Context: an optimization exercise on an open-source flow, tuned for small area. The choices shown serve that exercise and are no tape-out recipe. The RTL was checked by simulation tests, not by an equivalence proof against the original design. Some runs may be left out. An edit can pass the tests and still lose a function that they never use. Power is estimated from default activity; no workload was simulated.

run_1/detail.png
Region (83, 83) to (133, 133) um. Cells in gray, sequential cells in the stronger gray; small squares are vias.
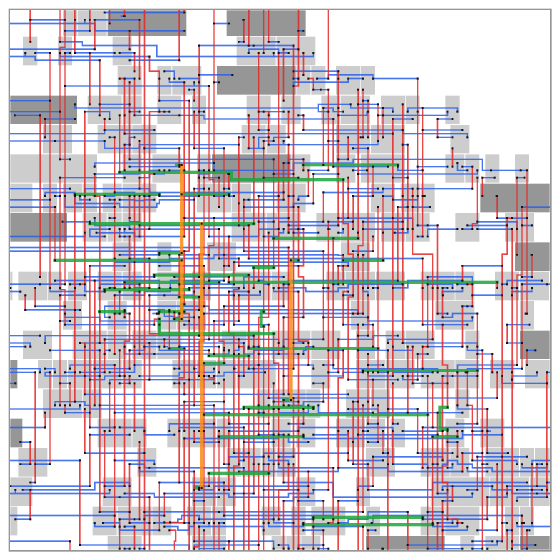
run_1/io_placement.png
The bar under the picture is 50 um long. Pins as bars across the die edge, other pins in gray.
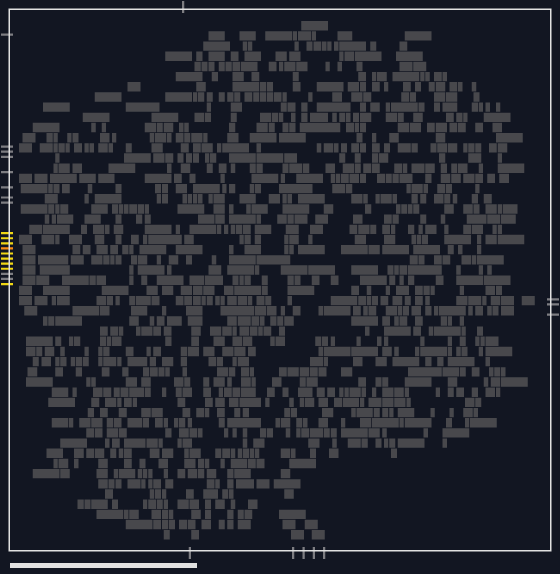
run_1/routing.png
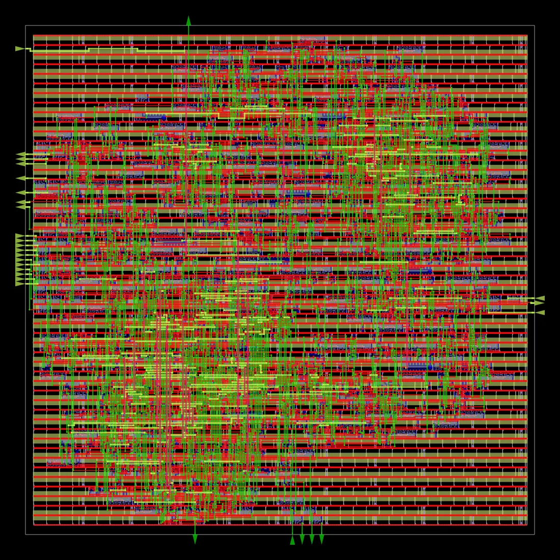
[flow/config.mk]
export PLATFORM = sky130hd
export DESIGN_NAME = I2C_MASTER_SLAVE
export DESIGN_NICKNAME = I2C_MASTER_SLAVE
export VERILOG_FILES = /design/flow/design.v
export SDC_FILE = /design/flow/constraint.sdc
export NUM_CORES = 4
export LEC_CHECK = 0
export CAP_MARGIN = 20
export CORE_MARGIN = 2
export CORE_UTILIZATION = 40
export PLACE_DENSITY = 0.6
export SLEW_MARGIN = 20
[flow/constraint.sdc]
create_clock -name core_clock -period 10.0 [get_ports {clk}]
set_input_delay 2.0000 -clock core_clock [delete_from_list [all_inputs] [get_ports {clk}]]
set_output_delay 2.0000 -clock core_clock [all_outputs]
set_load 0.01 [all_outputs]
[flow/design.v]
module I2C_MASTER(clk, reset, start, ready, sda_i, scl_i, sda_o, scl_o, send, datasend, sended, receive, datareceive, received);
localparam STATE_IDLE_0							= 6'd0;
localparam STATE_START_11						= 6'd11;
localparam STATE_WAIT_RESTART_12				= 6'd12;
localparam STATE_RESTART_13					= 6'd13;
localparam STATE_PREPARE_SEND_21				= 6'd21;
localparam STATE_SEND_22						= 6'd22;
localparam STATE_WAIT_ACK_31					= 6'd31;
localparam STATE_WAIT_GEN_ACK_32				= 6'd32;
localparam STATE_ACK_33							= 6'd33;
localparam STATE_PREPARE_RECEIVE_41			= 6'd41;
localparam STATE_RECEIVE_42					= 6'd42;
localparam STATE_PREPARE_STRETCH_51			= 6'd51;
localparam STATE_STRETCH_52					= 6'd52;
localparam STATE_PREPARE_STRETCH_53			= 6'd53;
localparam STATE_STRETCH_54					= 6'd54;
localparam STATE_PREPARE_STRETCH_55			= 6'd55;
localparam STATE_STRETCH_56					= 6'd56;
localparam STATE_PREPARE_STRETCH_57			= 6'd57;
localparam STATE_STRETCH_58					= 6'd58;
localparam STATE_STOP_63						= 6'd63;
localparam STATE_WAIT_START_10				= 6'd10;
localparam STATE_WAIT_GEN_ACK_ADR_34		= 6'd34;
localparam STATE_GEN_ACK_35					= 6'd35;
localparam STATE_PREPARE_RECEIVE_ADR_43	= 6'd43;
localparam STATE_RECEIVE_ADR_44				= 6'd44;
localparam STATE_WAIT_STOP_62					= 6'd62;
localparam SIXTEEN8								= 8'd15;
localparam EIGHTH8								= 8'd31;
localparam QUARTER8								= 8'd62;
localparam HALF8									= 8'd124;
localparam STRETCH_2								= 8'd2;
localparam ZERO8									= 8'd0;
localparam ONE8									= 8'd1;
localparam RAND8									= 8'h0F;
localparam COUNT_MAX4							= 4'd7;
localparam ZERO16									= 16'h0000;
input wire clk;					 
input wire reset;					 
input wire start;					 
output wire ready;				 
input wire sda_i;							 
input wire scl_i;							 
output wire sda_o;
output wire scl_o;
wire sda = sda_i;
wire scl = scl_i;
input	wire send;					 
input wire [7:0] datasend;		 
output wire sended;				 
input	wire receive;				 
output reg[7:0] datareceive;	 
output wire received;				 
reg zsda;						 
reg zscl;						 
reg rw;						 
reg ask;						 
reg waitSend;				 
reg waitReceive;			 
reg[3:0]	count;					 
reg[7:0]	delay;					 
reg[5:0] stateSda;				 
reg[5:0] stateScl;				 
reg	   stateStart;				 
reg receivedBit; 
reg lockReceived;
reg lockSended;
localparam START_IDLE_0	= 1'b0;
localparam START_1		= 1'b1;
assign sda_o = zsda;
assign scl_o = zscl;
assign ready = (stateSda == STATE_IDLE_0) ? 1'b1 : 1'b0;
assign sended 		= (lockSended) 	? 1'b1 : 1'b0;
assign received 	= (lockReceived) 	? 1'b1 : 1'b0;
always@(posedge clk)
begin
	if (!reset)
		begin
			stateStart	<= START_IDLE_0;
		end
	else
		begin
			if (start) 
				begin
					stateStart <= START_1;
				end
			else
				begin
					if (stateSda == STATE_START_11 || stateSda == STATE_RESTART_13)
						begin
							stateStart <= START_IDLE_0;
						end
				end
		end
end 
always@(posedge clk)
begin
	if (!reset)
		begin
			stateSda	<= STATE_IDLE_0;
			zsda	<= 1'b1;
			rw		<= 1'b0;
			ask	<= 1'b1;
			lockSended		<= 1'b0;
			lockReceived	<= 1'b0;
			count 			<= COUNT_MAX4;
			datareceive 	<= ZERO8;
			waitSend			<= 1'b0;
			waitReceive		<= 1'b0;
			receivedBit		<= 1'b1;
		end
	else
		begin
			case (stateSda)
			STATE_IDLE_0: begin
				if (stateStart == START_1) 
					begin
						stateSda <= STATE_START_11;
					end
				else
					begin
						stateSda <= STATE_IDLE_0;
					end
				zsda	<= 1'b1;							 
				count <= COUNT_MAX4;							 
				ask	<= 1'b1;							 
				lockSended		<= 1'b0;				 
				lockReceived	<= 1'b0;				 
				waitSend			<= 1'b0;				 
				waitReceive		<= 1'b0;				 
				receivedBit		<= 1'b1;
			end
			STATE_START_11: begin						 
				if (stateScl == STATE_START_11) 
					begin 								 
						stateSda <= STATE_PREPARE_SEND_21;
						rw	<=	datasend[0];				 
					end
				zsda	<= 1'b0;	
				lockSended		<= 1'b0;							 
				lockReceived	<= 1'b0;							 
			end	
			STATE_WAIT_RESTART_12: begin
				 if (stateScl == STATE_WAIT_RESTART_12) 
					begin
						stateSda <= STATE_RESTART_13;
					end
				zsda    <= 1'b1;
			end  
			STATE_RESTART_13: begin
				if (stateScl == STATE_RESTART_13) 
					begin 								 
						stateSda <= STATE_PREPARE_SEND_21;
						rw	<=	datasend[0];			 
					end
				zsda	<= 1'b0;
				lockSended		<= 1'b0;							 
				lockReceived	<= 1'b0;							 
			end    		
			STATE_PREPARE_SEND_21: begin			 
				if (stateScl == STATE_PREPARE_SEND_21) 
					begin 								 
						stateSda <= STATE_PREPARE_STRETCH_51;
						count <= count - 4'd1;		 
					end
				if (datasend[count] == 1)			 
					zsda	<= 1'b1;
				else
					zsda	<= 1'b0;
			end
			STATE_SEND_22: begin
				if (stateScl == STATE_SEND_22) 
					begin 											 
						if (count == 4'hF) 						 
							begin
								stateSda <= STATE_WAIT_ACK_31;	 
								waitSend<= 1'b0;						 
								waitReceive<= 1'b0;					 
								count <= COUNT_MAX4;
							end
						else
							stateSda <= STATE_PREPARE_SEND_21;  
					end
			end
			STATE_WAIT_GEN_ACK_32: begin
				if (waitSend == 1'b1 || waitReceive ==  1'b1)
						zsda	<= 1'b0;
				else
						zsda	<= 1'b1;
				lockReceived	<= 1'b1;								 
				if (send)										 
						waitSend <= 1'b1;
				if (receive)									 
						waitReceive <= 1'b1;
				if (stateScl == STATE_WAIT_GEN_ACK_32) 
					begin 										 
						stateSda <= STATE_PREPARE_STRETCH_55;
						ask	<= 1'b1;
					end
			end	
			STATE_WAIT_ACK_31: begin
				zsda	<= 1'b1;
				lockSended		<= 1'b1;									 
				if (send)										 
						waitSend <= 1'b1;							
				if (receive)									 
						waitReceive <= 1'b1;
				if (stateScl == STATE_WAIT_ACK_31) 
					begin 										 
						stateSda <= STATE_PREPARE_STRETCH_53;
						ask	<= 1'b1;	
					end
			end
			STATE_ACK_33: begin
				if (stateScl == STATE_ACK_33) 
					begin
						if (!ask) 
							begin									 
								if (stateStart == START_1) 
									begin
										stateSda <= STATE_WAIT_RESTART_12;
									end
								else
									begin
										if (rw)							 
											begin
												if (waitReceive)
													begin	
														waitReceive <= 1'b0;						 
														stateSda <= STATE_PREPARE_RECEIVE_41; 
													end
												else
													stateSda <= STATE_STOP_63;					 
											end
										else
											begin							 
												if (waitSend)
													begin	
														waitSend <= 1'b0;							 
														stateSda <= STATE_PREPARE_SEND_21;	 
													end
												else
													stateSda <= STATE_STOP_63;					 
											end
									end
							end
						else																	 
							stateSda <= STATE_STOP_63;
					end
				else
					begin
						if (sda == 0) 			 
							ask <= 1'b0;
					end
				lockSended		<= 1'b0;							 
				lockReceived	<= 1'b0;							 
			end 
			STATE_PREPARE_RECEIVE_41: begin	 
				if (stateScl == STATE_PREPARE_RECEIVE_41) 
					begin 						 
						stateSda <= STATE_PREPARE_STRETCH_57;
						receivedBit<= 1'b1;
					end
				zsda	<= 1'b1;
			end
			STATE_RECEIVE_42: begin
				if (stateScl == STATE_RECEIVE_42) 
					begin 								 
						if (count == 4'h0) 			 
							begin
								stateSda <= STATE_WAIT_GEN_ACK_32;
								waitSend<= 1'b0;						 
								waitReceive<= 1'b0;					 
								count <= COUNT_MAX4;
							end
						else
							begin
								stateSda <= STATE_PREPARE_RECEIVE_41;
								count <= count - 4'd1;
							end
						datareceive[count] <= receivedBit;
					end
				if (sda == 0) 							 
					begin
						receivedBit<= 1'b0;
					end
				zsda	<= 1'b1;
			end
			STATE_PREPARE_STRETCH_51: begin
				if (stateScl == STATE_PREPARE_STRETCH_51) 
				begin
					stateSda <= STATE_STRETCH_52;
				end
			end
			STATE_STRETCH_52: begin
				if (stateScl == STATE_PREPARE_SEND_21) 
				begin
					stateSda <= STATE_SEND_22;
				end
			end
			STATE_PREPARE_STRETCH_53: begin
				if (stateScl == STATE_PREPARE_STRETCH_53) 
				begin
					stateSda <= STATE_STRETCH_54;
				end
			end
			STATE_STRETCH_54: begin
				if (stateScl == STATE_WAIT_ACK_31) 
				begin
					stateSda <= STATE_ACK_33;
				end
			end
			STATE_PREPARE_STRETCH_55: begin
				if (stateScl == STATE_PREPARE_STRETCH_55) 
				begin
					stateSda <= STATE_STRETCH_56;
				end
			end
			STATE_STRETCH_56: begin
				if (stateScl == STATE_WAIT_GEN_ACK_32) 
				begin
					stateSda <= STATE_ACK_33;
				end
			end	
			STATE_PREPARE_STRETCH_57: begin
				if (stateScl == STATE_PREPARE_STRETCH_57) 
				begin
					stateSda <= STATE_STRETCH_58;
				end
			end
			STATE_STRETCH_58: begin
				if (stateScl == STATE_PREPARE_RECEIVE_41) 
				begin
					stateSda <= STATE_RECEIVE_42;
				end
			end
			STATE_STOP_63: begin	
				if (stateScl == STATE_IDLE_0)
					begin
						stateSda <= STATE_IDLE_0;
					end
				zsda	<= 1'b0;
			end
			endcase
		end
end
always@(negedge clk)
begin
	if (!reset)
		begin
			zscl	<= 1'b1;
			stateScl <= STATE_IDLE_0;
			delay <= ZERO8;
		end
	else
		begin
			case (stateSda)
			STATE_IDLE_0: begin
				zscl	<= 1'b1;
				stateScl <= STATE_IDLE_0;
				delay <= ZERO8;
			end
			STATE_START_11: begin
				if (delay == HALF8+QUARTER8) 
					begin  
						stateScl <= STATE_START_11;
						delay <= QUARTER8;
					end
				else 
					delay <= delay + ONE8;
				if (delay < HALF8)
					zscl	<= 1'b1;
				else
					zscl	<= 1'b0;
			end
			STATE_WAIT_RESTART_12: begin
				if (delay == HALF8) 
					begin 
						stateScl <= STATE_WAIT_RESTART_12;
						delay <= ZERO8;
					end
				else
					delay <= delay + ONE8;
				if (delay < QUARTER8)
					zscl	<= 1'b0;
				else
					zscl	<= 1'b1;
			end
			STATE_RESTART_13: begin
				if (delay == HALF8) 
					begin 
						stateScl <= STATE_RESTART_13;
						delay <= QUARTER8;
					end
				else
					delay <= delay + ONE8;
				if (delay < QUARTER8)
					zscl	<= 1'b1;
				else
					zscl	<= 1'b0;
			end
			STATE_STOP_63: begin
				if (delay == HALF8+HALF8) 
					begin 
						stateScl <= STATE_IDLE_0;
						delay <= ZERO8;
					end
				else
					delay <= delay + ONE8;
				if (delay < HALF8)
					zscl	<= 1'b0;
				else
					zscl	<= 1'b1;
			end
			STATE_PREPARE_SEND_21: begin
				if (delay == HALF8-STRETCH_2)
					begin 
						stateScl <= STATE_PREPARE_SEND_21;
						delay <= ZERO8;
					end
				else
					delay <= delay + ONE8;
				zscl	<= 1'b0;
			end
			STATE_WAIT_GEN_ACK_32: begin
				if (delay == HALF8-STRETCH_2) 
					begin 
						stateScl <= STATE_WAIT_GEN_ACK_32;
						delay <= ZERO8;
					end
				else
					delay <= delay + ONE8;
				zscl	<= 1'b0;
			end
			STATE_WAIT_ACK_31: begin
				if (delay == HALF8-STRETCH_2) 
					begin 
						stateScl <= STATE_WAIT_ACK_31;
						delay <= ZERO8;
					end
				else
					delay <= delay + ONE8;
				zscl	<= 1'b0;
			end
			STATE_PREPARE_RECEIVE_41: begin
				if (delay == HALF8-STRETCH_2)
					begin 
						stateScl <= STATE_PREPARE_RECEIVE_41;
						delay <= ZERO8;
					end
				else
					delay <= delay + ONE8;
				zscl	<= 1'b0;
			end
			STATE_SEND_22: begin
				if (delay == HALF8) 
					begin 
						stateScl <= STATE_SEND_22;
						delay <= ZERO8;
					end
				else
					delay <= delay + ONE8;
				zscl	<= 1'b1;
			end
			STATE_ACK_33: begin
				if (delay == HALF8) 
					begin 
						stateScl <= STATE_ACK_33;
						delay <= ZERO8;
					end
				else
					delay <= delay + ONE8;
				zscl	<= 1'b1;
			end
			STATE_RECEIVE_42: begin
				if (delay == HALF8) 
					begin 
						stateScl <= STATE_RECEIVE_42;
						delay <= ZERO8;
					end
				else
					delay <= delay + ONE8;
				zscl	<= 1'b1;
			end
			STATE_PREPARE_STRETCH_51: begin
				stateScl <= STATE_PREPARE_STRETCH_51;
				zscl	<= 1'b1;
			end
			STATE_STRETCH_52: begin
				if (scl == 1'b1) 
					begin
						stateScl <= STATE_PREPARE_SEND_21;
					end
			end
			STATE_PREPARE_STRETCH_53: begin
				stateScl <= STATE_PREPARE_STRETCH_53;
				zscl	<= 1'b1;
			end
			STATE_STRETCH_54: begin
				if (scl == 1'b1) 
					begin
						stateScl <= STATE_WAIT_ACK_31;
					end
			end
			STATE_PREPARE_STRETCH_55: begin
				stateScl <= STATE_PREPARE_STRETCH_55;
				zscl	<= 1'b1;
			end
			STATE_STRETCH_56: begin
				if (scl == 1'b1) 
					begin
						stateScl <= STATE_WAIT_GEN_ACK_32;
					end
			end
			STATE_PREPARE_STRETCH_57: begin
				stateScl <= STATE_PREPARE_STRETCH_57;
				zscl	<= 1'b1;
			end
			STATE_STRETCH_58: begin
				if (scl == 1'b1) 
					begin
						stateScl <= STATE_PREPARE_RECEIVE_41;
					end
			end
			endcase
		end
end
endmodule
module I2C_SLAVE(
clk, reset, sda_i, scl_i, sda_o, scl_o, address, datasend, sended, datareceive, received
);
localparam STATE_IDLE_0							= 6'd0;
localparam STATE_START_11						= 6'd11;
localparam STATE_WAIT_RESTART_12				= 6'd12;
localparam STATE_RESTART_13					= 6'd13;
localparam STATE_PREPARE_SEND_21				= 6'd21;
localparam STATE_SEND_22						= 6'd22;
localparam STATE_WAIT_ACK_31					= 6'd31;
localparam STATE_WAIT_GEN_ACK_32				= 6'd32;
localparam STATE_ACK_33							= 6'd33;
localparam STATE_PREPARE_RECEIVE_41			= 6'd41;
localparam STATE_RECEIVE_42					= 6'd42;
localparam STATE_PREPARE_STRETCH_51			= 6'd51;
localparam STATE_STRETCH_52					= 6'd52;
localparam STATE_PREPARE_STRETCH_53			= 6'd53;
localparam STATE_STRETCH_54					= 6'd54;
localparam STATE_PREPARE_STRETCH_55			= 6'd55;
localparam STATE_STRETCH_56					= 6'd56;
localparam STATE_PREPARE_STRETCH_57			= 6'd57;
localparam STATE_STRETCH_58					= 6'd58;
localparam STATE_STOP_63						= 6'd63;
localparam STATE_WAIT_START_10				= 6'd10;
localparam STATE_WAIT_GEN_ACK_ADR_34		= 6'd34;
localparam STATE_GEN_ACK_35					= 6'd35;
localparam STATE_PREPARE_RECEIVE_ADR_43	= 6'd43;
localparam STATE_RECEIVE_ADR_44				= 6'd44;
localparam STATE_WAIT_STOP_62					= 6'd62;
localparam SIXTEEN8								= 8'd15;
localparam EIGHTH8								= 8'd31;
localparam QUARTER8								= 8'd62;
localparam HALF8									= 8'd124;
localparam STRETCH_2								= 8'd2;
localparam ZERO8									= 8'd0;
localparam ONE8									= 8'd1;
localparam RAND8									= 8'h0F;
localparam COUNT_MAX4							= 4'd7;
localparam ZERO16									= 16'h0000;
input wire clk;					 
input wire reset;					 
input wire sda_i;							 
input wire scl_i;							 
output wire sda_o;
output wire scl_o;
wire sda = sda_i;
wire scl = scl_i;
input	wire[6:0] address;
input  wire[7:0] datasend;		 
output wire sended;				 
output reg[7:0] datareceive;	 
output wire received;			 
reg zsda;					 
reg zscl;					 
reg rw;					 
reg[3:0]	count;					 
reg[5:0] stateSda;				 
reg[5:0] stateScl;				 
reg[7:0] delay; 		
reg[5:0] stateFSM;				 
wire topSda;
wire middleSda;
wire bottomSda;
wire topScl;
wire bottomScl;
reg lastScl;
reg lockReceived;
reg lockSended;
reg ack;
reg [3:0]syncSda;
reg [2:0]syncScl;
assign sda_o = zsda;
assign scl_o = zscl;
assign sended 		= (lockSended) 	? 1'b0 : 1'b1;
assign received 	= (lockReceived) 	? 1'b0 : 1'b1;
always @(posedge clk)
begin
	if (!reset)
		begin
			syncSda <= 4'b1111;
		end
	else
		begin
			syncSda <= { syncSda[2], syncSda[1], syncSda[0],  sda };
		end
end
assign bottomSda = syncSda[1];
assign middleSda = syncSda[2];
assign topSda = syncSda[3];
always @(posedge clk)
begin
	if (!reset)
		begin
			syncScl <= 3'b111;
		end
	else
		begin
			syncScl <= { syncScl[1], syncScl[0],  scl };
		end
end
assign bottomScl = syncScl[1];
assign topScl = syncScl[2];
always@(negedge clk)
begin
	if (!reset)
		begin
			stateFSM <= STATE_IDLE_0;
			delay <= ZERO8;
		end
	else
		begin
			case (stateFSM)
				STATE_IDLE_0:begin		
					if (zsda)		 
						begin
							case ({middleSda,bottomSda,scl})	
							3'b101:begin 
										stateFSM <= STATE_WAIT_START_10;
									 end
							3'b011:begin 
										 if (stateSda!=STATE_PREPARE_SEND_21) 
											begin
												stateFSM <= STATE_STOP_63;		
											end
									 end		 
							endcase
						end
					delay <= ZERO8;
				end
				STATE_WAIT_START_10:begin	
					if ({topSda,middleSda,scl} == 3'b001)
						begin
							stateFSM <= STATE_START_11;								
						end	
					else
						begin
								if(delay == EIGHTH8)
									begin
										stateFSM <= STATE_IDLE_0;
									end
						end
					delay <= delay + ONE8;
				end				
				STATE_START_11,
				STATE_STOP_63:begin
					stateFSM <= STATE_IDLE_0;
				end
			endcase	
		end
end
always@(posedge clk)
begin
if (!reset)
	begin
		stateSda	<= STATE_IDLE_0;
		zsda	<= 1'b1;			
		datareceive <= ZERO8;
		lockReceived	<= 1'b1;	
		lockSended	<= 1'b1;	
		count <= COUNT_MAX4;
		ack	<= 1'b1;
	end
else
	begin
		if (stateFSM == STATE_START_11)
			begin
				stateSda <= STATE_PREPARE_RECEIVE_ADR_43;
				zsda	<= 1'b1;
				count <= COUNT_MAX4;
			end
		else
			begin
				case (stateSda)
					STATE_IDLE_0: begin							 
						zsda	<= 1'b1;		
						datareceive <= ZERO8;				
					end
					STATE_PREPARE_RECEIVE_41: begin
							if (stateScl == STATE_RECEIVE_42) 
								begin
									stateSda <= STATE_RECEIVE_42;	
								end				
							zsda	<= 1'b1;
							lockReceived	<= 1'b1;
							lockSended	<= 1'b1;							
					end
					STATE_PREPARE_RECEIVE_ADR_43: begin
							if (stateScl == STATE_RECEIVE_ADR_44) 
								begin
									stateSda <= STATE_RECEIVE_ADR_44;	
								end					
							zsda	<= 1'b1;
							lockReceived	<= 1'b1;
							lockSended	<= 1'b1;							
					end										
					STATE_RECEIVE_42: begin						 
							datareceive[count] <= (topSda == 0) ? 1'b0: 1'b1;	
							if (stateScl == STATE_PREPARE_RECEIVE_41) 	
								begin
									if (count == 4'h0) 
										begin
											stateSda<= STATE_WAIT_GEN_ACK_32;
											count <= COUNT_MAX4;
										end
									else
										begin
											stateSda<= STATE_PREPARE_RECEIVE_41;
											count <= count - 4'd1;
										end
								end							
					end					
					STATE_RECEIVE_ADR_44: begin						 
							datareceive[count] <= (topSda == 0) ? 1'b0: 1'b1;	
							if (stateScl == STATE_PREPARE_RECEIVE_ADR_43) 	
								begin
									if (count == 4'h0) 
										begin
											stateSda<= STATE_WAIT_GEN_ACK_ADR_34;
											count <= COUNT_MAX4;
										end
									else
										begin
											stateSda<= STATE_PREPARE_RECEIVE_ADR_43;
											count <= count - 4'd1;
										end
								end		
					end
					STATE_PREPARE_SEND_21: begin
						if (stateScl == STATE_SEND_22) 
							begin
								stateSda <= STATE_SEND_22;
							end
						else
							begin
								lockReceived	<= 1'b1;
								lockSended	<= 1'b1;
								zsda <= datasend[count] ? 1'b1: 1'b0;
							end
					end
					STATE_SEND_22: begin
						if (stateScl == STATE_PREPARE_SEND_21) 
							begin
								if (count == 4'h0) 			
									begin
										stateSda<=STATE_WAIT_ACK_31;
										count <= COUNT_MAX4;
									end
								else
									begin
										stateSda<=STATE_PREPARE_SEND_21;
										count <= count - 4'd1;
									end
							end
					end
					STATE_WAIT_GEN_ACK_ADR_34: begin  			 
								if (stateScl == STATE_GEN_ACK_35)
								begin
									stateSda <= (datareceive[7:1] == address) ? STATE_GEN_ACK_35:STATE_IDLE_0;
									rw <= datareceive[0];
								end
								zsda	<= 1'b0;	
								count <= COUNT_MAX4;								
					end
					STATE_WAIT_GEN_ACK_32: begin  			
							if (stateScl == STATE_GEN_ACK_35)
								begin
									stateSda <= STATE_GEN_ACK_35;
									rw <= datareceive[0];
								end
							lockReceived	<= 1'b0;
							zsda	<= 1'b0;
					end
					STATE_GEN_ACK_35: begin	
							if (stateScl == STATE_PREPARE_RECEIVE_41 || stateScl == STATE_PREPARE_SEND_21)
								begin
									stateSda <= (rw) ? STATE_PREPARE_SEND_21:STATE_PREPARE_RECEIVE_41;							
								end
								zsda	<= 1'b0;	
					end	
					STATE_WAIT_ACK_31: begin					 
							if (stateScl == STATE_WAIT_ACK_31) 
								begin
									stateSda <= STATE_ACK_33;
									ack	<= 1'b1;							
								end
							else
								begin
									zsda <= 1'b1;
									lockSended	<= 1'b0;
								end
					end
					STATE_ACK_33: begin	
						if (stateScl == STATE_ACK_33) 	 
							begin							
								stateSda <= (ack == 1'b0) ? STATE_PREPARE_SEND_21: STATE_STOP_63;
							end
						else
							begin
								if (topSda == 0)
								begin
									ack	<= 1'b0;
								end
							end
					end
					STATE_STOP_63: begin	
						if (stateFSM == STATE_STOP_63) 	 
							begin							
								stateSda <= STATE_IDLE_0;
							end
						else
							begin
								lockReceived	<= 1'b1;
								lockSended	<= 1'b1;
							end
					end
				endcase
		end
	end
end
always@(negedge clk)
begin
	if (!reset)
		begin
			stateScl <= STATE_IDLE_0;
			zscl	<= 1'b1;
		end
	else
		begin
			case (stateSda)		
				STATE_IDLE_0: begin
					stateScl <= STATE_IDLE_0;
				end
				STATE_PREPARE_RECEIVE_ADR_43: begin
					if ({topScl,bottomScl} == 2'b01)
						begin
							stateScl <= STATE_RECEIVE_ADR_44;
						end					
				end
				STATE_RECEIVE_ADR_44: begin
					if ({topScl,bottomScl} == 2'b10)
						begin
							stateScl <= STATE_PREPARE_RECEIVE_ADR_43;
						end
				end	
				STATE_PREPARE_RECEIVE_41: begin	
					if ({topScl,bottomScl} == 2'b01)
						begin
							stateScl <= STATE_RECEIVE_42;
						end		
				end	
				STATE_RECEIVE_42: begin	
					if ({topScl,bottomScl} == 2'b10)
						begin
							stateScl <= STATE_PREPARE_RECEIVE_41;
						end			
				end
				STATE_PREPARE_SEND_21: begin	
					if ({topScl,bottomScl} == 2'b01)
						begin
							stateScl <= STATE_SEND_22;
						end					
				end	
				STATE_SEND_22: begin
					if ({topScl,bottomScl} == 2'b10)
						begin
							stateScl <= STATE_PREPARE_SEND_21;
						end
				end
				STATE_WAIT_GEN_ACK_ADR_34,
				STATE_WAIT_GEN_ACK_32: begin
					if ({topScl,bottomScl} == 2'b01)
						begin
							stateScl <= STATE_GEN_ACK_35;
						end
				end
				STATE_GEN_ACK_35: begin	
					if ({topScl,bottomScl} == 2'b10)
						begin
							stateScl <= (rw) ? STATE_PREPARE_SEND_21:STATE_PREPARE_RECEIVE_41;
						end
				end
				STATE_WAIT_ACK_31: begin
					if ({topScl,bottomScl} == 2'b01)
						begin
							stateScl <= STATE_WAIT_ACK_31;
						end
				end
				STATE_ACK_33: begin
					if ({topScl,bottomScl} == 2'b10)
						begin
							stateScl <= STATE_ACK_33;
						end						
				end
			endcase	
		end
end
endmodule
module SLAVE_DRIVER(
clk, reset, address, datasend, sended, datareceive, received
);
localparam STATE_IDLE_0						= 4'd0;
localparam STATE_RECEIVE_2					= 4'd2;
localparam STATE_SEND_4						= 4'd4;
localparam STATE_WAIT_STOP_6				= 4'd6;
localparam STATE_STOP_7 					= 4'd7;
localparam STATE_GET_CHIP_ID_8			= 4'd8;
localparam STATE_GET_INT_16_HIGH_9		= 4'd9;
localparam STATE_GET_INT_16_LOW_10		= 4'd10;
localparam SLAVE_ADDRESS						= 7'h75;
localparam SLAVE_ADDRESS_CHIP_ID				= 8'hD0;
localparam SLAVE_CHIP_ID						= 8'h81;
localparam SLAVE_ADDRESS_GET_INT_16			= 8'h16;
localparam SLAVE_ADDRESS_HIGH_INT_16		= 8'hAF;
localparam SLAVE_ADDRESS_LOW_INT_16			= 8'hA5;
localparam STATE_IDLE_10					= 6'd10;
localparam STATE_GET_ID_11					= 6'd11;
localparam STATE_WAIT_READY_12			= 6'd12;
localparam STATE_START_DATA_SEND_20		= 6'd20;
localparam STATE_START_PREPARE_SEND_21	= 6'd21;
localparam STATE_UNLOCK_DATA_SEND_22	= 6'd22;
localparam STATE_PREPARE_SEND_23			= 6'd23;
localparam STATE_SEND_24					= 6'd24;
localparam STATE_GEN_SEND_25				= 6'd25;
localparam STATE_PREPARE_SEND_TO_GET_30= 6'd30;
localparam STATE_SEND_TO_GET_31			= 6'd31;
localparam STATE_GEN_RECEIVE_32			= 6'd32;
localparam STATE_PREPARE_GET_40			= 6'd40;
localparam STATE_GET_41						= 6'd41;
localparam STATE_GEN_RECEIVE_42			= 6'd42;
localparam STATE_END_43						= 6'd43;
localparam STATE_PREPARE_SHOW_61			= 6'd61;
localparam STATE_SHOW_62					= 6'd62;
localparam STATE_SHOW_END_63				= 6'd63;
localparam ZERO8									= 8'd0;
localparam ONE8									= 8'd1;
localparam RAND8									= 8'h0F;
localparam COUNT_MAX4							= 4'd7;
localparam ZERO16									= 16'h0000;
input wire clk;					 
input wire reset;					 
output reg[7:0] datasend;		
input	wire sended;				
input wire[7:0] datareceive;	
input	wire received;				
output wire[6:0] address;
assign address = SLAVE_ADDRESS; 		 
reg[2:0] stateFSM;				 
reg[3:0] stateDRIVER;	
reg[3:0] lastStateDRIVER;
reg lastReceived;
reg lastSended;
always@(negedge clk)
begin
	if (!reset)
		begin
			lastReceived <= 1'b0;
			lastSended	<= 1'b0;
			stateFSM <= STATE_IDLE_0;
		end
	else
		begin
			case (stateFSM)
				STATE_IDLE_0:begin
					case ({lastReceived,received,lastSended,sended})	
					4'b0100:begin 
								stateFSM <= STATE_RECEIVE_2;
							 end
					4'b0001:begin 
								stateFSM <= STATE_SEND_4;		
							 end	 
					endcase
				end
				STATE_RECEIVE_2,
				STATE_SEND_4:begin
					stateFSM <= STATE_WAIT_STOP_6;
				end
				STATE_WAIT_STOP_6:begin
					if (4'b0000 == {lastReceived,received,lastSended,sended})
						stateFSM <= STATE_IDLE_0;
				end
			endcase	
			lastReceived <= received;				
			lastSended <= sended;	
		end
end
always@(posedge clk)
begin
	if (!reset)
		begin
			datasend<=ZERO8;
			stateDRIVER<=STATE_IDLE_0;
			lastStateDRIVER<=STATE_IDLE_0;
		end
	else
		begin
			case (stateDRIVER)
				STATE_IDLE_0:begin
					stateDRIVER <= (stateFSM == STATE_RECEIVE_2)?STATE_RECEIVE_2:(stateFSM == STATE_SEND_4)?STATE_SEND_4:STATE_IDLE_0;
				end
				STATE_RECEIVE_2:begin
					case (datareceive)
						SLAVE_ADDRESS_CHIP_ID:begin
							stateDRIVER <= STATE_GET_CHIP_ID_8;						
						end
						SLAVE_ADDRESS_GET_INT_16:begin
							stateDRIVER <= STATE_GET_INT_16_LOW_10;						
						end
						default:begin
							stateDRIVER <= STATE_STOP_7;
							lastStateDRIVER<=STATE_IDLE_0;
							datasend<=ZERO8;
						end
					endcase
				end
				STATE_SEND_4:begin
					case (lastStateDRIVER)
						STATE_GET_INT_16_LOW_10:begin
							stateDRIVER <= STATE_GET_INT_16_HIGH_9;						
						end
						default:begin
							stateDRIVER <= STATE_STOP_7;
						end
					endcase
				end
				STATE_STOP_7:begin
					stateDRIVER <= STATE_IDLE_0;
				end
				STATE_GET_CHIP_ID_8:begin				
					datasend<=SLAVE_CHIP_ID;
					stateDRIVER <= STATE_STOP_7;
				end
				STATE_GET_INT_16_LOW_10:begin				
					datasend<=SLAVE_ADDRESS_LOW_INT_16;
					lastStateDRIVER<= STATE_GET_INT_16_LOW_10;
					stateDRIVER <= STATE_STOP_7;
				end
				STATE_GET_INT_16_HIGH_9:begin				
					datasend<=SLAVE_ADDRESS_HIGH_INT_16;
					lastStateDRIVER<= STATE_IDLE_0;
					stateDRIVER <= STATE_STOP_7;
				end
			endcase
		end
end
endmodule
module I2C_MASTER_SLAVE(
	clk,
	reset,
	start,
	ready,
	send,
	datasend,
	sended,
	receive,
	datareceive,
	received,
	sda_i,
	scl_i,
	sda_o,
	scl_o
);
input	wire clk;
input	wire reset;
input	wire start;
output	wire ready;
input	wire send;
input	wire [7:0] datasend;
output	wire sended;
input	wire receive;
output	wire [7:0] datareceive;
output	wire received;
input	wire sda_i;
input	wire scl_i;
output	wire sda_o;
output	wire scl_o;
wire m_sda_o;
wire m_scl_o;
wire s_sda_o;
wire s_scl_o;
assign sda_o = m_sda_o & s_sda_o;
assign scl_o = m_scl_o & s_scl_o;
wire sda = sda_o & sda_i;
wire scl = scl_o & scl_i;
wire [6:0] address;
wire [7:0] slv_datasend;
wire slv_sended;
wire [7:0] slv_datareceive;
wire slv_received;
I2C_MASTER I2C_MASTER(
	.clk(clk),
	.reset(reset),
	.start(start),
	.ready(ready),
	.sda_i(sda),
	.scl_i(scl),
	.sda_o(m_sda_o),
	.scl_o(m_scl_o),
	.send(send),
	.datasend(datasend),
	.sended(sended),
	.receive(receive),
	.datareceive(datareceive),
	.received(received)
);
I2C_SLAVE I2C_SLAVE(
	.clk(clk),
	.reset(reset),
	.sda_i(sda),
	.scl_i(scl),
	.sda_o(s_sda_o),
	.scl_o(s_scl_o),
	.address(address),
	.datasend(slv_datasend),
	.sended(slv_sended),
	.datareceive(slv_datareceive),
	.received(slv_received)
);
SLAVE_DRIVER SLAVE_DRIVER(
	.clk(clk),
	.reset(reset),
	.address(address),
	.datasend(slv_datasend),
	.sended(slv_sended),
	.datareceive(slv_datareceive),
	.received(slv_received)
);
endmodule
[flow/run.sh]
#!/bin/bash
# synth_recipe.tcl (not shown) runs the flow's synth.tcl, then flattens the netlist and writes it again
# the make line also repeats each setting of config.mk as NAME=value (left out here)
make -C /OpenROAD-flow-scripts/flow DESIGN_CONFIG=/design/flow/config.mk WORK_HOME=/design/flow/orfs CLKGATE_MAP_FILE= SYNTH_SCRIPT=/design/flow/synth_recipe.tcl finish
==> impl_results.rst, run 1 <==
.. list-table::
   :header-rows: 1

   * - Metric
     - Value
   * - Run status
     - finished clean
   * - Worst-path cell with the longest stage delay
     - sky130_fd_sc_hd__clkdlybuf4s50_1
   * - Fraction of synthesized cell area in xor and xnor cells
     - 1.892%
   * - Compound-cell area share of the yosys netlist
     - a little over a quarter
   * - Post-cts gate resize count
     - 0
   * - Area of all placed cells without fillers
     - between 8000 and 9000 um2
   * - Worst-path clk slew
     - around 0.08 ns
   * - Grt total ovfl
     - 0
   * - Clk Latency, worst-skew pair
     - about 0.42 ns
   * - Buffers on Ports
     - 27
   * - Worst hold start
     - I2C_SLAVE.syncSda[0]
   * - Area of the multi-input gates
     - about 5300 um2
   * - Number of nets at the end of the flow
     - 1114
   * - Most numerous cell types in the synthesized netlist
     - sky130_fd_sc_hd__nor2_1 (117), sky130_fd_sc_hd__nand2_1 (106), sky130_fd_sc_hd__dfxtp_1 (100)
   * - Die height
     - roughly 140 um
   * - Number of cells on the worst hold path
     - 1
   * - Post-layout instance count excluding filler cells
     - 1350
   * - Total count of hold-check failures in the final report
     - 0
   * - Start point of the critical path
     - I2C_MASTER.zscl
   * - Setup clock skew after layout
     - 0.06720 ns
   * - Dominant combinational cell family by area after synthesis
     - simple AND/OR/NAND/NOR gates
   * - Clock sink total
     - 101
   * - Cell area after synthesis
     - 7871 um2
   * - Placed Instance Area
     - 8179 um2
   * - Die Outline Area
     - between 20000 and 25000 um2
   * - Most frequent cells in the layout
     - sky130_fd_sc_hd__nor2_1 (117), sky130_fd_sc_hd__nand2_1 (106), sky130_fd_sc_hd__dfxtp_1 (100)
   * - Most frequent cell after synthesis
     - sky130_fd_sc_hd__nor2_1
   * - Clock network power consumption
     - ~400 uW
   * - Register Area
     - slightly above 2000 um2
   * - Maximum cell stage delay along the critical path
     - about 0.58 ns
   * - Power consumed by combinational cells
     - 800 uW
   * - Met1 layer usage reported by global route
     - 31.61%
   * - Most used routing layer
     - met2
   * - Ys flop type
     - sky130_fd_sc_hd__dfxtp_1
   * - Area contributors post-synth
     - sky130_fd_sc_hd__dfxtp_1 (25%), sky130_fd_sc_hd__nor2_1 (5.6%), sky130_fd_sc_hd__a21oi_1 (5.2%)
   * - Maximum clock insertion buffer count
     - 2
   * - Adder-cell area share of the yosys netlist
     - under 10%
   * - Maximum vdd drop
     - 148.6 uV
   * - Endpoint of the worst hold-timing path
     - I2C_SLAVE.syncSda[1]
   * - Worst hold slack
     - roughly 0.41 ns
   * - CP required
     - about 8 ns
   * - Depth of the most critical reg-to-reg path
     - 8
   * - Fraction of power spent switching nets
     - 46.26%
   * - Reg2Reg Setup Slack
     - roughly 1.8 ns
   * - Peak fanout along the critical path
     - 5
   * - Fraction of area in registers
     - 23.66%
   * - Worst R2R End
     - I2C_MASTER.stateScl[3]
   * - Weighted congestion reported at the end of routability-driven placement
     - ~0.97
   * - Number of synthesized register bits
     - 101
   * - Power in sequential cells
     - 543 uW
   * - Share of cell area taken by muxes after synthesis
     - 2.400%
   * - Number of warnings printed during yosys synthesis
     - 3
   * - Number of synthesized flops with an enable pin
     - 1
   * - Placement-stage worst setup slack
     - between 1 and 1.5 ns
   * - DR WL met2
     - around 10000 um
   * - DIE WIDTH
     - ~140 um
   * - Clock network share of area
     - a little under 5%
   * - Main power-consuming group
     - combinational cells
   * - Setup repair after global routing missed its margin
     - false
   * - Number of endpoints failing setup at the final stage
     - 0
Back to the opening pictures, detail.png:
legend:
  orange:
    layer: metal 4
  red:
    layer: metal 2
  blue:
    layer: metal 1
  green:
    layer: metal 3
cells with their middle in the window: 181
sequential cells in the window: 6
netlist names of flops here include: I2C_SLAVE.stateSda (4)
most frequent: nand2_1 (18), nor2_1 (17), o21ai_0 (17)

Back to the opening pictures, io_placement.png:
legend:
  yellow:
    port: datasend
    pins: 8
    direction: input
    edge: left
  orange:
    port: start
    pins: 1
    direction: input
    edge: left
all pins by edge: 19 left, 5 bottom, 3 right, 1 top

Back to the opening pictures, routing.png:
total number of vias: 8191
met3 wire len: 1487 um
sum of routed wire length over all layers: 23300 um
highest metal used: met4
sum of routed wire segments on met1: 10940 um

run_1/placement_by_type.png
The bar under the picture is 50 um long. Fill, decap, tap and diode cells in gray.
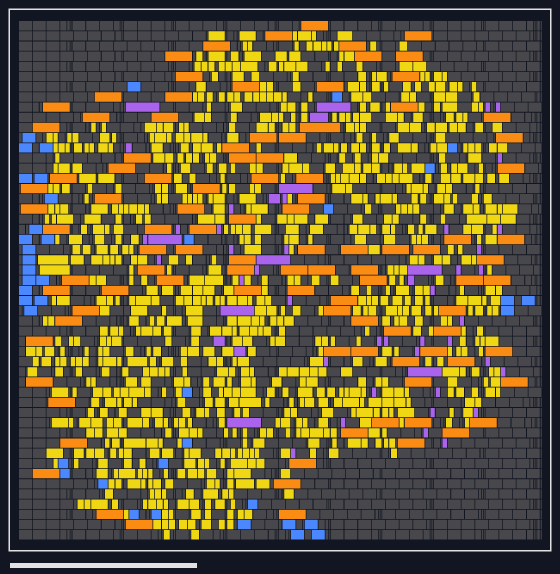

## Run 2: files that changed since run 1, shown whole
==> flow/design.v <==
module I2C_MASTER(clk, reset, start, ready, sda_i, scl_i, sda_o, scl_o, send, datasend, sended, receive, datareceive, received);
input  wire clk;
input  wire reset;
input  wire start;
output wire ready;
input  wire sda_i;
input  wire scl_i;
output wire sda_o;
output wire scl_o;
input  wire send;
input  wire [7:0] datasend;
output wire sended;
input  wire receive;
output reg  [7:0] datareceive;
output wire received;
localparam S_PS   = 5'b00000;	 
localparam S_PST1 = 5'b00001;
localparam S_ST1  = 5'b00010;
localparam S_SEND = 5'b00011;
localparam S_WA   = 5'b00100;	 
localparam S_PST2 = 5'b00101;
localparam S_ST2  = 5'b00110;
localparam S_ACKA = 5'b00111;	 
localparam S_WGA  = 5'b01000;	 
localparam S_PST3 = 5'b01001;
localparam S_ST3  = 5'b01010;
localparam S_ACKB = 5'b01011;	 
localparam S_PR   = 5'b01100;	 
localparam S_PST4 = 5'b01101;
localparam S_ST4  = 5'b01110;
localparam S_RECV = 5'b01111;
localparam S_IDLE = 5'b10000;
localparam S_STRT = 5'b10001;
localparam S_WRST = 5'b10010;
localparam S_RST  = 5'b10011;
localparam S_STOP = 5'b10100;
reg [4:0] st;
reg       done;		 
reg       zsda;
reg       zscl;
reg       rw;
reg       ask;
reg       waitSend;
reg       waitReceive;
reg [2:0] count;
reg [7:0] delay;
reg       stateStart;
reg       receivedBit;
reg       lockReceived;
reg       lockSended;
assign sda_o    = zsda;
assign scl_o    = zscl;
assign ready    = (st == S_IDLE);
assign sended   = lockSended;
assign received = lockReceived;
wire [2:0] countDec = count - 3'd1;
wire [7:0] delayInc = delay + 8'd1;
wire e122 = (delay == 8'd122);
wire e124 = (delay == 8'd124);
wire e186 = (delay == 8'd186);
wire e248 = (delay == 8'd248);
wire lt62 = (delay < 8'd62);
wire lt124 = (delay < 8'd124);
wire special = st[4];
wire [1:0] kind = st[3:2];
wire [1:0] phase = st[1:0];
always @(posedge clk)
begin
	if (!reset)
		stateStart <= 1'b0;
	else if (start)
		stateStart <= 1'b1;
	else if (st == S_STRT || st == S_RST)
		stateStart <= 1'b0;
end
always @(posedge clk)
begin
	if (!reset)
		begin
			st <= S_IDLE;
			zsda <= 1'b1;
			rw <= 1'b0;
			ask <= 1'b1;
			lockSended <= 1'b0;
			lockReceived <= 1'b0;
			count <= 3'd7;
			datareceive <= 8'd0;
			waitSend <= 1'b0;
			waitReceive <= 1'b0;
			receivedBit <= 1'b1;
		end
	else
		begin
			case (st)
			S_IDLE: begin
				if (stateStart)
					st <= S_STRT;
				zsda <= 1'b1;
				count <= 3'd7;
				ask <= 1'b1;
				lockSended <= 1'b0;
				lockReceived <= 1'b0;
				waitSend <= 1'b0;
				waitReceive <= 1'b0;
				receivedBit <= 1'b1;
			end
			S_STRT, S_RST: begin
				if (done)
					begin
						st <= S_PS;
						rw <= datasend[0];
					end
				zsda <= 1'b0;
				lockSended <= 1'b0;
				lockReceived <= 1'b0;
			end
			S_WRST: begin
				if (done)
					st <= S_RST;
				zsda <= 1'b1;
			end
			S_PS: begin
				if (done)
					begin
						st <= S_PST1;
						count <= countDec;
					end
				zsda <= datasend[count];
			end
			S_SEND: begin
				if (done)
					begin
						if (count == 3'd7)
							begin
								st <= S_WA;
								waitSend <= 1'b0;
								waitReceive <= 1'b0;
							end
						else
							st <= S_PS;
					end
			end
			S_WGA: begin
				zsda <= ~(waitSend | waitReceive);
				lockReceived <= 1'b1;
				if (send)
					waitSend <= 1'b1;
				if (receive)
					waitReceive <= 1'b1;
				if (done)
					begin
						st <= S_PST3;
						ask <= 1'b1;
					end
			end
			S_WA: begin
				zsda <= 1'b1;
				lockSended <= 1'b1;
				if (send)
					waitSend <= 1'b1;
				if (receive)
					waitReceive <= 1'b1;
				if (done)
					begin
						st <= S_PST2;
						ask <= 1'b1;
					end
			end
			S_ACKA, S_ACKB: begin
				if (done)
					begin
						if (ask)
							st <= S_STOP;
						else if (stateStart)
							st <= S_WRST;
						else if (rw)
							begin
								if (waitReceive)
									begin
										waitReceive <= 1'b0;
										st <= S_PR;
									end
								else
									st <= S_STOP;
							end
						else
							begin
								if (waitSend)
									begin
										waitSend <= 1'b0;
										st <= S_PS;
									end
								else
									st <= S_STOP;
							end
					end
				else if (!sda_i)
					ask <= 1'b0;
				lockSended <= 1'b0;
				lockReceived <= 1'b0;
			end
			S_PR: begin
				if (done)
					begin
						st <= S_PST4;
						receivedBit <= 1'b1;
					end
				zsda <= 1'b1;
			end
			S_RECV: begin
				if (done)
					begin
						if (count == 3'd0)
							begin
								st <= S_WGA;
								waitSend <= 1'b0;
								waitReceive <= 1'b0;
								count <= 3'd7;
							end
						else
							begin
								st <= S_PR;
								count <= countDec;
							end
						datareceive[count] <= receivedBit;
					end
				if (!sda_i)
					receivedBit <= 1'b0;
				zsda <= 1'b1;
			end
			S_PST1, S_ST1, S_PST2, S_ST2, S_PST3, S_ST3, S_PST4, S_ST4: begin
				if (done)
					st <= st + 5'd1;
			end
			S_STOP: begin
				if (done)
					st <= S_IDLE;
				zsda <= 1'b0;
			end
			default: ;
			endcase
		end
end
wire isIdle  = special & (st[2:0] == 3'b000);
wire isStart = special & (st[2:0] == 3'b001);
wire isWrst  = special & (st[2:0] == 3'b010);
wire isRst   = special & (st[2:0] == 3'b011);
wire isStop  = special & st[2];
wire isLow   = ~special & (phase == 2'd0);
wire isRel   = ~special & (phase == 2'd1);
wire isWait  = ~special & (phase == 2'd2);
wire isHigh  = ~special & (phase == 2'd3);
wire hit = (isStart & e186) | ((isWrst | isRst | isHigh) & e124) | (isStop & e248) | (isLow & e122);
wire counting = ~(isIdle | isRel | isWait);
always @(negedge clk)
begin
	if (!reset)
		begin
			zscl <= 1'b1;
			done <= 1'b1;
			delay <= 8'd0;
		end
	else
		begin
			done <= isIdle | isRel | (isWait & scl_i) | hit;
			if (isIdle)
				delay <= 8'd0;
			else if (counting)
				delay <= hit ? ((isStart | isRst) ? 8'd62 : 8'd0) : delayInc;
			if (isIdle | isRel | isHigh)
				zscl <= 1'b1;
			else if (isLow)
				zscl <= 1'b0;
			else if (isStart)
				zscl <= lt124;
			else if (isWrst)
				zscl <= ~lt62;
			else if (isRst)
				zscl <= lt62;
			else if (isStop)
				zscl <= ~lt124;
		end
end
endmodule
module I2C_SLAVE(clk, reset, sda_i, scl_i, sda_o, datasend, sended, isD0, is16, received);
input  wire clk;
input  wire reset;
input  wire sda_i;		 
input  wire scl_i;		 
output wire sda_o;
input  wire [1:0] datasend;	 
output wire sended;
output wire isD0;		 
output wire is16;		 
output wire received;
localparam S_IDLE = 4'd0;
localparam S_PR   = 4'd1;	 
localparam S_R    = 4'd2;	 
localparam S_WGA  = 4'd3;	 
localparam S_PRA  = 4'd5;	 
localparam S_RA   = 4'd6;	 
localparam S_WGAA = 4'd7;	 
localparam S_GA   = 4'd4;	 
localparam S_PS   = 4'd8;	 
localparam S_S    = 4'd9;	 
localparam S_WA   = 4'd10;	 
localparam S_A    = 4'd11;	 
localparam S_STOP = 4'd12;
localparam F_IDLE = 2'd0;
localparam F_WAIT = 2'd1;
localparam F_STRT = 2'd2;
localparam F_STOP = 2'd3;
reg [3:0] st;
reg       done;		 
reg       restartHigh;	 
reg       zsda;
reg [2:0] count;
reg       lockReceived;
reg       lockSended;
reg       ack;
reg       b0;		 
reg       mAdr;		 
reg       mD0;		 
reg       m16;		 
reg [3:0] syncSda;
reg [2:0] syncScl;
reg [1:0] fsm;
reg [4:0] delay;
assign sda_o    = zsda;
assign sended   = ~lockSended;
assign received = ~lockReceived;
assign isD0     = mD0 & ~b0;
assign is16     = m16 & ~b0;
wire bottomSda = syncSda[1];
wire middleSda = syncSda[2];
wire topSda    = syncSda[3];
wire bottomScl = syncScl[1];
wire topScl    = syncScl[2];
wire sclRise   = ~topScl & bottomScl;
wire sclFall   = topScl & ~bottomScl;
always @(posedge clk)
begin
	if (!reset)
		begin
			syncSda <= 4'b1111;
			syncScl <= 3'b111;
		end
	else
		begin
			syncSda <= {syncSda[2:0], sda_i};
			syncScl <= {syncScl[1:0], scl_i};
		end
end
always @(negedge clk)
begin
	if (!reset)
		begin
			fsm <= F_IDLE;
			delay <= 5'd0;
		end
	else
		case (fsm)
		F_IDLE: begin
			if (zsda)
				begin
					if ({middleSda, bottomSda, scl_i} == 3'b101)
						fsm <= F_WAIT;
					else if ({middleSda, bottomSda, scl_i} == 3'b011 && st != S_PS)
						fsm <= F_STOP;
				end
			delay <= 5'd0;
		end
		F_WAIT: begin
			if ({topSda, middleSda, scl_i} == 3'b001)
				fsm <= F_STRT;
			else if (delay == 5'd31)
				fsm <= F_IDLE;
			delay <= delay + 5'd1;
		end
		default:
			fsm <= F_IDLE;
		endcase
end
reg txBit;
always @(*)
begin
	case (count)
	3'd7, 3'd0: txBit = (datasend != 2'd0);
	3'd5, 3'd2: txBit = datasend[1];
	3'd3, 3'd1: txBit = (datasend == 2'd3);
	default:    txBit = 1'b0;
	endcase
end
wire [7:0] kAdr = 8'hEA;	 
wire [7:0] kD0  = 8'hD0;
wire [7:0] k16  = 8'h16;
wire first = (count == 3'd7);
wire [2:0] countDec = count - 3'd1;
always @(posedge clk)
begin
	if (!reset)
		begin
			st <= S_IDLE;
			zsda <= 1'b1;
			lockReceived <= 1'b1;
			lockSended <= 1'b1;
			count <= 3'd7;
			ack <= 1'b1;
		end
	else if (fsm == F_STRT)
		begin
			st <= S_PRA;
			zsda <= 1'b1;
			count <= 3'd7;
		end
	else
		begin
			case (st)
			S_IDLE: begin
				zsda <= 1'b1;
			end
			S_PR, S_PRA: begin
				if (done)
					st <= st + 4'd1;
				zsda <= 1'b1;
				lockReceived <= 1'b1;
				lockSended <= 1'b1;
			end
			S_R, S_RA: begin
				if (done)
					begin
						if (count == 3'd0)
							begin
								st <= st + 4'd1;
								b0 <= topSda;
							end
						else
							begin
								st <= st - 4'd1;
								mAdr <= (first | mAdr) & (topSda == kAdr[count]);
								mD0 <= (first | mD0) & (topSda == kD0[count]);
								m16 <= (first | m16) & (topSda == k16[count]);
							end
						count <= countDec;
					end
			end
			S_PS: begin
				if (done)
					st <= S_S;
				else
					begin
						lockReceived <= 1'b1;
						lockSended <= 1'b1;
						zsda <= txBit;
					end
			end
			S_S: begin
				if (done)
					begin
						st <= (count == 3'd0) ? S_WA : S_PS;
						count <= countDec;
					end
			end
			S_WGAA: begin
				if (done)
					st <= mAdr ? S_GA : S_IDLE;
				zsda <= 1'b0;
			end
			S_WGA: begin
				if (done)
					st <= S_GA;
				lockReceived <= 1'b0;
				zsda <= 1'b0;
			end
			S_GA: begin
				if (done)
					st <= b0 ? S_PS : S_PR;
				zsda <= 1'b0;
			end
			S_WA: begin
				if (done)
					begin
						st <= S_A;
						ack <= 1'b1;
					end
				else
					begin
						zsda <= 1'b1;
						lockSended <= 1'b0;
					end
			end
			S_A: begin
				if (done)
					st <= ack ? S_STOP : S_PS;
				else if (!topSda)
					ack <= 1'b0;
			end
			S_STOP: begin
				if (fsm == F_STOP)
					st <= S_IDLE;
				else
					begin
						lockReceived <= 1'b1;
						lockSended <= 1'b1;
					end
			end
			default: ;
			endcase
		end
end
always @(posedge clk)
begin
	if (!reset)
		restartHigh <= 1'b0;
	else
		restartHigh <= (fsm == F_STRT) & (((st == S_PRA) & done) | ((st == S_RA) & ~done));
end
always @(negedge clk)
begin
	if (!reset)
		done <= 1'b0;
	else
		case (st)
		S_PR, S_PS, S_WGA, S_WGAA, S_WA:
			done <= sclRise;
		S_PRA:
			done <= sclRise | restartHigh;
		S_R, S_RA, S_S, S_GA, S_A:
			done <= sclFall;
		default:
			done <= 1'b0;
		endcase
end
endmodule
module SLAVE_DRIVER(clk, reset, datasend, sended, isD0, is16, received);
input  wire clk;
input  wire reset;
output reg  [1:0] datasend;	 
input  wire sended;
input  wire isD0;
input  wire is16;
input  wire received;
localparam F_IDLE = 2'd0;
localparam F_RECV = 2'd1;
localparam F_SEND = 2'd2;
localparam F_WAIT = 2'd3;
localparam D_IDLE = 3'd0;
localparam D_RECV = 3'd1;
localparam D_SEND = 3'd2;
localparam D_STOP = 3'd3;
localparam D_CHIP = 3'd4;
localparam D_HIGH = 3'd5;
localparam D_LOW  = 3'd6;
reg [1:0] fsm;
reg       lastReceived;
reg       lastSended;
reg [2:0] st;
reg       lastLow;
always @(negedge clk)
begin
	if (!reset)
		begin
			lastReceived <= 1'b0;
			lastSended <= 1'b0;
			fsm <= F_IDLE;
		end
	else
		begin
			case (fsm)
			F_IDLE: begin
				case ({lastReceived, received, lastSended, sended})
				4'b0100: fsm <= F_RECV;
				4'b0001: fsm <= F_SEND;
				default: ;
				endcase
			end
			F_RECV, F_SEND:
				fsm <= F_WAIT;
			F_WAIT: begin
				if ({lastReceived, received, lastSended, sended} == 4'b0000)
					fsm <= F_IDLE;
			end
			endcase
			lastReceived <= received;
			lastSended <= sended;
		end
end
always @(posedge clk)
begin
	if (!reset)
		begin
			datasend <= 2'd0;
			st <= D_IDLE;
			lastLow <= 1'b0;
		end
	else
		begin
			case (st)
			D_IDLE:
				st <= (fsm == F_RECV) ? D_RECV : (fsm == F_SEND) ? D_SEND : D_IDLE;
			D_RECV: begin
				if (isD0)
					st <= D_CHIP;
				else if (is16)
					st <= D_LOW;
				else
					begin
						st <= D_STOP;
						lastLow <= 1'b0;
						datasend <= 2'd0;
					end
			end
			D_SEND:
				st <= lastLow ? D_HIGH : D_STOP;
			D_STOP:
				st <= D_IDLE;
			D_CHIP: begin
				datasend <= 2'd1;
				st <= D_STOP;
			end
			D_LOW: begin
				datasend <= 2'd2;
				lastLow <= 1'b1;
				st <= D_STOP;
			end
			D_HIGH: begin
				datasend <= 2'd3;
				lastLow <= 1'b0;
				st <= D_STOP;
			end
			default: ;
			endcase
		end
end
endmodule
module I2C_MASTER_SLAVE(
	clk,
	reset,
	start,
	ready,
	send,
	datasend,
	sended,
	receive,
	datareceive,
	received,
	sda_i,
	scl_i,
	sda_o,
	scl_o
);
input	wire clk;
input	wire reset;
input	wire start;
output	wire ready;
input	wire send;
input	wire [7:0] datasend;
output	wire sended;
input	wire receive;
output	wire [7:0] datareceive;
output	wire received;
input	wire sda_i;
input	wire scl_i;
output	wire sda_o;
output	wire scl_o;
wire m_sda_o;
wire s_sda_o;
assign sda_o = m_sda_o & s_sda_o;
wire sda = sda_o & sda_i;
wire scl = scl_o & scl_i;
wire [1:0] slv_datasend;
wire slv_sended;
wire slv_isD0;
wire slv_is16;
wire slv_received;
I2C_MASTER I2C_MASTER(
	.clk(clk),
	.reset(reset),
	.start(start),
	.ready(ready),
	.sda_i(sda),
	.scl_i(scl),
	.sda_o(m_sda_o),
	.scl_o(scl_o),
	.send(send),
	.datasend(datasend),
	.sended(sended),
	.receive(receive),
	.datareceive(datareceive),
	.received(received)
);
I2C_SLAVE I2C_SLAVE(
	.clk(clk),
	.reset(reset),
	.sda_i(sda),
	.scl_i(scl),
	.sda_o(s_sda_o),
	.datasend(slv_datasend),
	.sended(slv_sended),
	.isD0(slv_isD0),
	.is16(slv_is16),
	.received(slv_received)
);
SLAVE_DRIVER SLAVE_DRIVER(
	.clk(clk),
	.reset(reset),
	.datasend(slv_datasend),
	.sended(slv_sended),
	.isD0(slv_isD0),
	.is16(slv_is16),
	.received(slv_received)
);
endmodule
==> flow/config.mk <==
export PLATFORM = sky130hd
export DESIGN_NAME = I2C_MASTER_SLAVE
export DESIGN_NICKNAME = I2C_MASTER_SLAVE
export VERILOG_FILES = /design/flow/design.v
export SDC_FILE = /design/flow/constraint.sdc
export NUM_CORES = 4
export LEC_CHECK = 0
export CAP_MARGIN = 20
export CORE_MARGIN = 2
export CORE_UTILIZATION = 40
export CTS_BUF_LIST = sky130_fd_sc_hd__clkbuf_8
export CTS_CLUSTER_SIZE = 40
export PLACE_DENSITY = 0.6
export SLEW_MARGIN = 20
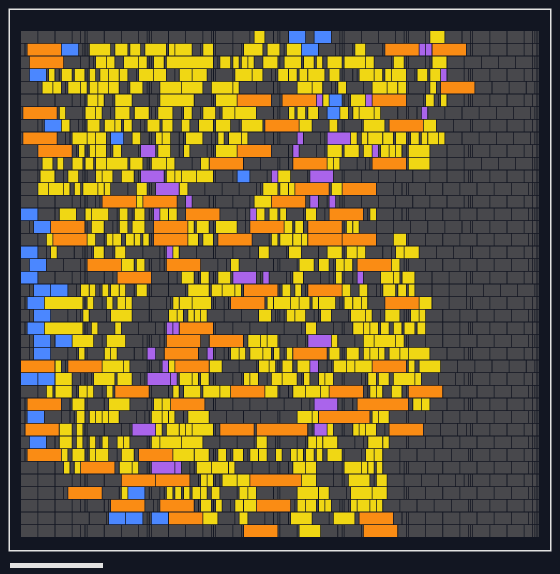
run_2/placement_by_type.png
The bar under the picture is 20 um long. Fill, decap, tap and diode cells in gray.
legend:
  orange:
    class: flops
    cells: 76
  yellow:
    class: combinational and other logic
    cells: 499
  blue:
    class: other buffers and delay cells
    cells: 31
  purple:
    class: clock drivers and dummy loads
    cells: 38
standard-cell row count: 40
end-of-flow core utilization: 45.39%
fraction of area in registers: 28.40%

==> run 2 against run 1 <==
Net effect: count of clock-buffer cells in the layout unchanged; non-clock buffer count decreased by 10; sequential cell count shrank 25; final area fell by 36%; clock power is 38% lower; still clean on timing, DRC and antenna; utilization is 1.1 points higher; synthesized cell count fell by 42%; wire length is 47% lower; register-to-register slack better by 0.13 ns; die area shrank 35%; clock skew fell by 0.012 ns.
==> impl_results.rst, run 2 <==
.. list-table::
   :header-rows: 1

   * - Metric
     - Value
   * - Area of the multi-input gates
     - about 3100 um2
   * - Reg2Reg Setup Slack
     - 1.97 ns
   * - Count of multi-input gates
     - roughly 470
   * - Buffers on Ports
     - 27
   * - Fraction of area in multi-input gates
     - a little under three fifths
   * - Maximum vdd drop
     - about 120 uV
   * - Peak fanout along the critical path
     - 5
   * - Worst-path clk slew
     - about 0.070 ns
   * - Weighted congestion reported at the end of routability-driven placement
     - 0.8634
   * - Classification of the worst setup path
     - flip-flop to output port
   * - Total number of vias
     - roughly 4.7k
   * - Clock network share of area
     - ~4.6%
   * - Compound-cell area share of the yosys netlist
     - between 20% and 30%
   * - Max H-tree Level
     - 3
   * - Met1 layer usage reported by global route
     - a little over a quarter
   * - Clock sink total
     - 76
   * - Power consumed by combinational cells
     - 411 uW
   * - Main power-consuming group
     - combinational cells
   * - Maximum cell stage delay along the critical path
     - about 0.57 ns
   * - Setup repair after global routing missed its margin
     - false
   * - Met3 wire len
     - roughly 630 um
   * - Clk Latency, worst-skew pair
     - around 0.4 ns
   * - Dominant combinational cell family by area after synthesis
     - simple AND/OR/NAND/NOR gates
   * - Area contributors post-synth
     - sky130_fd_sc_hd__dfxtp_1 (29%), sky130_fd_sc_hd__ha_1 (7.7%), sky130_fd_sc_hd__nor2_1 (4.8%)
   * - Non-clk invs
     - 32
   * - Worst R2R End
     - I2C_MASTER.delay[2]
   * - Worst hold slack
     - 0.4095 ns
   * - Worst hold start
     - I2C_SLAVE.syncScl[0]
   * - Post-layout instance count excluding filler cells
     - 812
   * - Maximum clock insertion buffer count
     - 2
   * - Share of synthesized cell area in and, or, nand and nor gates
     - 24.18%
   * - Most frequent cell after synthesis
     - sky130_fd_sc_hd__dfxtp_1
   * - Number of cells on the worst hold path
     - 1
   * - Clock Power Share
     - between 20% and 30%
   * - Adder-cell area share of the yosys netlist
     - between 7 and 8%
   * - Pin count of the biggest net entering global routing
     - 37
   * - Most common library cell in the layout ignoring fill and taps
     - sky130_fd_sc_hd__dfxtp_1
   * - Total count of hold-check failures in the final report
     - 0
   * - DR WL met2
     - between 5000 and 6000 um
   * - Power in sequential cells
     - ~390 uW
   * - Clock network power consumption
     - 249 uW
   * - Number of synthesized flops with an enable pin
     - 4
   * - Portion of total power attributed to sequential cells
     - between 30% and 40%
   * - Count of placed standard cells including taps
     - 775
   * - Number of warnings printed during yosys synthesis
     - 3
   * - Worst-path cell with the longest stage delay
     - sky130_fd_sc_hd__clkdlybuf4s50_1
   * - Net count of the mapped netlist
     - ~670
   * - Placed Instance Area
     - 5246 um2
   * - Fin worst setup slack
     - about 1.7 ns
   * - Area of all placed cells without fillers
     - 5498 um2
   * - Leading area contributor after synthesis
     - sky130_fd_sc_hd__dfxtp_1
   * - Most frequent cells in the layout
     - sky130_fd_sc_hd__dfxtp_1 (72), sky130_fd_sc_hd__nor2_1 (64), sky130_fd_sc_hd__nand2_1 (59)
   * - Cell area after synthesis
     - ~5000 um2
   * - Post-cts gate resize count
     - 0
   * - CP required
     - around 8.0 ns
   * - Grt total ovfl
     - 0
   * - Number of remaining DRC errors
     - 0
   * - Number of endpoints failing setup at the final stage
     - 0
   * - Die Outline Area
     - between 10000 and 15000 um2
   * - Setup clock skew after layout
     - ~0.055 ns
   * - Depth of the most critical reg-to-reg path
     - 8
   * - Ys flop type
     - sky130_fd_sc_hd__dfxtp_1
   * - Number of clock-tree buffers in the layout
     - 10
   * - Run status
     - finished clean
   * - Data arrival, critical path
     - 6.34 ns
   * - Fraction of synthesized cell area in xor and xnor cells
     - ~1.6%
   * - Most used routing layer
     - met2
   * - Antenna violations before repair
     - 0
   * - Start point of the critical path
     - I2C_MASTER.zscl
   * - Most numerous cell types in the synthesized netlist
     - sky130_fd_sc_hd__dfxtp_1 (72), sky130_fd_sc_hd__nor2_1 (64), sky130_fd_sc_hd__nand2_1 (59)
   * - Share of cell area taken by muxes after synthesis
     - under 10%
   * - Number of synthesized register bits
     - 76
   * - Endpoint of the worst hold-timing path
     - I2C_SLAVE.syncScl[1]
   * - Wire length of the first global-routing pass
     - ~21000 um
   * - DIE WIDTH
     - between 100 and 150 um
   * - Placement-stage worst setup slack
     - approximately 1.5 ns
   * - Fraction of power spent switching nets
     - between 40 and 50%
   * - Number of nets at the end of the flow
     - ~690
   * - Register Area
     - between 1500 and 2000 um2
   * - Sum of routed wire length over all layers
     - roughly 12000 um
   * - Die height
     - roughly 120 um
   * - Highest metal used
     - met4
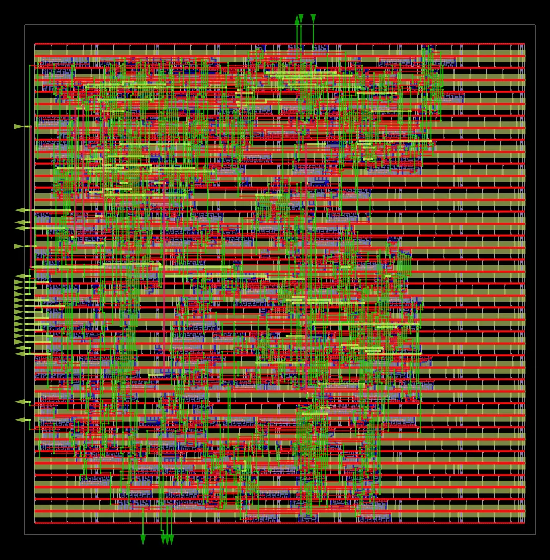
run_2/routing.png
GRT Util Overall: 19.27%
sum of routed wire segments on met1: 5794 um
wire length per cell after detailed routing: 15.26 um

run_2/io_placement.png
The bar under the picture is 20 um long. Pins as bars across the die edge, other pins in gray.
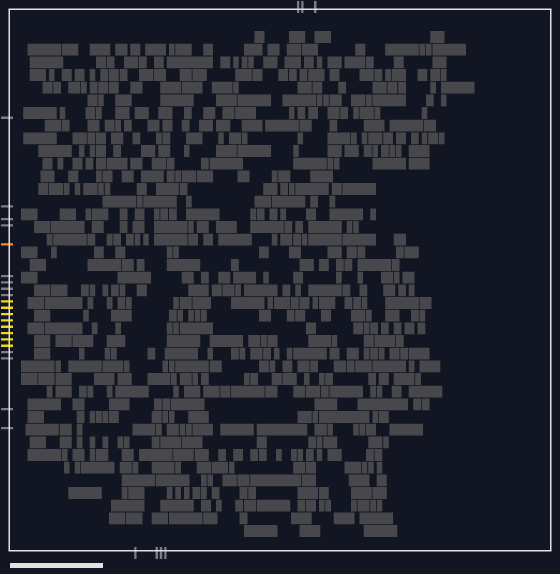

==> run 2 -> run 3 <==
--- a/flow/config.mk
+++ b/flow/config.mk
@@ -9,6 +9,4 @@
 export CORE_MARGIN = 2
 export CORE_UTILIZATION = 40
-export CTS_BUF_LIST = sky130_fd_sc_hd__clkbuf_8
-export CTS_CLUSTER_SIZE = 40
 export PLACE_DENSITY = 0.6
 export SLEW_MARGIN = 20
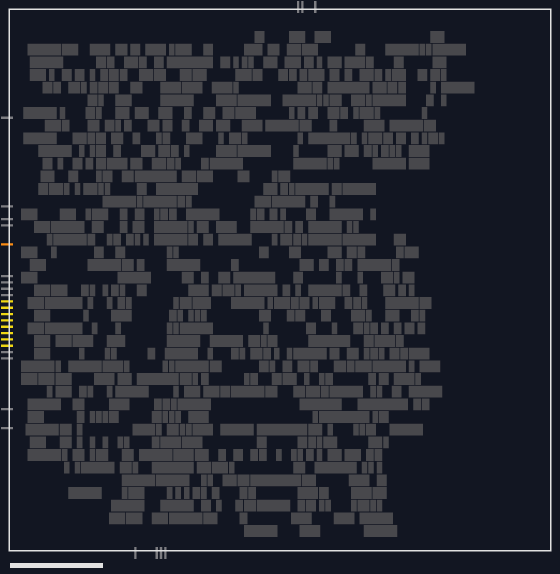
run_3/io_placement.png
The bar under the picture is 20 um long. Pins as bars across the die edge, other pins in gray.
legend:
  yellow:
    port: datasend
    pins: 8
    direction: input
    edge: left
  orange:
    port: start
    pins: 1
    direction: input
    edge: left
all pins by edge: 21 left, 4 bottom, 3 top

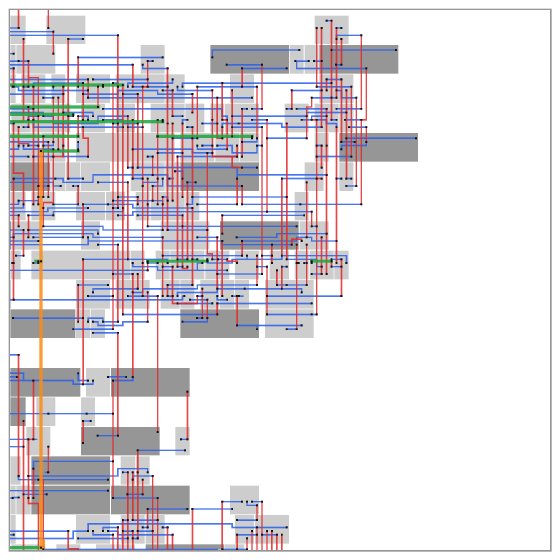
run_3/detail.png
Region (62, 62) to (112, 112) um. Cells in gray, sequential cells in the stronger gray; small squares are vias.
legend:
  blue:
    layer: metal 1
  red:
    layer: metal 2
  orange:
    layer: metal 4
  green:
    layer: metal 3
most frequent: dfxtp_1 (14), inv_1 (12), nand2_1 (9)
sequential cells in the window: 14
netlist names of flops here include: I2C_MASTER.delay (8), I2C_SLAVE.syncScl (3), I2C_SLAVE.syncSda (2)
cells with their middle in the window: 101

==> run 3 against run 2 <==
Net effect: total power grew 10%; cell count stayed put; final area increased by 2.2%; die area unchanged; via count fell by 1.1%; clock power increased by 42%; count of clock-buffer cells in the layout rose by 1; wire length about the same; register-to-register slack about the same; hold slack lost 0.0036 ns; global-route usage is 0.20 points higher.
==> impl_results.rst, run 3 <==
.. list-table::
   :header-rows: 1

   * - Metric
     - Value
   * - Fraction of area in multi-input gates
     - about 54%
   * - Worst setup path end
     - scl_o
   * - Clock sink total
     - 76
   * - Maximum clock insertion buffer count
     - 2
   * - CP required
     - approximately 8 ns
   * - Clk Latency, worst-skew pair
     - 0.40 ns
   * - Worst-path clk slew
     - 0.06 ns
   * - Met3 wire len
     - around 630 um
   * - Area of the multi-input gates
     - a little over 3000 um2
   * - Setup repair after global routing missed its margin
     - false
   * - Die Outline Area
     - ~13000 um2
   * - Max H-tree Level
     - 3
   * - Worst-path cell with the longest stage delay
     - sky130_fd_sc_hd__clkdlybuf4s50_1
   * - Placed Instance Area
     - between 5000 and 6000 um2
   * - Power consumed by combinational cells
     - ~410 uW
   * - Setup clock skew after layout
     - 0.06872 ns
   * - Number of synthesized flops with an enable pin
     - 4
   * - Fin worst setup slack
     - approximately 1.7 ns
   * - Most numerous cell types in the synthesized netlist
     - sky130_fd_sc_hd__dfxtp_1 (72), sky130_fd_sc_hd__nor2_1 (64), sky130_fd_sc_hd__nand2_1 (59)
   * - Non-clk invs
     - 32
   * - Total number of vias
     - ~4.6k
   * - DIE WIDTH
     - 116.0 um
   * - Maximum cell stage delay along the critical path
     - ~0.57 ns
   * - Fraction of power spent switching nets
     - roughly 38%
   * - Number of endpoints failing setup at the final stage
     - 0
   * - Global routing met2 resource utilization
     - between 30% and 40%
   * - Standard-cell row count
     - 40
   * - Dominant combinational cell family by area after synthesis
     - simple AND/OR/NAND/NOR gates
   * - GRT Util Overall
     - between 10% and 20%
   * - DR WL met2
     - roughly 5700 um
   * - Hold Path Class
     - flip-flop to flip-flop
   * - Number of warnings printed during yosys synthesis
     - 3
   * - Classification of the worst setup path
     - flip-flop to output port
   * - Pin count of the biggest net entering global routing
     - 37
   * - Antenna violations before repair
     - 0
   * - Share of cell area taken by muxes after synthesis
     - 3.743%
   * - Run status
     - finished clean
   * - Main power-consuming group
     - combinational cells
   * - Most frequent cells in the layout
     - sky130_fd_sc_hd__dfxtp_1 (72), sky130_fd_sc_hd__nor2_1 (64), sky130_fd_sc_hd__nand2_1 (59)
   * - Number of clock-tree buffers in the layout
     - 11
   * - Family with the most delay on the worst path
     - buffers and inverters
   * - Net count of the mapped netlist
     - 665
   * - Via count of the first global-routing pass
     - 4393
   * - Placement-stage worst setup slack
     - roughly 1.5 ns
   * - Power in sequential cells
     - around 400 uW
   * - End-of-flow core utilization
     - between 40 and 50%
   * - Portion of total power attributed to sequential cells
     - around 34%
   * - Flip-flop and latch count
     - 76
   * - Compound-cell area share of the yosys netlist
     - a little under a quarter
   * - Total count of hold-check failures in the final report
     - 0
   * - Count of placed standard cells including taps
     - around 780
   * - Initial Utilization
     - a little over 40%
   * - Sum of routed wire segments on met1
     - roughly 5800 um
   * - Post-layout instance count excluding filler cells
     - roughly 810
   * - Wire length of the first global-routing pass
     - roughly 21000 um
   * - Number of remaining DRC errors
     - 0
   * - Grt total ovfl
     - 0
   * - Worst hold start
     - I2C_SLAVE.syncScl[0]
   * - Buffers on Ports
     - 27
   * - Area contributors post-synth
     - sky130_fd_sc_hd__dfxtp_1 (29%), sky130_fd_sc_hd__ha_1 (7.7%), sky130_fd_sc_hd__nor2_1 (4.8%)
   * - Clock network power consumption
     - 353 uW
   * - Area of all placed cells without fillers
     - roughly 5600 um2
   * - Number of nets at the end of the flow
     - 685
   * - Ys flop type
     - sky130_fd_sc_hd__dfxtp_1
   * - Peak fanout along the critical path
     - 5
   * - Post-cts gate resize count
     - 0
   * - Overall power after layout
     - about 1.2 mW
   * - Worst R2R End
     - I2C_MASTER.delay[2]
   * - Wire length per cell after detailed routing
     - ~15 um
   * - Depth of the most critical reg-to-reg path
     - 8
   * - Most common library cell in the layout ignoring fill and taps
     - sky130_fd_sc_hd__dfxtp_1
   * - Share of synthesized cell area in and, or, nand and nor gates
     - about a quarter
   * - Die height
     - around 120 um
   * - Post-DP HPWL
     - a little under 9000 um
   * - Leading area contributor after synthesis
     - sky130_fd_sc_hd__dfxtp_1
   * - Endpoint of the worst hold-timing path
     - I2C_SLAVE.syncScl[1]
   * - Fraction of area in registers
     - between 20% and 30%
   * - Switching power summed over all nets
     - around 440 uW
   * - Worst hold slack
     - approximately 0.41 ns
   * - Number of cells on the worst hold path
     - 1
   * - Clock Power Share
     - between 30% and 40%
   * - Weighted congestion reported at the end of routability-driven placement
     - between 0.8 and 0.9
   * - Start point of the critical path
     - I2C_MASTER.zscl
   * - Reg2Reg Setup Slack
     - about 2.0 ns
   * - Data arrival, critical path
     - roughly 6.3 ns
   * - Highest metal used
     - met4
   * - Met1 layer usage reported by global route
     - a little over a quarter
   * - Number of synthesized register bits
     - 76
   * - Sum of routed wire length over all layers
     - ~12000 um
   * - Fraction of synthesized cell area in xor and xnor cells
     - under 10%
   * - Count of multi-input gates
     - about 470
   * - Adder-cell area share of the yosys netlist
     - 7.736%
   * - Cell area after synthesis
     - around 5000 um2
run_3/placement_by_type.png
The bar under the picture is 20 um long. Fill, decap, tap and diode cells in gray.
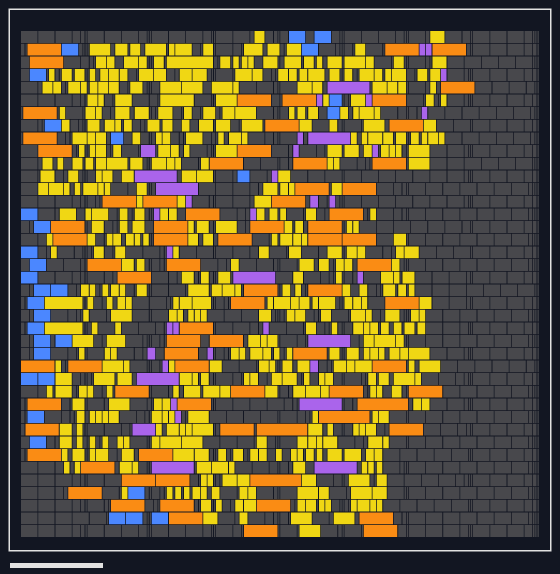

==> run 3 -> run 4 <==
--- a/flow/config.mk
+++ b/flow/config.mk
@@ -8,5 +8,6 @@
 export CAP_MARGIN = 20
 export CORE_MARGIN = 2
-export CORE_UTILIZATION = 40
-export PLACE_DENSITY = 0.6
+export CORE_UTILIZATION = 65
+export CTS_BUF_LIST = sky130_fd_sc_hd__clkbuf_8
+export PLACE_DENSITY = 0.85
 export SLEW_MARGIN = 20
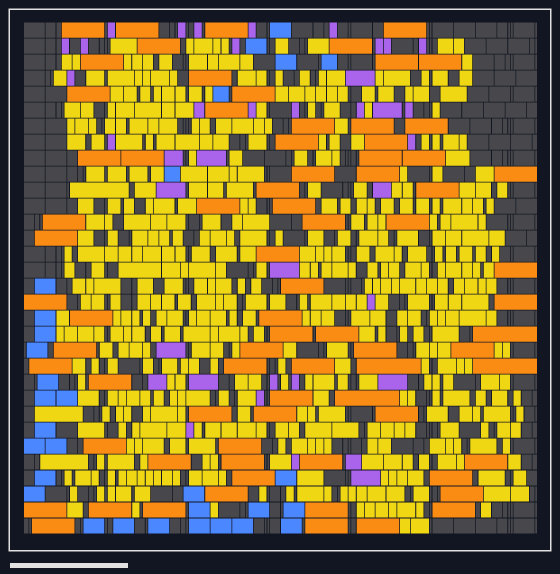
run_4/placement_by_type.png
The bar under the picture is 20 um long. Fill, decap, tap and diode cells in gray.
legend:
  orange:
    class: flops
    cells: 76
  purple:
    class: clock drivers and dummy loads
    cells: 38
  yellow:
    class: combinational and other logic
    cells: 499
  blue:
    class: other buffers and delay cells
    cells: 30

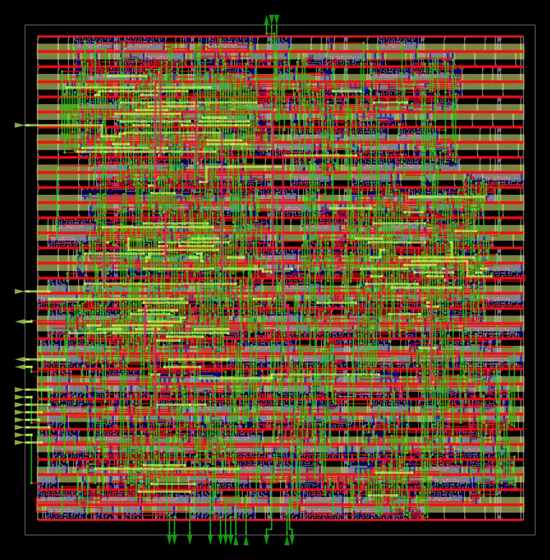
run_4/routing.png
DR WL met2: 5652 um
met3 wire len: 858 um
GRT Util Overall: 28.29%
sum of routed wire length over all layers: 11850 um

==> run 4 against run 3 <==
Net effect: sequential power up 3%; non-clock buffer count fell by 1; final area decreased by 3.8%; hold slack gained 0.014 ns; global-route usage up 8.8 points; setup slack worse by 0.22 ns; utilization is 25 points higher; sequential share of layout area increased by 1.1 points; register-to-register slack worse by 0.03 ns; cell count down 8.3%; largest power group is now registers.
==> impl_results.rst, run 4 <==
.. list-table::
   :header-rows: 1

   * - Metric
     - Value
   * - Met1 layer usage reported by global route
     - a little under two fifths
   * - Global routing met2 resource utilization
     - a little under half
   * - Main power-consuming group
     - registers
   * - Fraction of power spent switching nets
     - between 40% and 50%
   * - DIE WIDTH
     - around 92 um
   * - Via count of the first global-routing pass
     - about 4.3k
   * - Grt total ovfl
     - 0
   * - Most common library cell in the layout ignoring fill and taps
     - sky130_fd_sc_hd__dfxtp_1
   * - Net count of the mapped netlist
     - approximately 670
   * - Portion of total power attributed to sequential cells
     - 38.5%
   * - Standard-cell row count
     - 32
   * - Worst-path clk slew
     - 0.08 ns
   * - Worst hold slack
     - between 0.4 and 0.5 ns
   * - Worst hold start
     - I2C_SLAVE.syncSda[0]
   * - Dominant combinational cell family by area after synthesis
     - simple AND/OR/NAND/NOR gates
   * - Family with the most delay on the worst path
     - compound AO/OA/AOI/OAI gates
   * - Start point of the critical path
     - reset
   * - Most frequent cells in the layout
     - sky130_fd_sc_hd__dfxtp_1 (72), sky130_fd_sc_hd__nor2_1 (64), sky130_fd_sc_hd__nand2_1 (59)
   * - Endpoint of the worst hold-timing path
     - I2C_SLAVE.syncSda[1]
   * - Initial Utilization
     - around 66%
   * - Clock network share of area
     - ~4.7%
   * - Most used routing layer
     - met2
   * - Ys flop type
     - sky130_fd_sc_hd__dfxtp_1
   * - Maximum clock insertion buffer count
     - 2
   * - Clock network power consumption
     - roughly 250 uW
   * - Total number of vias
     - around 4.7k
   * - Compound-cell area share of the yosys netlist
     - about a quarter
   * - Power in sequential cells
     - 401 uW
   * - Number of synthesized flops with an enable pin
     - 4
   * - Switching power summed over all nets
     - approximately 430 uW
   * - Area of all placed cells without fillers
     - between 5000 and 6000 um2
   * - Data arrival, critical path
     - between 3 and 4 ns
   * - Number of endpoints failing setup at the final stage
     - 0
   * - Depth of the most critical reg-to-reg path
     - 8
   * - Sum of routed wire segments on met1
     - roughly 5000 um
   * - End-of-flow core utilization
     - between 70% and 80%
   * - Clock Power Share
     - a little under a quarter
   * - Total count of hold-check failures in the final report
     - 0
   * - Number of cells on the worst hold path
     - 1
   * - Fraction of area in multi-input gates
     - between 50% and 60%
   * - Most frequent cell after synthesis
     - sky130_fd_sc_hd__dfxtp_1
   * - Cell area after synthesis
     - 5014 um2
   * - Highest metal used
     - met4
   * - Area of the multi-input gates
     - between 3000 and 4000 um2
   * - Post-cts gate resize count
     - 0
   * - Non-clk invs
     - 32
   * - Clock sink total
     - 76
   * - Weighted congestion reported at the end of routability-driven placement
     - around 0.92
   * - Count of multi-input gates
     - roughly 470
   * - Hold Path Class
     - flip-flop to flip-flop
   * - Worst R2R End
     - I2C_MASTER.delay[2]
   * - Worst-path cell with the longest stage delay
     - sky130_fd_sc_hd__a2111oi_0
   * - Classification of the worst setup path
     - primary input to flip-flop
   * - Leading area contributor after synthesis
     - sky130_fd_sc_hd__dfxtp_1
   * - Fraction of synthesized cell area in xor and xnor cells
     - ~1.6%
   * - Reg2Reg Setup Slack
     - just under 2 ns
   * - Share of cell area taken by muxes after synthesis
     - 3.743%
   * - Adder-cell area share of the yosys netlist
     - under 10%
   * - Share of synthesized cell area in and, or, nand and nor gates
     - 24.18%
   * - Number of warnings printed during yosys synthesis
     - 3
   * - Register Area
     - between 1500 and 2000 um2
   * - Placement-stage worst setup slack
     - 1.212 ns
   * - Number of buffers inserted by hold repair at cts
     - 0
   * - Flip-flop and latch count
     - 76
   * - Peak fanout along the critical path
     - 25
   * - Number of synthesized register bits
     - 76
   * - Number of clock-tree buffers in the layout
     - 9
   * - Run status
     - finished clean
   * - Post-DP HPWL
     - 8304 um
   * - Buffers on Ports
     - 27
   * - Power consumed by combinational cells
     - about 400 uW
   * - Count of placed standard cells including taps
     - approximately 710
   * - Die height
     - 91.83 um
   * - Area contributors post-synth
     - sky130_fd_sc_hd__dfxtp_1 (29%), sky130_fd_sc_hd__ha_1 (7.7%), sky130_fd_sc_hd__nor2_1 (4.8%)
   * - Setup clock skew after layout
     - approximately 0.05 ns
   * - Worst setup path end
     - I2C_MASTER.delay[2]
   * - Setup repair after global routing missed its margin
     - false
   * - Maximum vdd drop
     - 118.9 uV
   * - Fin worst setup slack
     - between 1 and 1.5 ns
run_4/wires.png
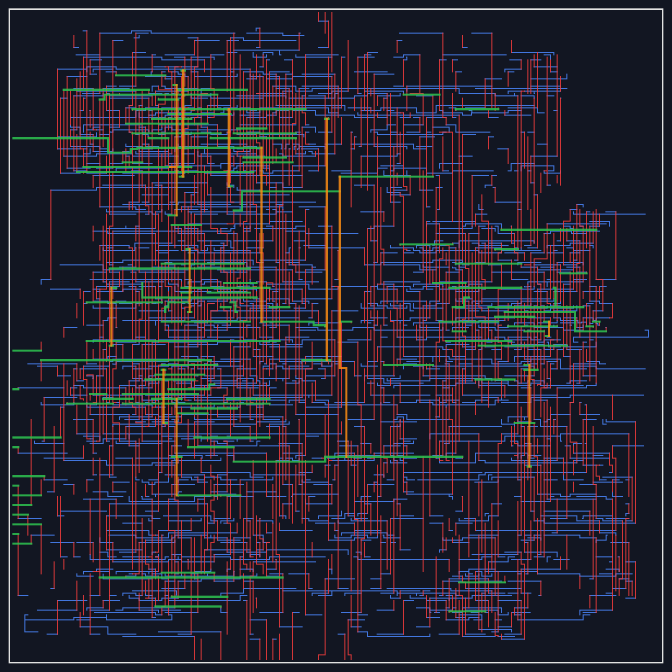

==> run 5: a larger rewrite; changed files in full <==
removed: flow/run.sh
==> flow/design.v <==
module I2C_MASTER(clk, reset, start, ready, sda_i, scl_i, sda_o, scl_o, send, datasend, sended, receive, datareceive, received);
input  wire clk;
input  wire reset;
input  wire start;
output wire ready;
input  wire sda_i;
input  wire scl_i;
output wire sda_o;
output wire scl_o;
input  wire send;
input  wire [7:0] datasend;
output wire sended;
input  wire receive;
output reg  [7:0] datareceive;
output wire received;
localparam S_PS   = 5'b00000;	 
localparam S_PST1 = 5'b00001;
localparam S_ST1  = 5'b00010;
localparam S_SEND = 5'b00011;
localparam S_WA   = 5'b00100;	 
localparam S_PST2 = 5'b00101;
localparam S_ST2  = 5'b00110;
localparam S_ACKA = 5'b00111;	 
localparam S_WGA  = 5'b01000;	 
localparam S_PST3 = 5'b01001;
localparam S_ST3  = 5'b01010;
localparam S_ACKB = 5'b01011;	 
localparam S_PR   = 5'b01100;	 
localparam S_PST4 = 5'b01101;
localparam S_ST4  = 5'b01110;
localparam S_RECV = 5'b01111;
localparam S_IDLE = 5'b10000;
localparam S_STRT = 5'b10001;
localparam S_WRST = 5'b10010;
localparam S_RST  = 5'b10011;
localparam S_STOP = 5'b10100;
reg [4:0] st;
reg       zsda;
reg       zscl;
reg       rw;
reg       ask;
reg       waitSend;
reg       waitReceive;
reg [2:0] count;
reg [7:0] delay;
reg       stateStart;
reg       receivedBit;
reg       lockReceived;
reg       lockSended;
assign sda_o    = zsda;
assign scl_o    = zscl;
assign ready    = (st == S_IDLE);
assign sended   = lockSended;
assign received = lockReceived;
wire [2:0] countDec = count - 3'd1;
localparam [7:0] D_0   = 8'h00;
localparam [7:0] D_62 = 8'h10;
localparam [7:0] D_122 = 8'hE4;
localparam [7:0] D_124 = 8'h93;
localparam [7:0] D_186 = 8'hD8;
localparam [7:0] D_248 = 8'h5E;
wire [7:0] delayInc = {delay[6:0], ~(delay[7] ^ delay[3] ^ delay[2] ^ delay[1])};
wire e0   = (delay == D_0);
wire e62  = (delay == D_62);
wire e122 = (delay == D_122);
wire e124 = (delay == D_124);
wire e186 = (delay == D_186);
wire e248 = (delay == D_248);
wire special = st[4];
wire [1:0] kind = st[3:2];
wire [1:0] phase = st[1:0];
always @(posedge clk)
begin
	if (!reset)
		stateStart <= 1'b0;
	else if (start)
		stateStart <= 1'b1;
	else if (st == S_STRT || st == S_RST)
		stateStart <= 1'b0;
end
always @(posedge clk)
begin
	if (!reset)
		begin
			st <= S_IDLE;
			zsda <= 1'b1;
			rw <= 1'b0;
			ask <= 1'b1;
			lockSended <= 1'b0;
			lockReceived <= 1'b0;
			count <= 3'd7;
			datareceive <= 8'd0;
			waitSend <= 1'b0;
			waitReceive <= 1'b0;
			receivedBit <= 1'b1;
		end
	else
		begin
			case (st)
			S_IDLE: begin
				if (stateStart)
					st <= S_STRT;
				zsda <= 1'b1;
				count <= 3'd7;
				ask <= 1'b1;
				lockSended <= 1'b0;
				lockReceived <= 1'b0;
				waitSend <= 1'b0;
				waitReceive <= 1'b0;
				receivedBit <= 1'b1;
			end
			S_STRT, S_RST: begin
				if (done)
					begin
						st <= S_PS;
						rw <= datasend[0];
					end
				zsda <= 1'b0;
				lockSended <= 1'b0;
				lockReceived <= 1'b0;
			end
			S_WRST: begin
				if (done)
					st <= S_RST;
				zsda <= 1'b1;
			end
			S_PS: begin
				if (done)
					begin
						st <= S_PST1;
						count <= countDec;
					end
				zsda <= datasend[count];
			end
			S_SEND: begin
				if (done)
					begin
						if (count == 3'd7)
							begin
								st <= S_WA;
								waitSend <= 1'b0;
								waitReceive <= 1'b0;
							end
						else
							st <= S_PS;
					end
			end
			S_WGA: begin
				zsda <= ~(waitSend | waitReceive);
				lockReceived <= 1'b1;
				if (send)
					waitSend <= 1'b1;
				if (receive)
					waitReceive <= 1'b1;
				if (done)
					begin
						st <= S_PST3;
						ask <= 1'b1;
					end
			end
			S_WA: begin
				zsda <= 1'b1;
				lockSended <= 1'b1;
				if (send)
					waitSend <= 1'b1;
				if (receive)
					waitReceive <= 1'b1;
				if (done)
					begin
						st <= S_PST2;
						ask <= 1'b1;
					end
			end
			S_ACKA, S_ACKB: begin
				if (done)
					begin
						if (ask)
							st <= S_STOP;
						else if (stateStart)
							st <= S_WRST;
						else if (rw)
							begin
								if (waitReceive)
									begin
										waitReceive <= 1'b0;
										st <= S_PR;
									end
								else
									st <= S_STOP;
							end
						else
							begin
								if (waitSend)
									begin
										waitSend <= 1'b0;
										st <= S_PS;
									end
								else
									st <= S_STOP;
							end
					end
				else if (!sda_i)
					ask <= 1'b0;
				lockSended <= 1'b0;
				lockReceived <= 1'b0;
			end
			S_PR: begin
				if (done)
					begin
						st <= S_PST4;
						receivedBit <= 1'b1;
					end
				zsda <= 1'b1;
			end
			S_RECV: begin
				if (done)
					begin
						if (count == 3'd0)
							begin
								st <= S_WGA;
								waitSend <= 1'b0;
								waitReceive <= 1'b0;
								count <= 3'd7;
							end
						else
							begin
								st <= S_PR;
								count <= countDec;
							end
						datareceive[count] <= receivedBit;
					end
				if (!sda_i)
					receivedBit <= 1'b0;
				zsda <= 1'b1;
			end
			S_PST1, S_ST1, S_PST2, S_ST2, S_PST3, S_ST3, S_PST4, S_ST4: begin
				if (done)
					st <= st + 5'd1;
			end
			S_STOP: begin
				if (done)
					st <= S_IDLE;
				zsda <= 1'b0;
			end
			default: ;
			endcase
		end
end
wire isIdle  = special & (st[2:0] == 3'b000);
wire isStart = special & (st[2:0] == 3'b001);
wire isWrst  = special & (st[2:0] == 3'b010);
wire isRst   = special & (st[2:0] == 3'b011);
wire isStop  = special & st[2];
wire isLow   = ~special & (phase == 2'd0);
wire isRel   = ~special & (phase == 2'd1);
wire isWait  = ~special & (phase == 2'd2);
wire isHigh  = ~special & (phase == 2'd3);
wire hit = (isStart & e186) | ((isWrst | isRst | isHigh) & e124) | (isStop & e248) | (isLow & e122);
wire counting = ~(isIdle | isRel | isWait);
wire done = isIdle | isRel | (isWait & scl_i) | hit;
always @(posedge clk)
begin
	if (!reset)
		delay <= D_0;
	else
		delay <= (counting & ~hit) ? delayInc : (hit & (isStart | isRst)) ? D_62 : D_0;
end
always @(negedge clk)
begin
	if (!reset)
		zscl <= 1'b1;
	else if (isLow)
		zscl <= 1'b0;
	else if (isStart)
		zscl <= zscl & ~e124;
	else if (isWrst)
		zscl <= ~e0 & (zscl | e62);
	else if (isRst)
		zscl <= zscl & ~e62;
	else if (isStop)
		zscl <= ~e0 & (zscl | e124);
	else
		zscl <= 1'b1;
end
endmodule
module I2C_SLAVE(clk, reset, sda_i, scl_i, scl_pin, m_scl_o, sda_o, datasend, sended, isD0, is16, received);
input  wire clk;
input  wire reset;
input  wire sda_i;		 
input  wire scl_i;		 
input  wire scl_pin;		 
input  wire m_scl_o;		 
output wire sda_o;
input  wire [1:0] datasend;	 
output wire sended;
output wire isD0;		 
output wire is16;		 
output wire received;
localparam S_IDLE = 4'd0;
localparam S_PR   = 4'd1;	 
localparam S_R    = 4'd2;	 
localparam S_WGA  = 4'd3;	 
localparam S_PRA  = 4'd5;	 
localparam S_RA   = 4'd6;	 
localparam S_WGAA = 4'd7;	 
localparam S_GA   = 4'd4;	 
localparam S_PS   = 4'd8;	 
localparam S_S    = 4'd9;	 
localparam S_WA   = 4'd10;	 
localparam S_A    = 4'd11;	 
localparam S_STOP = 4'd12;
localparam S_PRAH = 4'd13;	 
localparam F_IDLE = 2'd0;
localparam F_WAIT = 2'd1;
localparam F_STRT = 2'd2;
localparam F_STOP = 2'd3;
reg [3:0] st;
reg       zsda;
reg [2:0] count;
reg       lockReceived;
reg       lockSended;
reg       ack;
reg       b0;		 
reg       mAdr;		 
reg       mD0;		 
reg       m16;		 
reg [3:0] syncSda;
reg [2:0] syncScl;
reg [1:0] fsm;
reg [4:0] delay;
reg       mSclOld;	 
assign sda_o    = zsda;
assign sended   = ~lockSended;
assign received = ~lockReceived;
assign isD0     = mD0 & ~b0;
assign is16     = m16 & ~b0;
wire bottomSda = syncSda[1];
wire middleSda = syncSda[2];
wire topSda    = syncSda[3];
wire bottomScl = syncScl[1];
wire topScl    = syncScl[2];
wire sclRise   = ~topScl & bottomScl;
wire sclFall   = topScl & ~bottomScl;
always @(posedge clk)
begin
	if (!reset)
		begin
			syncSda <= 4'b1111;
			syncScl <= 3'b111;
		end
	else
		begin
			syncSda <= {syncSda[2:0], sda_i};
			syncScl <= {syncScl[1:0], scl_i};
		end
end
wire sclN = mSclOld & scl_pin;
reg [1:0] fsmN;
always @(*)
begin
	fsmN = fsm;
	case (fsm)
	F_IDLE: begin
		if (zsda)
			begin
				if ({middleSda, bottomSda, sclN} == 3'b101)
					fsmN = F_WAIT;
				else if ({middleSda, bottomSda, sclN} == 3'b011 && st != S_PS)
					fsmN = F_STOP;
			end
	end
	F_WAIT: begin
		if ({topSda, middleSda, sclN} == 3'b001)
			fsmN = F_STRT;
		else if (delay == 5'd31)
			fsmN = F_IDLE;
	end
	default:
		fsmN = F_IDLE;
	endcase
end
always @(posedge clk)
begin
	mSclOld <= m_scl_o;
	if (!reset)
		begin
			fsm <= F_IDLE;
			delay <= 5'd0;
		end
	else
		begin
			fsm <= fsmN;
			delay <= (fsm == F_WAIT) ? delay + 5'd1 : (fsm == F_IDLE) ? 5'd0 : delay;
		end
end
reg txBit;
always @(*)
begin
	case (count)
	3'd7, 3'd0: txBit = (datasend != 2'd0);
	3'd5, 3'd2: txBit = datasend[1];
	3'd3, 3'd1: txBit = (datasend == 2'd3);
	default:    txBit = 1'b0;
	endcase
end
wire [7:0] kAdr = 8'hEA;	 
wire [7:0] kD0  = 8'hD0;
wire [7:0] k16  = 8'h16;
wire first = (count == 3'd7);
wire [2:0] countDec = count - 3'd1;
always @(posedge clk)
begin
	if (!reset)
		begin
			st <= S_IDLE;
			zsda <= 1'b1;
			lockReceived <= 1'b1;
			lockSended <= 1'b1;
			count <= 3'd7;
			ack <= 1'b1;
		end
	else if (fsmN == F_STRT)
		begin
			st <= (((st == S_PRA) & done) | ((st == S_RA) & ~done)) ? S_PRAH : S_PRA;
			zsda <= 1'b1;
			count <= 3'd7;
		end
	else
		begin
			case (st)
			S_IDLE: begin
				zsda <= 1'b1;
			end
			S_PRAH: begin
				st <= S_RA;
				zsda <= 1'b1;
				lockReceived <= 1'b1;
				lockSended <= 1'b1;
			end
			S_PR, S_PRA: begin
				if (done)
					st <= st + 4'd1;
				zsda <= 1'b1;
				lockReceived <= 1'b1;
				lockSended <= 1'b1;
			end
			S_R, S_RA: begin
				if (done)
					begin
						if (count == 3'd0)
							begin
								st <= st + 4'd1;
								b0 <= topSda;
							end
						else
							begin
								st <= st - 4'd1;
								mAdr <= (first | mAdr) & (topSda == kAdr[count]);
								mD0 <= (first | mD0) & (topSda == kD0[count]);
								m16 <= (first | m16) & (topSda == k16[count]);
							end
						count <= countDec;
					end
			end
			S_PS: begin
				if (done)
					st <= S_S;
				else
					begin
						lockReceived <= 1'b1;
						lockSended <= 1'b1;
						zsda <= txBit;
					end
			end
			S_S: begin
				if (done)
					begin
						st <= (count == 3'd0) ? S_WA : S_PS;
						count <= countDec;
					end
			end
			S_WGAA: begin
				if (done)
					st <= mAdr ? S_GA : S_IDLE;
				zsda <= 1'b0;
			end
			S_WGA: begin
				if (done)
					st <= S_GA;
				lockReceived <= 1'b0;
				zsda <= 1'b0;
			end
			S_GA: begin
				if (done)
					st <= b0 ? S_PS : S_PR;
				zsda <= 1'b0;
			end
			S_WA: begin
				if (done)
					begin
						st <= S_A;
						ack <= 1'b1;
					end
				else
					begin
						zsda <= 1'b1;
						lockSended <= 1'b0;
					end
			end
			S_A: begin
				if (done)
					st <= ack ? S_STOP : S_PS;
				else if (!topSda)
					ack <= 1'b0;
			end
			S_STOP: begin
				if (fsmN == F_STOP)
					st <= S_IDLE;
				else
					begin
						lockReceived <= 1'b1;
						lockSended <= 1'b1;
					end
			end
			default: ;
			endcase
		end
end
reg done;
always @(*)
begin
	case (st)
	S_PR, S_PRA, S_PS, S_WGA, S_WGAA, S_WA:
		done = sclRise;
	S_R, S_RA, S_S, S_GA, S_A:
		done = sclFall;
	default:
		done = 1'b0;
	endcase
end
endmodule
module SLAVE_DRIVER(clk, reset, datasend, sended, isD0, is16, received);
input  wire clk;
input  wire reset;
output reg  [1:0] datasend;	 
input  wire sended;
input  wire isD0;
input  wire is16;
input  wire received;
localparam F_IDLE = 2'd0;
localparam F_RECV = 2'd1;
localparam F_SEND = 2'd2;
localparam F_WAIT = 2'd3;
localparam D_IDLE = 3'b000;
localparam D_RECV = 3'b001;
localparam D_SEND = 3'b010;
localparam D_STOP = 3'b011;
localparam D_CHIP = 3'b101;
localparam D_LOW  = 3'b110;
localparam D_HIGH = 3'b111;
reg [1:0] fsm;
reg       lastReceived;
reg       lastSended;
reg [2:0] st;
reg       lastLow;
reg [1:0] fsmN;
always @(*)
begin
	fsmN = fsm;
	case (fsm)
	F_IDLE: begin
		case ({lastReceived, received, lastSended, sended})
		4'b0100: fsmN = F_RECV;
		4'b0001: fsmN = F_SEND;
		default: ;
		endcase
	end
	F_RECV, F_SEND:
		fsmN = F_WAIT;
	F_WAIT: begin
		if ({lastReceived, received, lastSended, sended} == 4'b0000)
			fsmN = F_IDLE;
	end
	endcase
end
always @(posedge clk)
begin
	if (!reset)
		begin
			lastReceived <= 1'b0;
			lastSended <= 1'b0;
			fsm <= F_IDLE;
		end
	else
		begin
			fsm <= fsmN;
			lastReceived <= received;
			lastSended <= sended;
		end
end
wire other = (st == D_RECV) & ~isD0 & ~is16;
always @(posedge clk)
begin
	if (!reset)
		begin
			datasend <= 2'd0;
			st <= D_IDLE;
			lastLow <= 1'b0;
		end
	else
		begin
			if (st[2])
				datasend <= st[1:0];
			else if (other)
				datasend <= 2'd0;
			if (st == D_LOW)
				lastLow <= 1'b1;
			else if ((st == D_HIGH) | other)
				lastLow <= 1'b0;
			case (st)
			D_IDLE:
				st <= (fsmN == F_RECV) ? D_RECV : (fsmN == F_SEND) ? D_SEND : D_IDLE;
			D_RECV:
				st <= isD0 ? D_CHIP : is16 ? D_LOW : D_STOP;
			D_SEND:
				st <= lastLow ? D_HIGH : D_STOP;
			D_STOP:
				st <= D_IDLE;
			default:
				st <= D_STOP;
			endcase
		end
end
endmodule
module I2C_MASTER_SLAVE(
	clk,
	reset,
	start,
	ready,
	send,
	datasend,
	sended,
	receive,
	datareceive,
	received,
	sda_i,
	scl_i,
	sda_o,
	scl_o
);
input	wire clk;
input	wire reset;
input	wire start;
output	wire ready;
input	wire send;
input	wire [7:0] datasend;
output	wire sended;
input	wire receive;
output	wire [7:0] datareceive;
output	wire received;
input	wire sda_i;
input	wire scl_i;
output	wire sda_o;
output	wire scl_o;
wire m_sda_o;
wire s_sda_o;
assign sda_o = m_sda_o & s_sda_o;
wire sda = sda_o & sda_i;
wire scl = scl_o & scl_i;
wire [1:0] slv_datasend;
wire slv_sended;
wire slv_isD0;
wire slv_is16;
wire slv_received;
I2C_MASTER I2C_MASTER(
	.clk(clk),
	.reset(reset),
	.start(start),
	.ready(ready),
	.sda_i(sda),
	.scl_i(scl),
	.sda_o(m_sda_o),
	.scl_o(scl_o),
	.send(send),
	.datasend(datasend),
	.sended(sended),
	.receive(receive),
	.datareceive(datareceive),
	.received(received)
);
I2C_SLAVE I2C_SLAVE(
	.clk(clk),
	.reset(reset),
	.sda_i(sda),
	.scl_i(scl),
	.scl_pin(scl_i),
	.m_scl_o(scl_o),
	.sda_o(s_sda_o),
	.datasend(slv_datasend),
	.sended(slv_sended),
	.isD0(slv_isD0),
	.is16(slv_is16),
	.received(slv_received)
);
SLAVE_DRIVER SLAVE_DRIVER(
	.clk(clk),
	.reset(reset),
	.datasend(slv_datasend),
	.sended(slv_sended),
	.isD0(slv_isD0),
	.is16(slv_is16),
	.received(slv_received)
);
endmodule
==> flow/flow/run.sh <==
#!/bin/bash
# Own layout flow: the standard ORFS flow (the make command of standard.sh),
# changed in these ways only:
#  - synthesis: the standard synthesis script, except that the
#    combinational logic is mapped by area-oriented ABC scripts (flow/abc/*.abc)
#    and half/full adders are not extracted. Every script is tried (synthesis
#    only, in try_<name>/) and the one giving the smallest cell area is used.
#    Registers are the same whichever script is used (ABC maps only logic).
#  - port buffers: the smallest buffer (sky130_fd_sc_hd__buf_1),
#  - extra make variables from flow/extra.mk (one VAR=value per line).
# Tool output: ORFS logs under orfs/logs/ (and try_*/logs/); make's own output
# in flow.log and try_<name>.log here.
set -euo pipefail
W=$(pwd)

make_script() {  # $1 = ABC script name: writes synth_$1.tcl
  sed 's|log_cmd abc {\*}\$abc_args|set i [lsearch $abc_args -script]; lset abc_args [expr {$i+1}] '"$W"'/flow/abc/'"$1"'.abc\n  log_cmd abc {*}$abc_args|' \
    "$FLOW_HOME/scripts/synth.tcl" > "$W/synth_body_$1.tcl"
  grep -q "flow/abc/$1.abc" "$W/synth_body_$1.tcl"
  sed 's|source \$::env(SCRIPTS_DIR)/synth.tcl|source '"$W"'/synth_body_'"$1"'.tcl|' synth_recipe.tcl > "$W/synth_$1.tcl"
  grep -q "synth_body_$1.tcl" "$W/synth_$1.tcl"
}

make_cmd() {  # $1 = ABC script name, $2 = WORK_HOME, $3 = output file
  python3 - "$W" "$1" "$2" "$3" <<'PY'
import shlex, sys, re
w, name, home, out = sys.argv[1:]
s = open(f"{w}/standard.sh").read()
extra = ["ADDER_MAP_FILE=", "BUFFER_PORTS_ARGS=-buffer_cell sky130_fd_sc_hd__buf_1"]
try:
    extra += [l.strip() for l in open(f"{w}/flow/extra.mk") if l.strip() and not l.startswith("#")]
except FileNotFoundError:
    pass
add = " ".join(shlex.quote(x) for x in extra)
s2 = re.sub(r"SYNTH_SCRIPT=\S+", lambda m: f"SYNTH_SCRIPT={w}/synth_{name}.tcl {add}", s, count=1)
assert s2 != s
if home:
    s3 = re.sub(r"WORK_HOME=\S+", lambda m: f"WORK_HOME={home}", s2, count=1)
    assert s3 != s2
    s2 = s3
open(out, "w").write(s2)
PY
}

names=()
for f in "$W"/flow/abc/*.abc; do
  n=$(basename "$f" .abc)
  names+=("$n")
  make_script "$n"
  make_cmd "$n" "$W/try_$n" "$W/try_$n.sh"
done

# try every script (synthesis only), four at a time
pids=()
for n in "${names[@]}"; do
  bash "$W/try_$n.sh" synth > "$W/try_$n.log" 2>&1 &
  pids+=($!)
  if (( ${#pids[@]} >= ${NUM_CORES:-4} )); then wait "${pids[0]}" || true; pids=("${pids[@]:1}"); fi
done
for p in "${pids[@]}"; do wait "$p" || true; done

best=""
bestarea=""
for n in "${names[@]}"; do
  r="$W/try_$n/reports/$FLOW_PLATFORM/I2C_MASTER_SLAVE/base/synth_stat.txt"
  [[ -f "$r" ]] || continue
  a=$(grep -E "Chip area for module" "$r" | tail -1 | awk '{print $NF}')
  echo "$n $a" >> "$W/try_areas.txt"
  if [[ -z "$best" ]] || python3 -c "import sys; sys.exit(0 if float('$a') < float('$bestarea') else 1)"; then
    best=$n; bestarea=$a
  fi
done
[[ -n "$best" ]]
echo "chosen $best $bestarea" >> "$W/try_areas.txt"

make_cmd "$best" "" "$W/own_standard.sh"
bash "$W/own_standard.sh" > "$W/flow.log" 2>&1
==> flow/flow/abc/b1.abc <==
strash
dc2
dch -f
map -a
topo
==> flow/flow/abc/c10.abc <==
strash
dc2
dch -f
map -a
strash
dc2
dch -f
map -a
strash
dc2
dch -f
map -a
strash
dc2
dch -f
map -a
strash
dc2
dch -f
map -a
topo
==> flow/flow/abc/c11.abc <==
strash
dc2
dch -f
map -a
mfs -a
strash
dc2
dch -f
map -a
topo
==> flow/flow/abc/c12.abc <==
strash
ifraig
dc2
dch -f
map -a
strash
dc2
dch -f
map -a
strash
dc2
dch -f
map -a
topo
==> flow/flow/abc/c13.abc <==
strash
dc2
dch -f
map -a
mfs -a
strash
dc2
dch -f
map -a
mfs -a
strash
dc2
dch -f
map -a
topo
==> flow/flow/abc/c8.abc <==
strash
dc2
dch -f
map -a
strash
dc2
dch -f
map -a
strash
dc2
dch -f
map -a
topo
==> flow/flow/extra.mk <==
CTS_ARGS=-sink_clustering_enable -repair_clock_nets -dont_use_dummy_load -buf_list sky130_fd_sc_hd__clkbuf_8
==> flow/standard.sh <==
#!/bin/bash
# synth_recipe.tcl (not shown) runs the flow's synth.tcl, then flattens the netlist and writes it again
# the make line also repeats each setting of config.mk as NAME=value (left out here)
make -C /OpenROAD-flow-scripts/flow DESIGN_CONFIG=/design/flow/config.mk WORK_HOME=/design/flow/orfs CLKGATE_MAP_FILE= SYNTH_SCRIPT=/design/flow/synth_recipe.tcl "${@:-finish}"
==> flow/config.mk <==
export PLATFORM = sky130hd
export DESIGN_NAME = I2C_MASTER_SLAVE
export DESIGN_NICKNAME = I2C_MASTER_SLAVE
export VERILOG_FILES = /design/flow/design.v
export SDC_FILE = /design/flow/constraint.sdc
export NUM_CORES = 4
export LEC_CHECK = 0
export CAP_MARGIN = 20
export CORE_MARGIN = 2
export CORE_UTILIZATION = 40
export CTS_BUF_LIST = sky130_fd_sc_hd__clkbuf_8
export PLACE_DENSITY = 0.6
export SLEW_MARGIN = 20
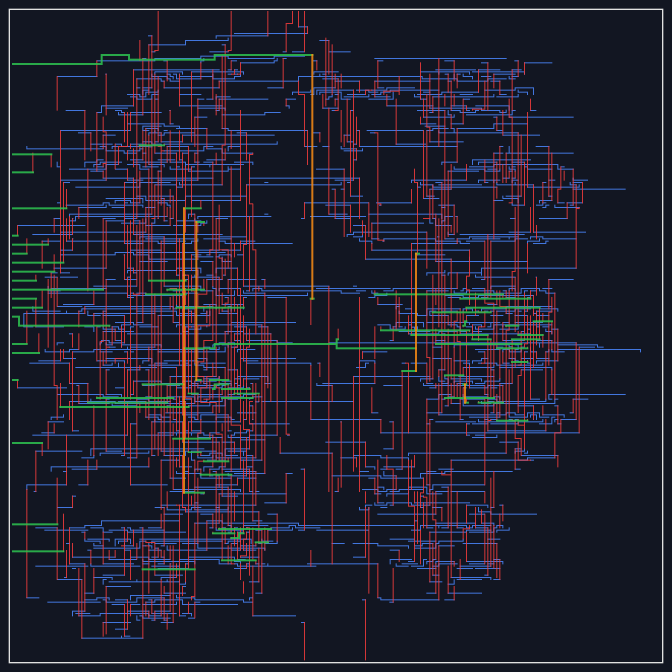
run_5/wires.png
legend:
  red:
    layer: metal 2
    wire_length: 3910 um
  blue:
    layer: metal 1
    wire_length: 4260 um
  green:
    layer: metal 3
    wire_length: 472 um
  orange:
    layer: metal 4
    wire_length: 124 um

==> run 5 against run 4 <==
Net effect: final area is 27% lower; count of clock-buffer cells in the layout did not move; area after synthesis down 29%; clock skew fell by 0.014 ns; first-iteration DRC count decreased by 59%; combinational power shrank 76%; register-to-register slack improved by 0.84 ns; largest power group unchanged.
==> impl_results.rst, run 5 <==
.. list-table::
   :header-rows: 1

   * - Metric
     - Value
   * - Most frequent cell after synthesis
     - sky130_fd_sc_hd__nor2_1
   * - Family with the most delay on the worst path
     - flip-flops
   * - Number of warnings printed during yosys synthesis
     - 3
   * - End-of-flow core utilization
     - approximately 45%
   * - CTS tree
     - done
   * - Worst path bufs/invs
     - 1
   * - Reg2Reg Setup Slack
     - about 2.8 ns
   * - Met3 wire len
     - ~470 um
   * - Weighted congestion reported at the end of routability-driven placement
     - between 0.9 and 1
   * - Post-DP HPWL
     - approximately 6500 um
   * - Number of remaining DRC errors
     - 0
   * - Power in sequential cells
     - around 330 uW
   * - Most numerous cell types in the synthesized netlist
     - sky130_fd_sc_hd__nor2_1 (91), sky130_fd_sc_hd__clkinv_1 (76), sky130_fd_sc_hd__dfxtp_1 (70)
   * - Clock sink total
     - 74
   * - Setup TNS
     - 0 ns
   * - Cell variety after synth
     - 31
   * - Maximum cell stage delay along the critical path
     - ~0.4 ns
   * - Worst R2R End
     - I2C_MASTER.datareceive[6]
   * - Number of cells on the worst hold path
     - 1
   * - Global-route track usage on met3
     - 4.295%
   * - Area of the multi-input gates
     - between 1500 and 2000 um2
   * - Worst-path cell with the longest stage delay
     - sky130_fd_sc_hd__dfxtp_1
   * - Number of clock-tree buffers in the layout
     - 9
   * - Global routing met2 resource utilization
     - a little under a third
   * - Via count of the first global-routing pass
     - around 3.3k
   * - Cell-by-cell listing of the critical path
     - buf_1
   * - Most frequent cells in the layout
     - sky130_fd_sc_hd__nor2_1 (91), sky130_fd_sc_hd__clkinv_1 (76), sky130_fd_sc_hd__dfxtp_1 (70)
   * - Fin worst setup slack
     - just over 2 ns
   * - CP required
     - 8.00 ns
   * - Antenna violations before repair
     - 0
   * - Area contributors post-synth
     - sky130_fd_sc_hd__dfxtp_1 (39%), sky130_fd_sc_hd__nor2_1 (9.6%), sky130_fd_sc_hd__clkinv_1 (8.0%)
   * - Fraction of area in multi-input gates
     - 44.46%
   * - Ys flop type
     - sky130_fd_sc_hd__dfxtp_1
   * - Clock network share of area
     - 3.248%
   * - Number of buffers inserted by hold repair at cts
     - 0
   * - Worst hold start
     - I2C_SLAVE.syncScl[0]
   * - Fraction of area in registers
     - around 39%
   * - Depth of the most critical reg-to-reg path
     - 8
   * - GRT Util Overall
     - between 10% and 20%
   * - Sum of routed wire segments on met1
     - around 4300 um
   * - Endpoint of the worst hold-timing path
     - I2C_SLAVE.syncScl[1]
   * - Overall power after layout
     - approximately 600 uW
   * - Max H-tree Level
     - 3
   * - Dominant combinational cell family by area after synthesis
     - compound AO/OA/AOI/OAI gates
   * - Count of multi-input gates
     - around 340
   * - Setup clock skew after layout
     - about 0.036 ns
   * - Number of nets at the end of the flow
     - between 500 and 600
   * - Setup repair after global routing missed its margin
     - false
   * - Fraction of power spent switching nets
     - around 30%
   * - Pin count of the biggest net entering global routing
     - 33
   * - Data arrival, critical path
     - 5.94 ns
   * - Peak fanout along the critical path
     - 6
   * - Number of top-level design ports
     - 28
   * - Grt total ovfl
     - 0
   * - Share of cell area taken by muxes after synthesis
     - 0%
   * - Net count of the mapped netlist
     - between 500 and 600
   * - Number of instances in the synthesized netlist
     - approximately 490
   * - Met1 layer usage reported by global route
     - between 20% and 30%
   * - Leading area contributor after synthesis
     - sky130_fd_sc_hd__dfxtp_1
   * - Wire length of the first global-routing pass
     - approximately 15000 um
   * - Adder-cell area share of the yosys netlist
     - 0%
   * - Start point of the critical path
     - I2C_MASTER.zscl
   * - Power consumed by combinational cells
     - around 95 uW
   * - Portion of total power attributed to sequential cells
     - a little over half
   * - Most used routing layer
     - met2
   * - Worst hold slack
     - approximately 0.41 ns
   * - Antenna-violating nets left
     - 0
   * - Flip-flop and latch count
     - 74
   * - Logic gate share of total power
     - approximately 16%
   * - Run status
     - finished clean
   * - Main power-consuming group
     - registers
   * - Clock Power Share
     - between 20% and 30%
   * - Worst setup path end
     - scl_o
   * - First-pass iteration count of the detailed router
     - 5
   * - Sum of routed wire length over all layers
     - 8771 um
   * - Placed Instance Area
     - between 3000 and 4000 um2
   * - Total number of vias
     - 3512
   * - Post-layout instance count excluding filler cells
     - 638
   * - Switching power summed over all nets
     - 179.5 uW
   * - Internal
     - 424.3 uW
   * - Non-clk invs
     - 75
   * - Register Area
     - around 1500 um2
   * - Compound-cell area share of the yosys netlist
     - approximately a quarter
   * - Maximum clock insertion buffer count
     - 2
   * - Clk Latency, worst-skew pair
     - 0.37 ns
   * - Classification of the worst setup path
     - flip-flop to output port
   * - Fraction of synthesized cell area in xor and xnor cells
     - less than 1%
   * - Number of synthesized register bits
     - between 70 and 80
   * - Cell area after synthesis
     - around 3600 um2
   * - Number of synthesized flops with an enable pin
     - 4
   * - Total count of hold-check failures in the final report
     - 0
   * - DR WL met2
     - around 4000 um
   * - Area of all placed cells without fillers
     - about 4000 um2
   * - Share of synthesized cell area in and, or, nand and nor gates
     - 23.73%
   * - Worst-path clk slew
     - ~0.07 ns
   * - Standard-cell row count
     - 34
   * - Count of final max-slew check failures
     - 0
   * - Number of endpoints failing setup at the final stage
     - 0
   * - Count of placed standard cells including taps
     - 629
   * - Buffer count from post-CTS setup fixing
     - 0
   * - Highest metal used
     - met4
   * - Hold Path Class
     - flip-flop to flip-flop
   * - Post-cts gate resize count
     - 0
   * - Die Outline Area
     - just under 10000 um2
   * - Clock network power consumption
     - about 180 uW
   * - Placement-stage worst setup slack
     - 2.384 ns
   * - Maximum vdd drop
     - just under 90 uV
   * - Wire length per cell after detailed routing
     - between 10 and 15 um
   * - Most common library cell in the layout ignoring fill and taps
     - sky130_fd_sc_hd__nor2_1
   * - Initial Utilization
     - between 40% and 50%
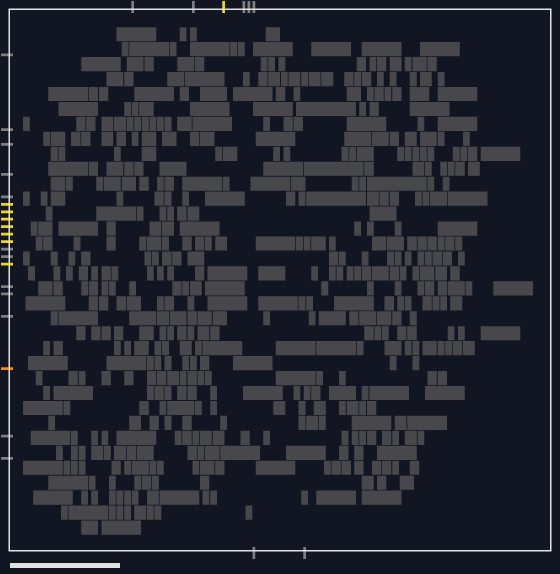
run_5/io_placement.png
The bar under the picture is 20 um long. Pins as bars across the die edge, other pins in gray.
legend:
  orange:
    port: start
    pins: 1
    direction: input
    edge: left
  yellow:
    port: datasend
    pins: 8
    direction: input
    edge: 7 left, 1 top
all pins by edge: 20 left, 6 top, 2 bottom
Buffers on Ports: 27
DIE WIDTH: 98.25 um

run_5/routing.png
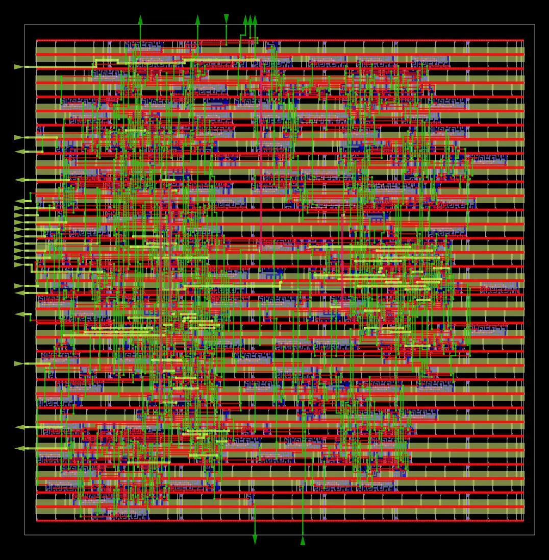

==> run 5 -> run 6 <==
--- a/flow/design.v
+++ b/flow/design.v
@@ -322,7 +322,6 @@
 reg       ack;
 reg       b0;		 
-reg       mAdr;		 
-reg       mD0;		 
-reg       m16;		 
+reg       match;	 
+reg       cand;		 
 reg [3:0] syncSda;
 reg [2:0] syncScl;
@@ -333,6 +332,6 @@
 assign sended   = ~lockSended;
 assign received = ~lockReceived;
-assign isD0     = mD0 & ~b0;
-assign is16     = m16 & ~b0;
+assign isD0     = match & cand & ~b0;
+assign is16     = match & ~cand & ~b0;
 wire bottomSda = syncSda[1];
 wire middleSda = syncSda[2];
@@ -408,4 +407,5 @@
 wire [7:0] k16  = 8'h16;
 wire first = (count == 3'd7);
+wire kBit = st[2] ? kAdr[count] : cand ? kD0[count] : k16[count];
 wire [2:0] countDec = count - 3'd1;
 always @(posedge clk)
@@ -456,7 +456,11 @@
 							begin
 								st <= st - 4'd1;
-								mAdr <= (first | mAdr) & (topSda == kAdr[count]);
-								mD0 <= (first | mD0) & (topSda == kD0[count]);
-								m16 <= (first | m16) & (topSda == k16[count]);
+								if (first)
+									begin
+										match <= ~st[2] | topSda;
+										cand <= topSda;
+									end
+								else
+									match <= match & (topSda == kBit);
 							end
 						count <= countDec;
@@ -482,5 +486,5 @@
 			S_WGAA: begin
 				if (done)
-					st <= mAdr ? S_GA : S_IDLE;
+					st <= match ? S_GA : S_IDLE;
 				zsda <= 1'b0;
 			end
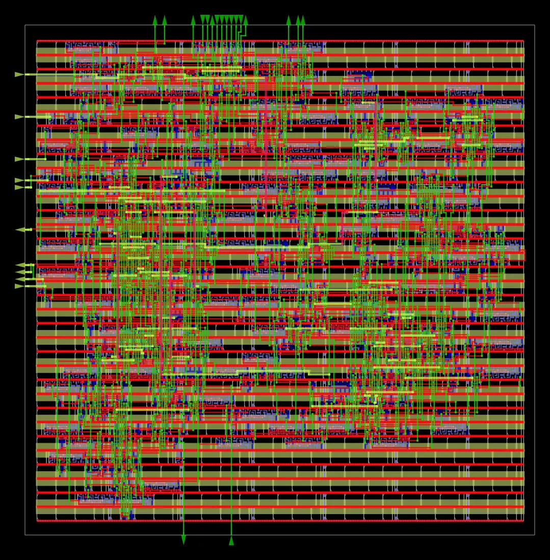
run_6/routing.png
total number of vias: 3643
DR WL met2: 4382 um

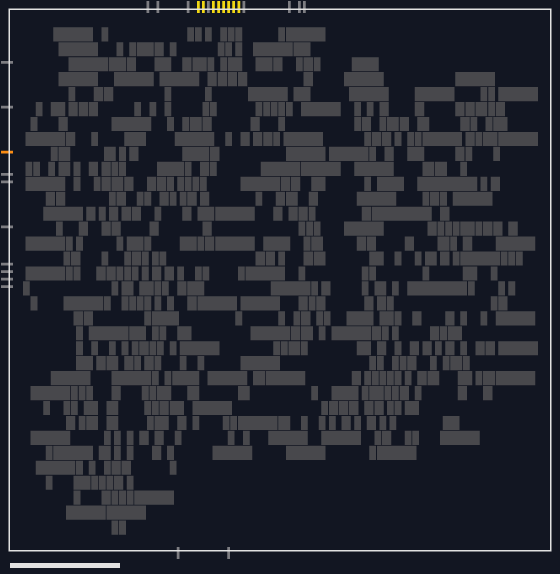
run_6/io_placement.png
The bar under the picture is 20 um long. Pins as bars across the die edge, other pins in gray.
legend:
  orange:
    port: start
    pins: 1
    direction: input
    edge: left
  yellow:
    port: datasend
    pins: 8
    direction: input
    edge: top
all pins by edge: 16 top, 10 left, 2 bottom

==> run 6 against run 5 <==
Net effect: largest power group unchanged; critical endpoint unchanged; utilization down 0.072 points; combinational power grew 130%; highest routed layer unchanged; register-to-register slack better by 0.14 ns; global-route usage up 0.11 points; cell count is 3.1% higher; non-clock buffer count shrank 1; largest cell class unchanged; synthesized cell count increased by 4.3%; sequential share of layout area is 0.70 points lower; sequential power up 7.0%.
==> impl_results.rst, run 6 <==
.. list-table::
   :header-rows: 1

   * - Metric
     - Value
   * - Number of cells on the worst hold path
     - 1
   * - Number of buffers inserted by hold repair at cts
     - 0
   * - Peak fanout along the critical path
     - 7
   * - Die Outline Area
     - 9657 um2
   * - Max H-tree Level
     - 3
   * - Grt total ovfl
     - 0
   * - Pin count of the biggest net entering global routing
     - 31
   * - CP required
     - 8.00 ns
   * - Logic gate share of total power
     - between 20% and 30%
   * - Area of all placed cells without fillers
     - between 3000 and 4000 um2
   * - Post-cts gate resize count
     - 0
   * - Register Area
     - about 1500 um2
   * - Power in sequential cells
     - 352 uW
   * - Setup repair after global routing missed its margin
     - false
   * - Family with the most delay on the worst path
     - flip-flops
   * - Wire length per cell after detailed routing
     - ~14 um
   * - Power consumed by combinational cells
     - ~220 uW
   * - Non-clk invs
     - 83
   * - Global-route track usage on met3
     - under 10%
   * - GRT Util Overall
     - 19.55%
   * - Placed Instance Area
     - 3799 um2
   * - Number of synthesized flops with an enable pin
     - 3
   * - Placement-stage worst setup slack
     - between 2 and 2.5 ns
   * - Initial Utilization
     - between 40% and 50%
   * - Highest metal used
     - met4
   * - Number of synthesized register bits
     - 73
   * - Cell variety after synth
     - 28
   * - Number of nets at the end of the flow
     - around 570
   * - Net count of the mapped netlist
     - approximately 530
   * - Internal
     - between 400 and 500 uW
   * - Clock network power consumption
     - around 180 uW
   * - Worst hold slack
     - ~0.43 ns
   * - Buffer count from post-CTS setup fixing
     - 0
   * - Worst-path clk slew
     - 0.08 ns
   * - Count of final max-slew check failures
     - 0
   * - Buffers on Ports
     - 27
   * - Post-layout instance count excluding filler cells
     - between 600 and 700
   * - Wire length of the first global-routing pass
     - ~16000 um
   * - Clock sink total
     - between 70 and 80
   * - Cell-by-cell listing of the critical path
     - buf_1
   * - Maximum cell stage delay along the critical path
     - between 0.4 and 0.5 ns
   * - Count of multi-input gates
     - 356
   * - Worst hold start
     - I2C_SLAVE.syncScl[0]
   * - Most frequent cells in the layout
     - sky130_fd_sc_hd__nor2_1 (98), sky130_fd_sc_hd__clkinv_1 (84), sky130_fd_sc_hd__dfxtp_1 (70)
   * - Via count of the first global-routing pass
     - between 3k and 4k
   * - Cell area after synthesis
     - between 3000 and 4000 um2
   * - DIE WIDTH
     - around 98 um
   * - Count of placed standard cells including taps
     - 649
   * - Setup TNS
     - 0 ns
   * - Hold Path Class
     - flip-flop to flip-flop
   * - Flip-flop and latch count
     - 73
   * - Fraction of synthesized cell area in xor and xnor cells
     - less than 1%
   * - Number of warnings printed during yosys synthesis
     - 3
   * - Portion of total power attributed to sequential cells
     - 47.1%
   * - End-of-flow core utilization
     - around 45%
   * - Standard-cell row count
     - 34
   * - CTS tree
     - done
   * - Sum of routed wire segments on met1
     - 4217 um
   * - Global routing met2 resource utilization
     - between 30 and 40%
   * - Total count of hold-check failures in the final report
     - 0
   * - Die height
     - just under 100 um
   * - Run status
     - finished clean
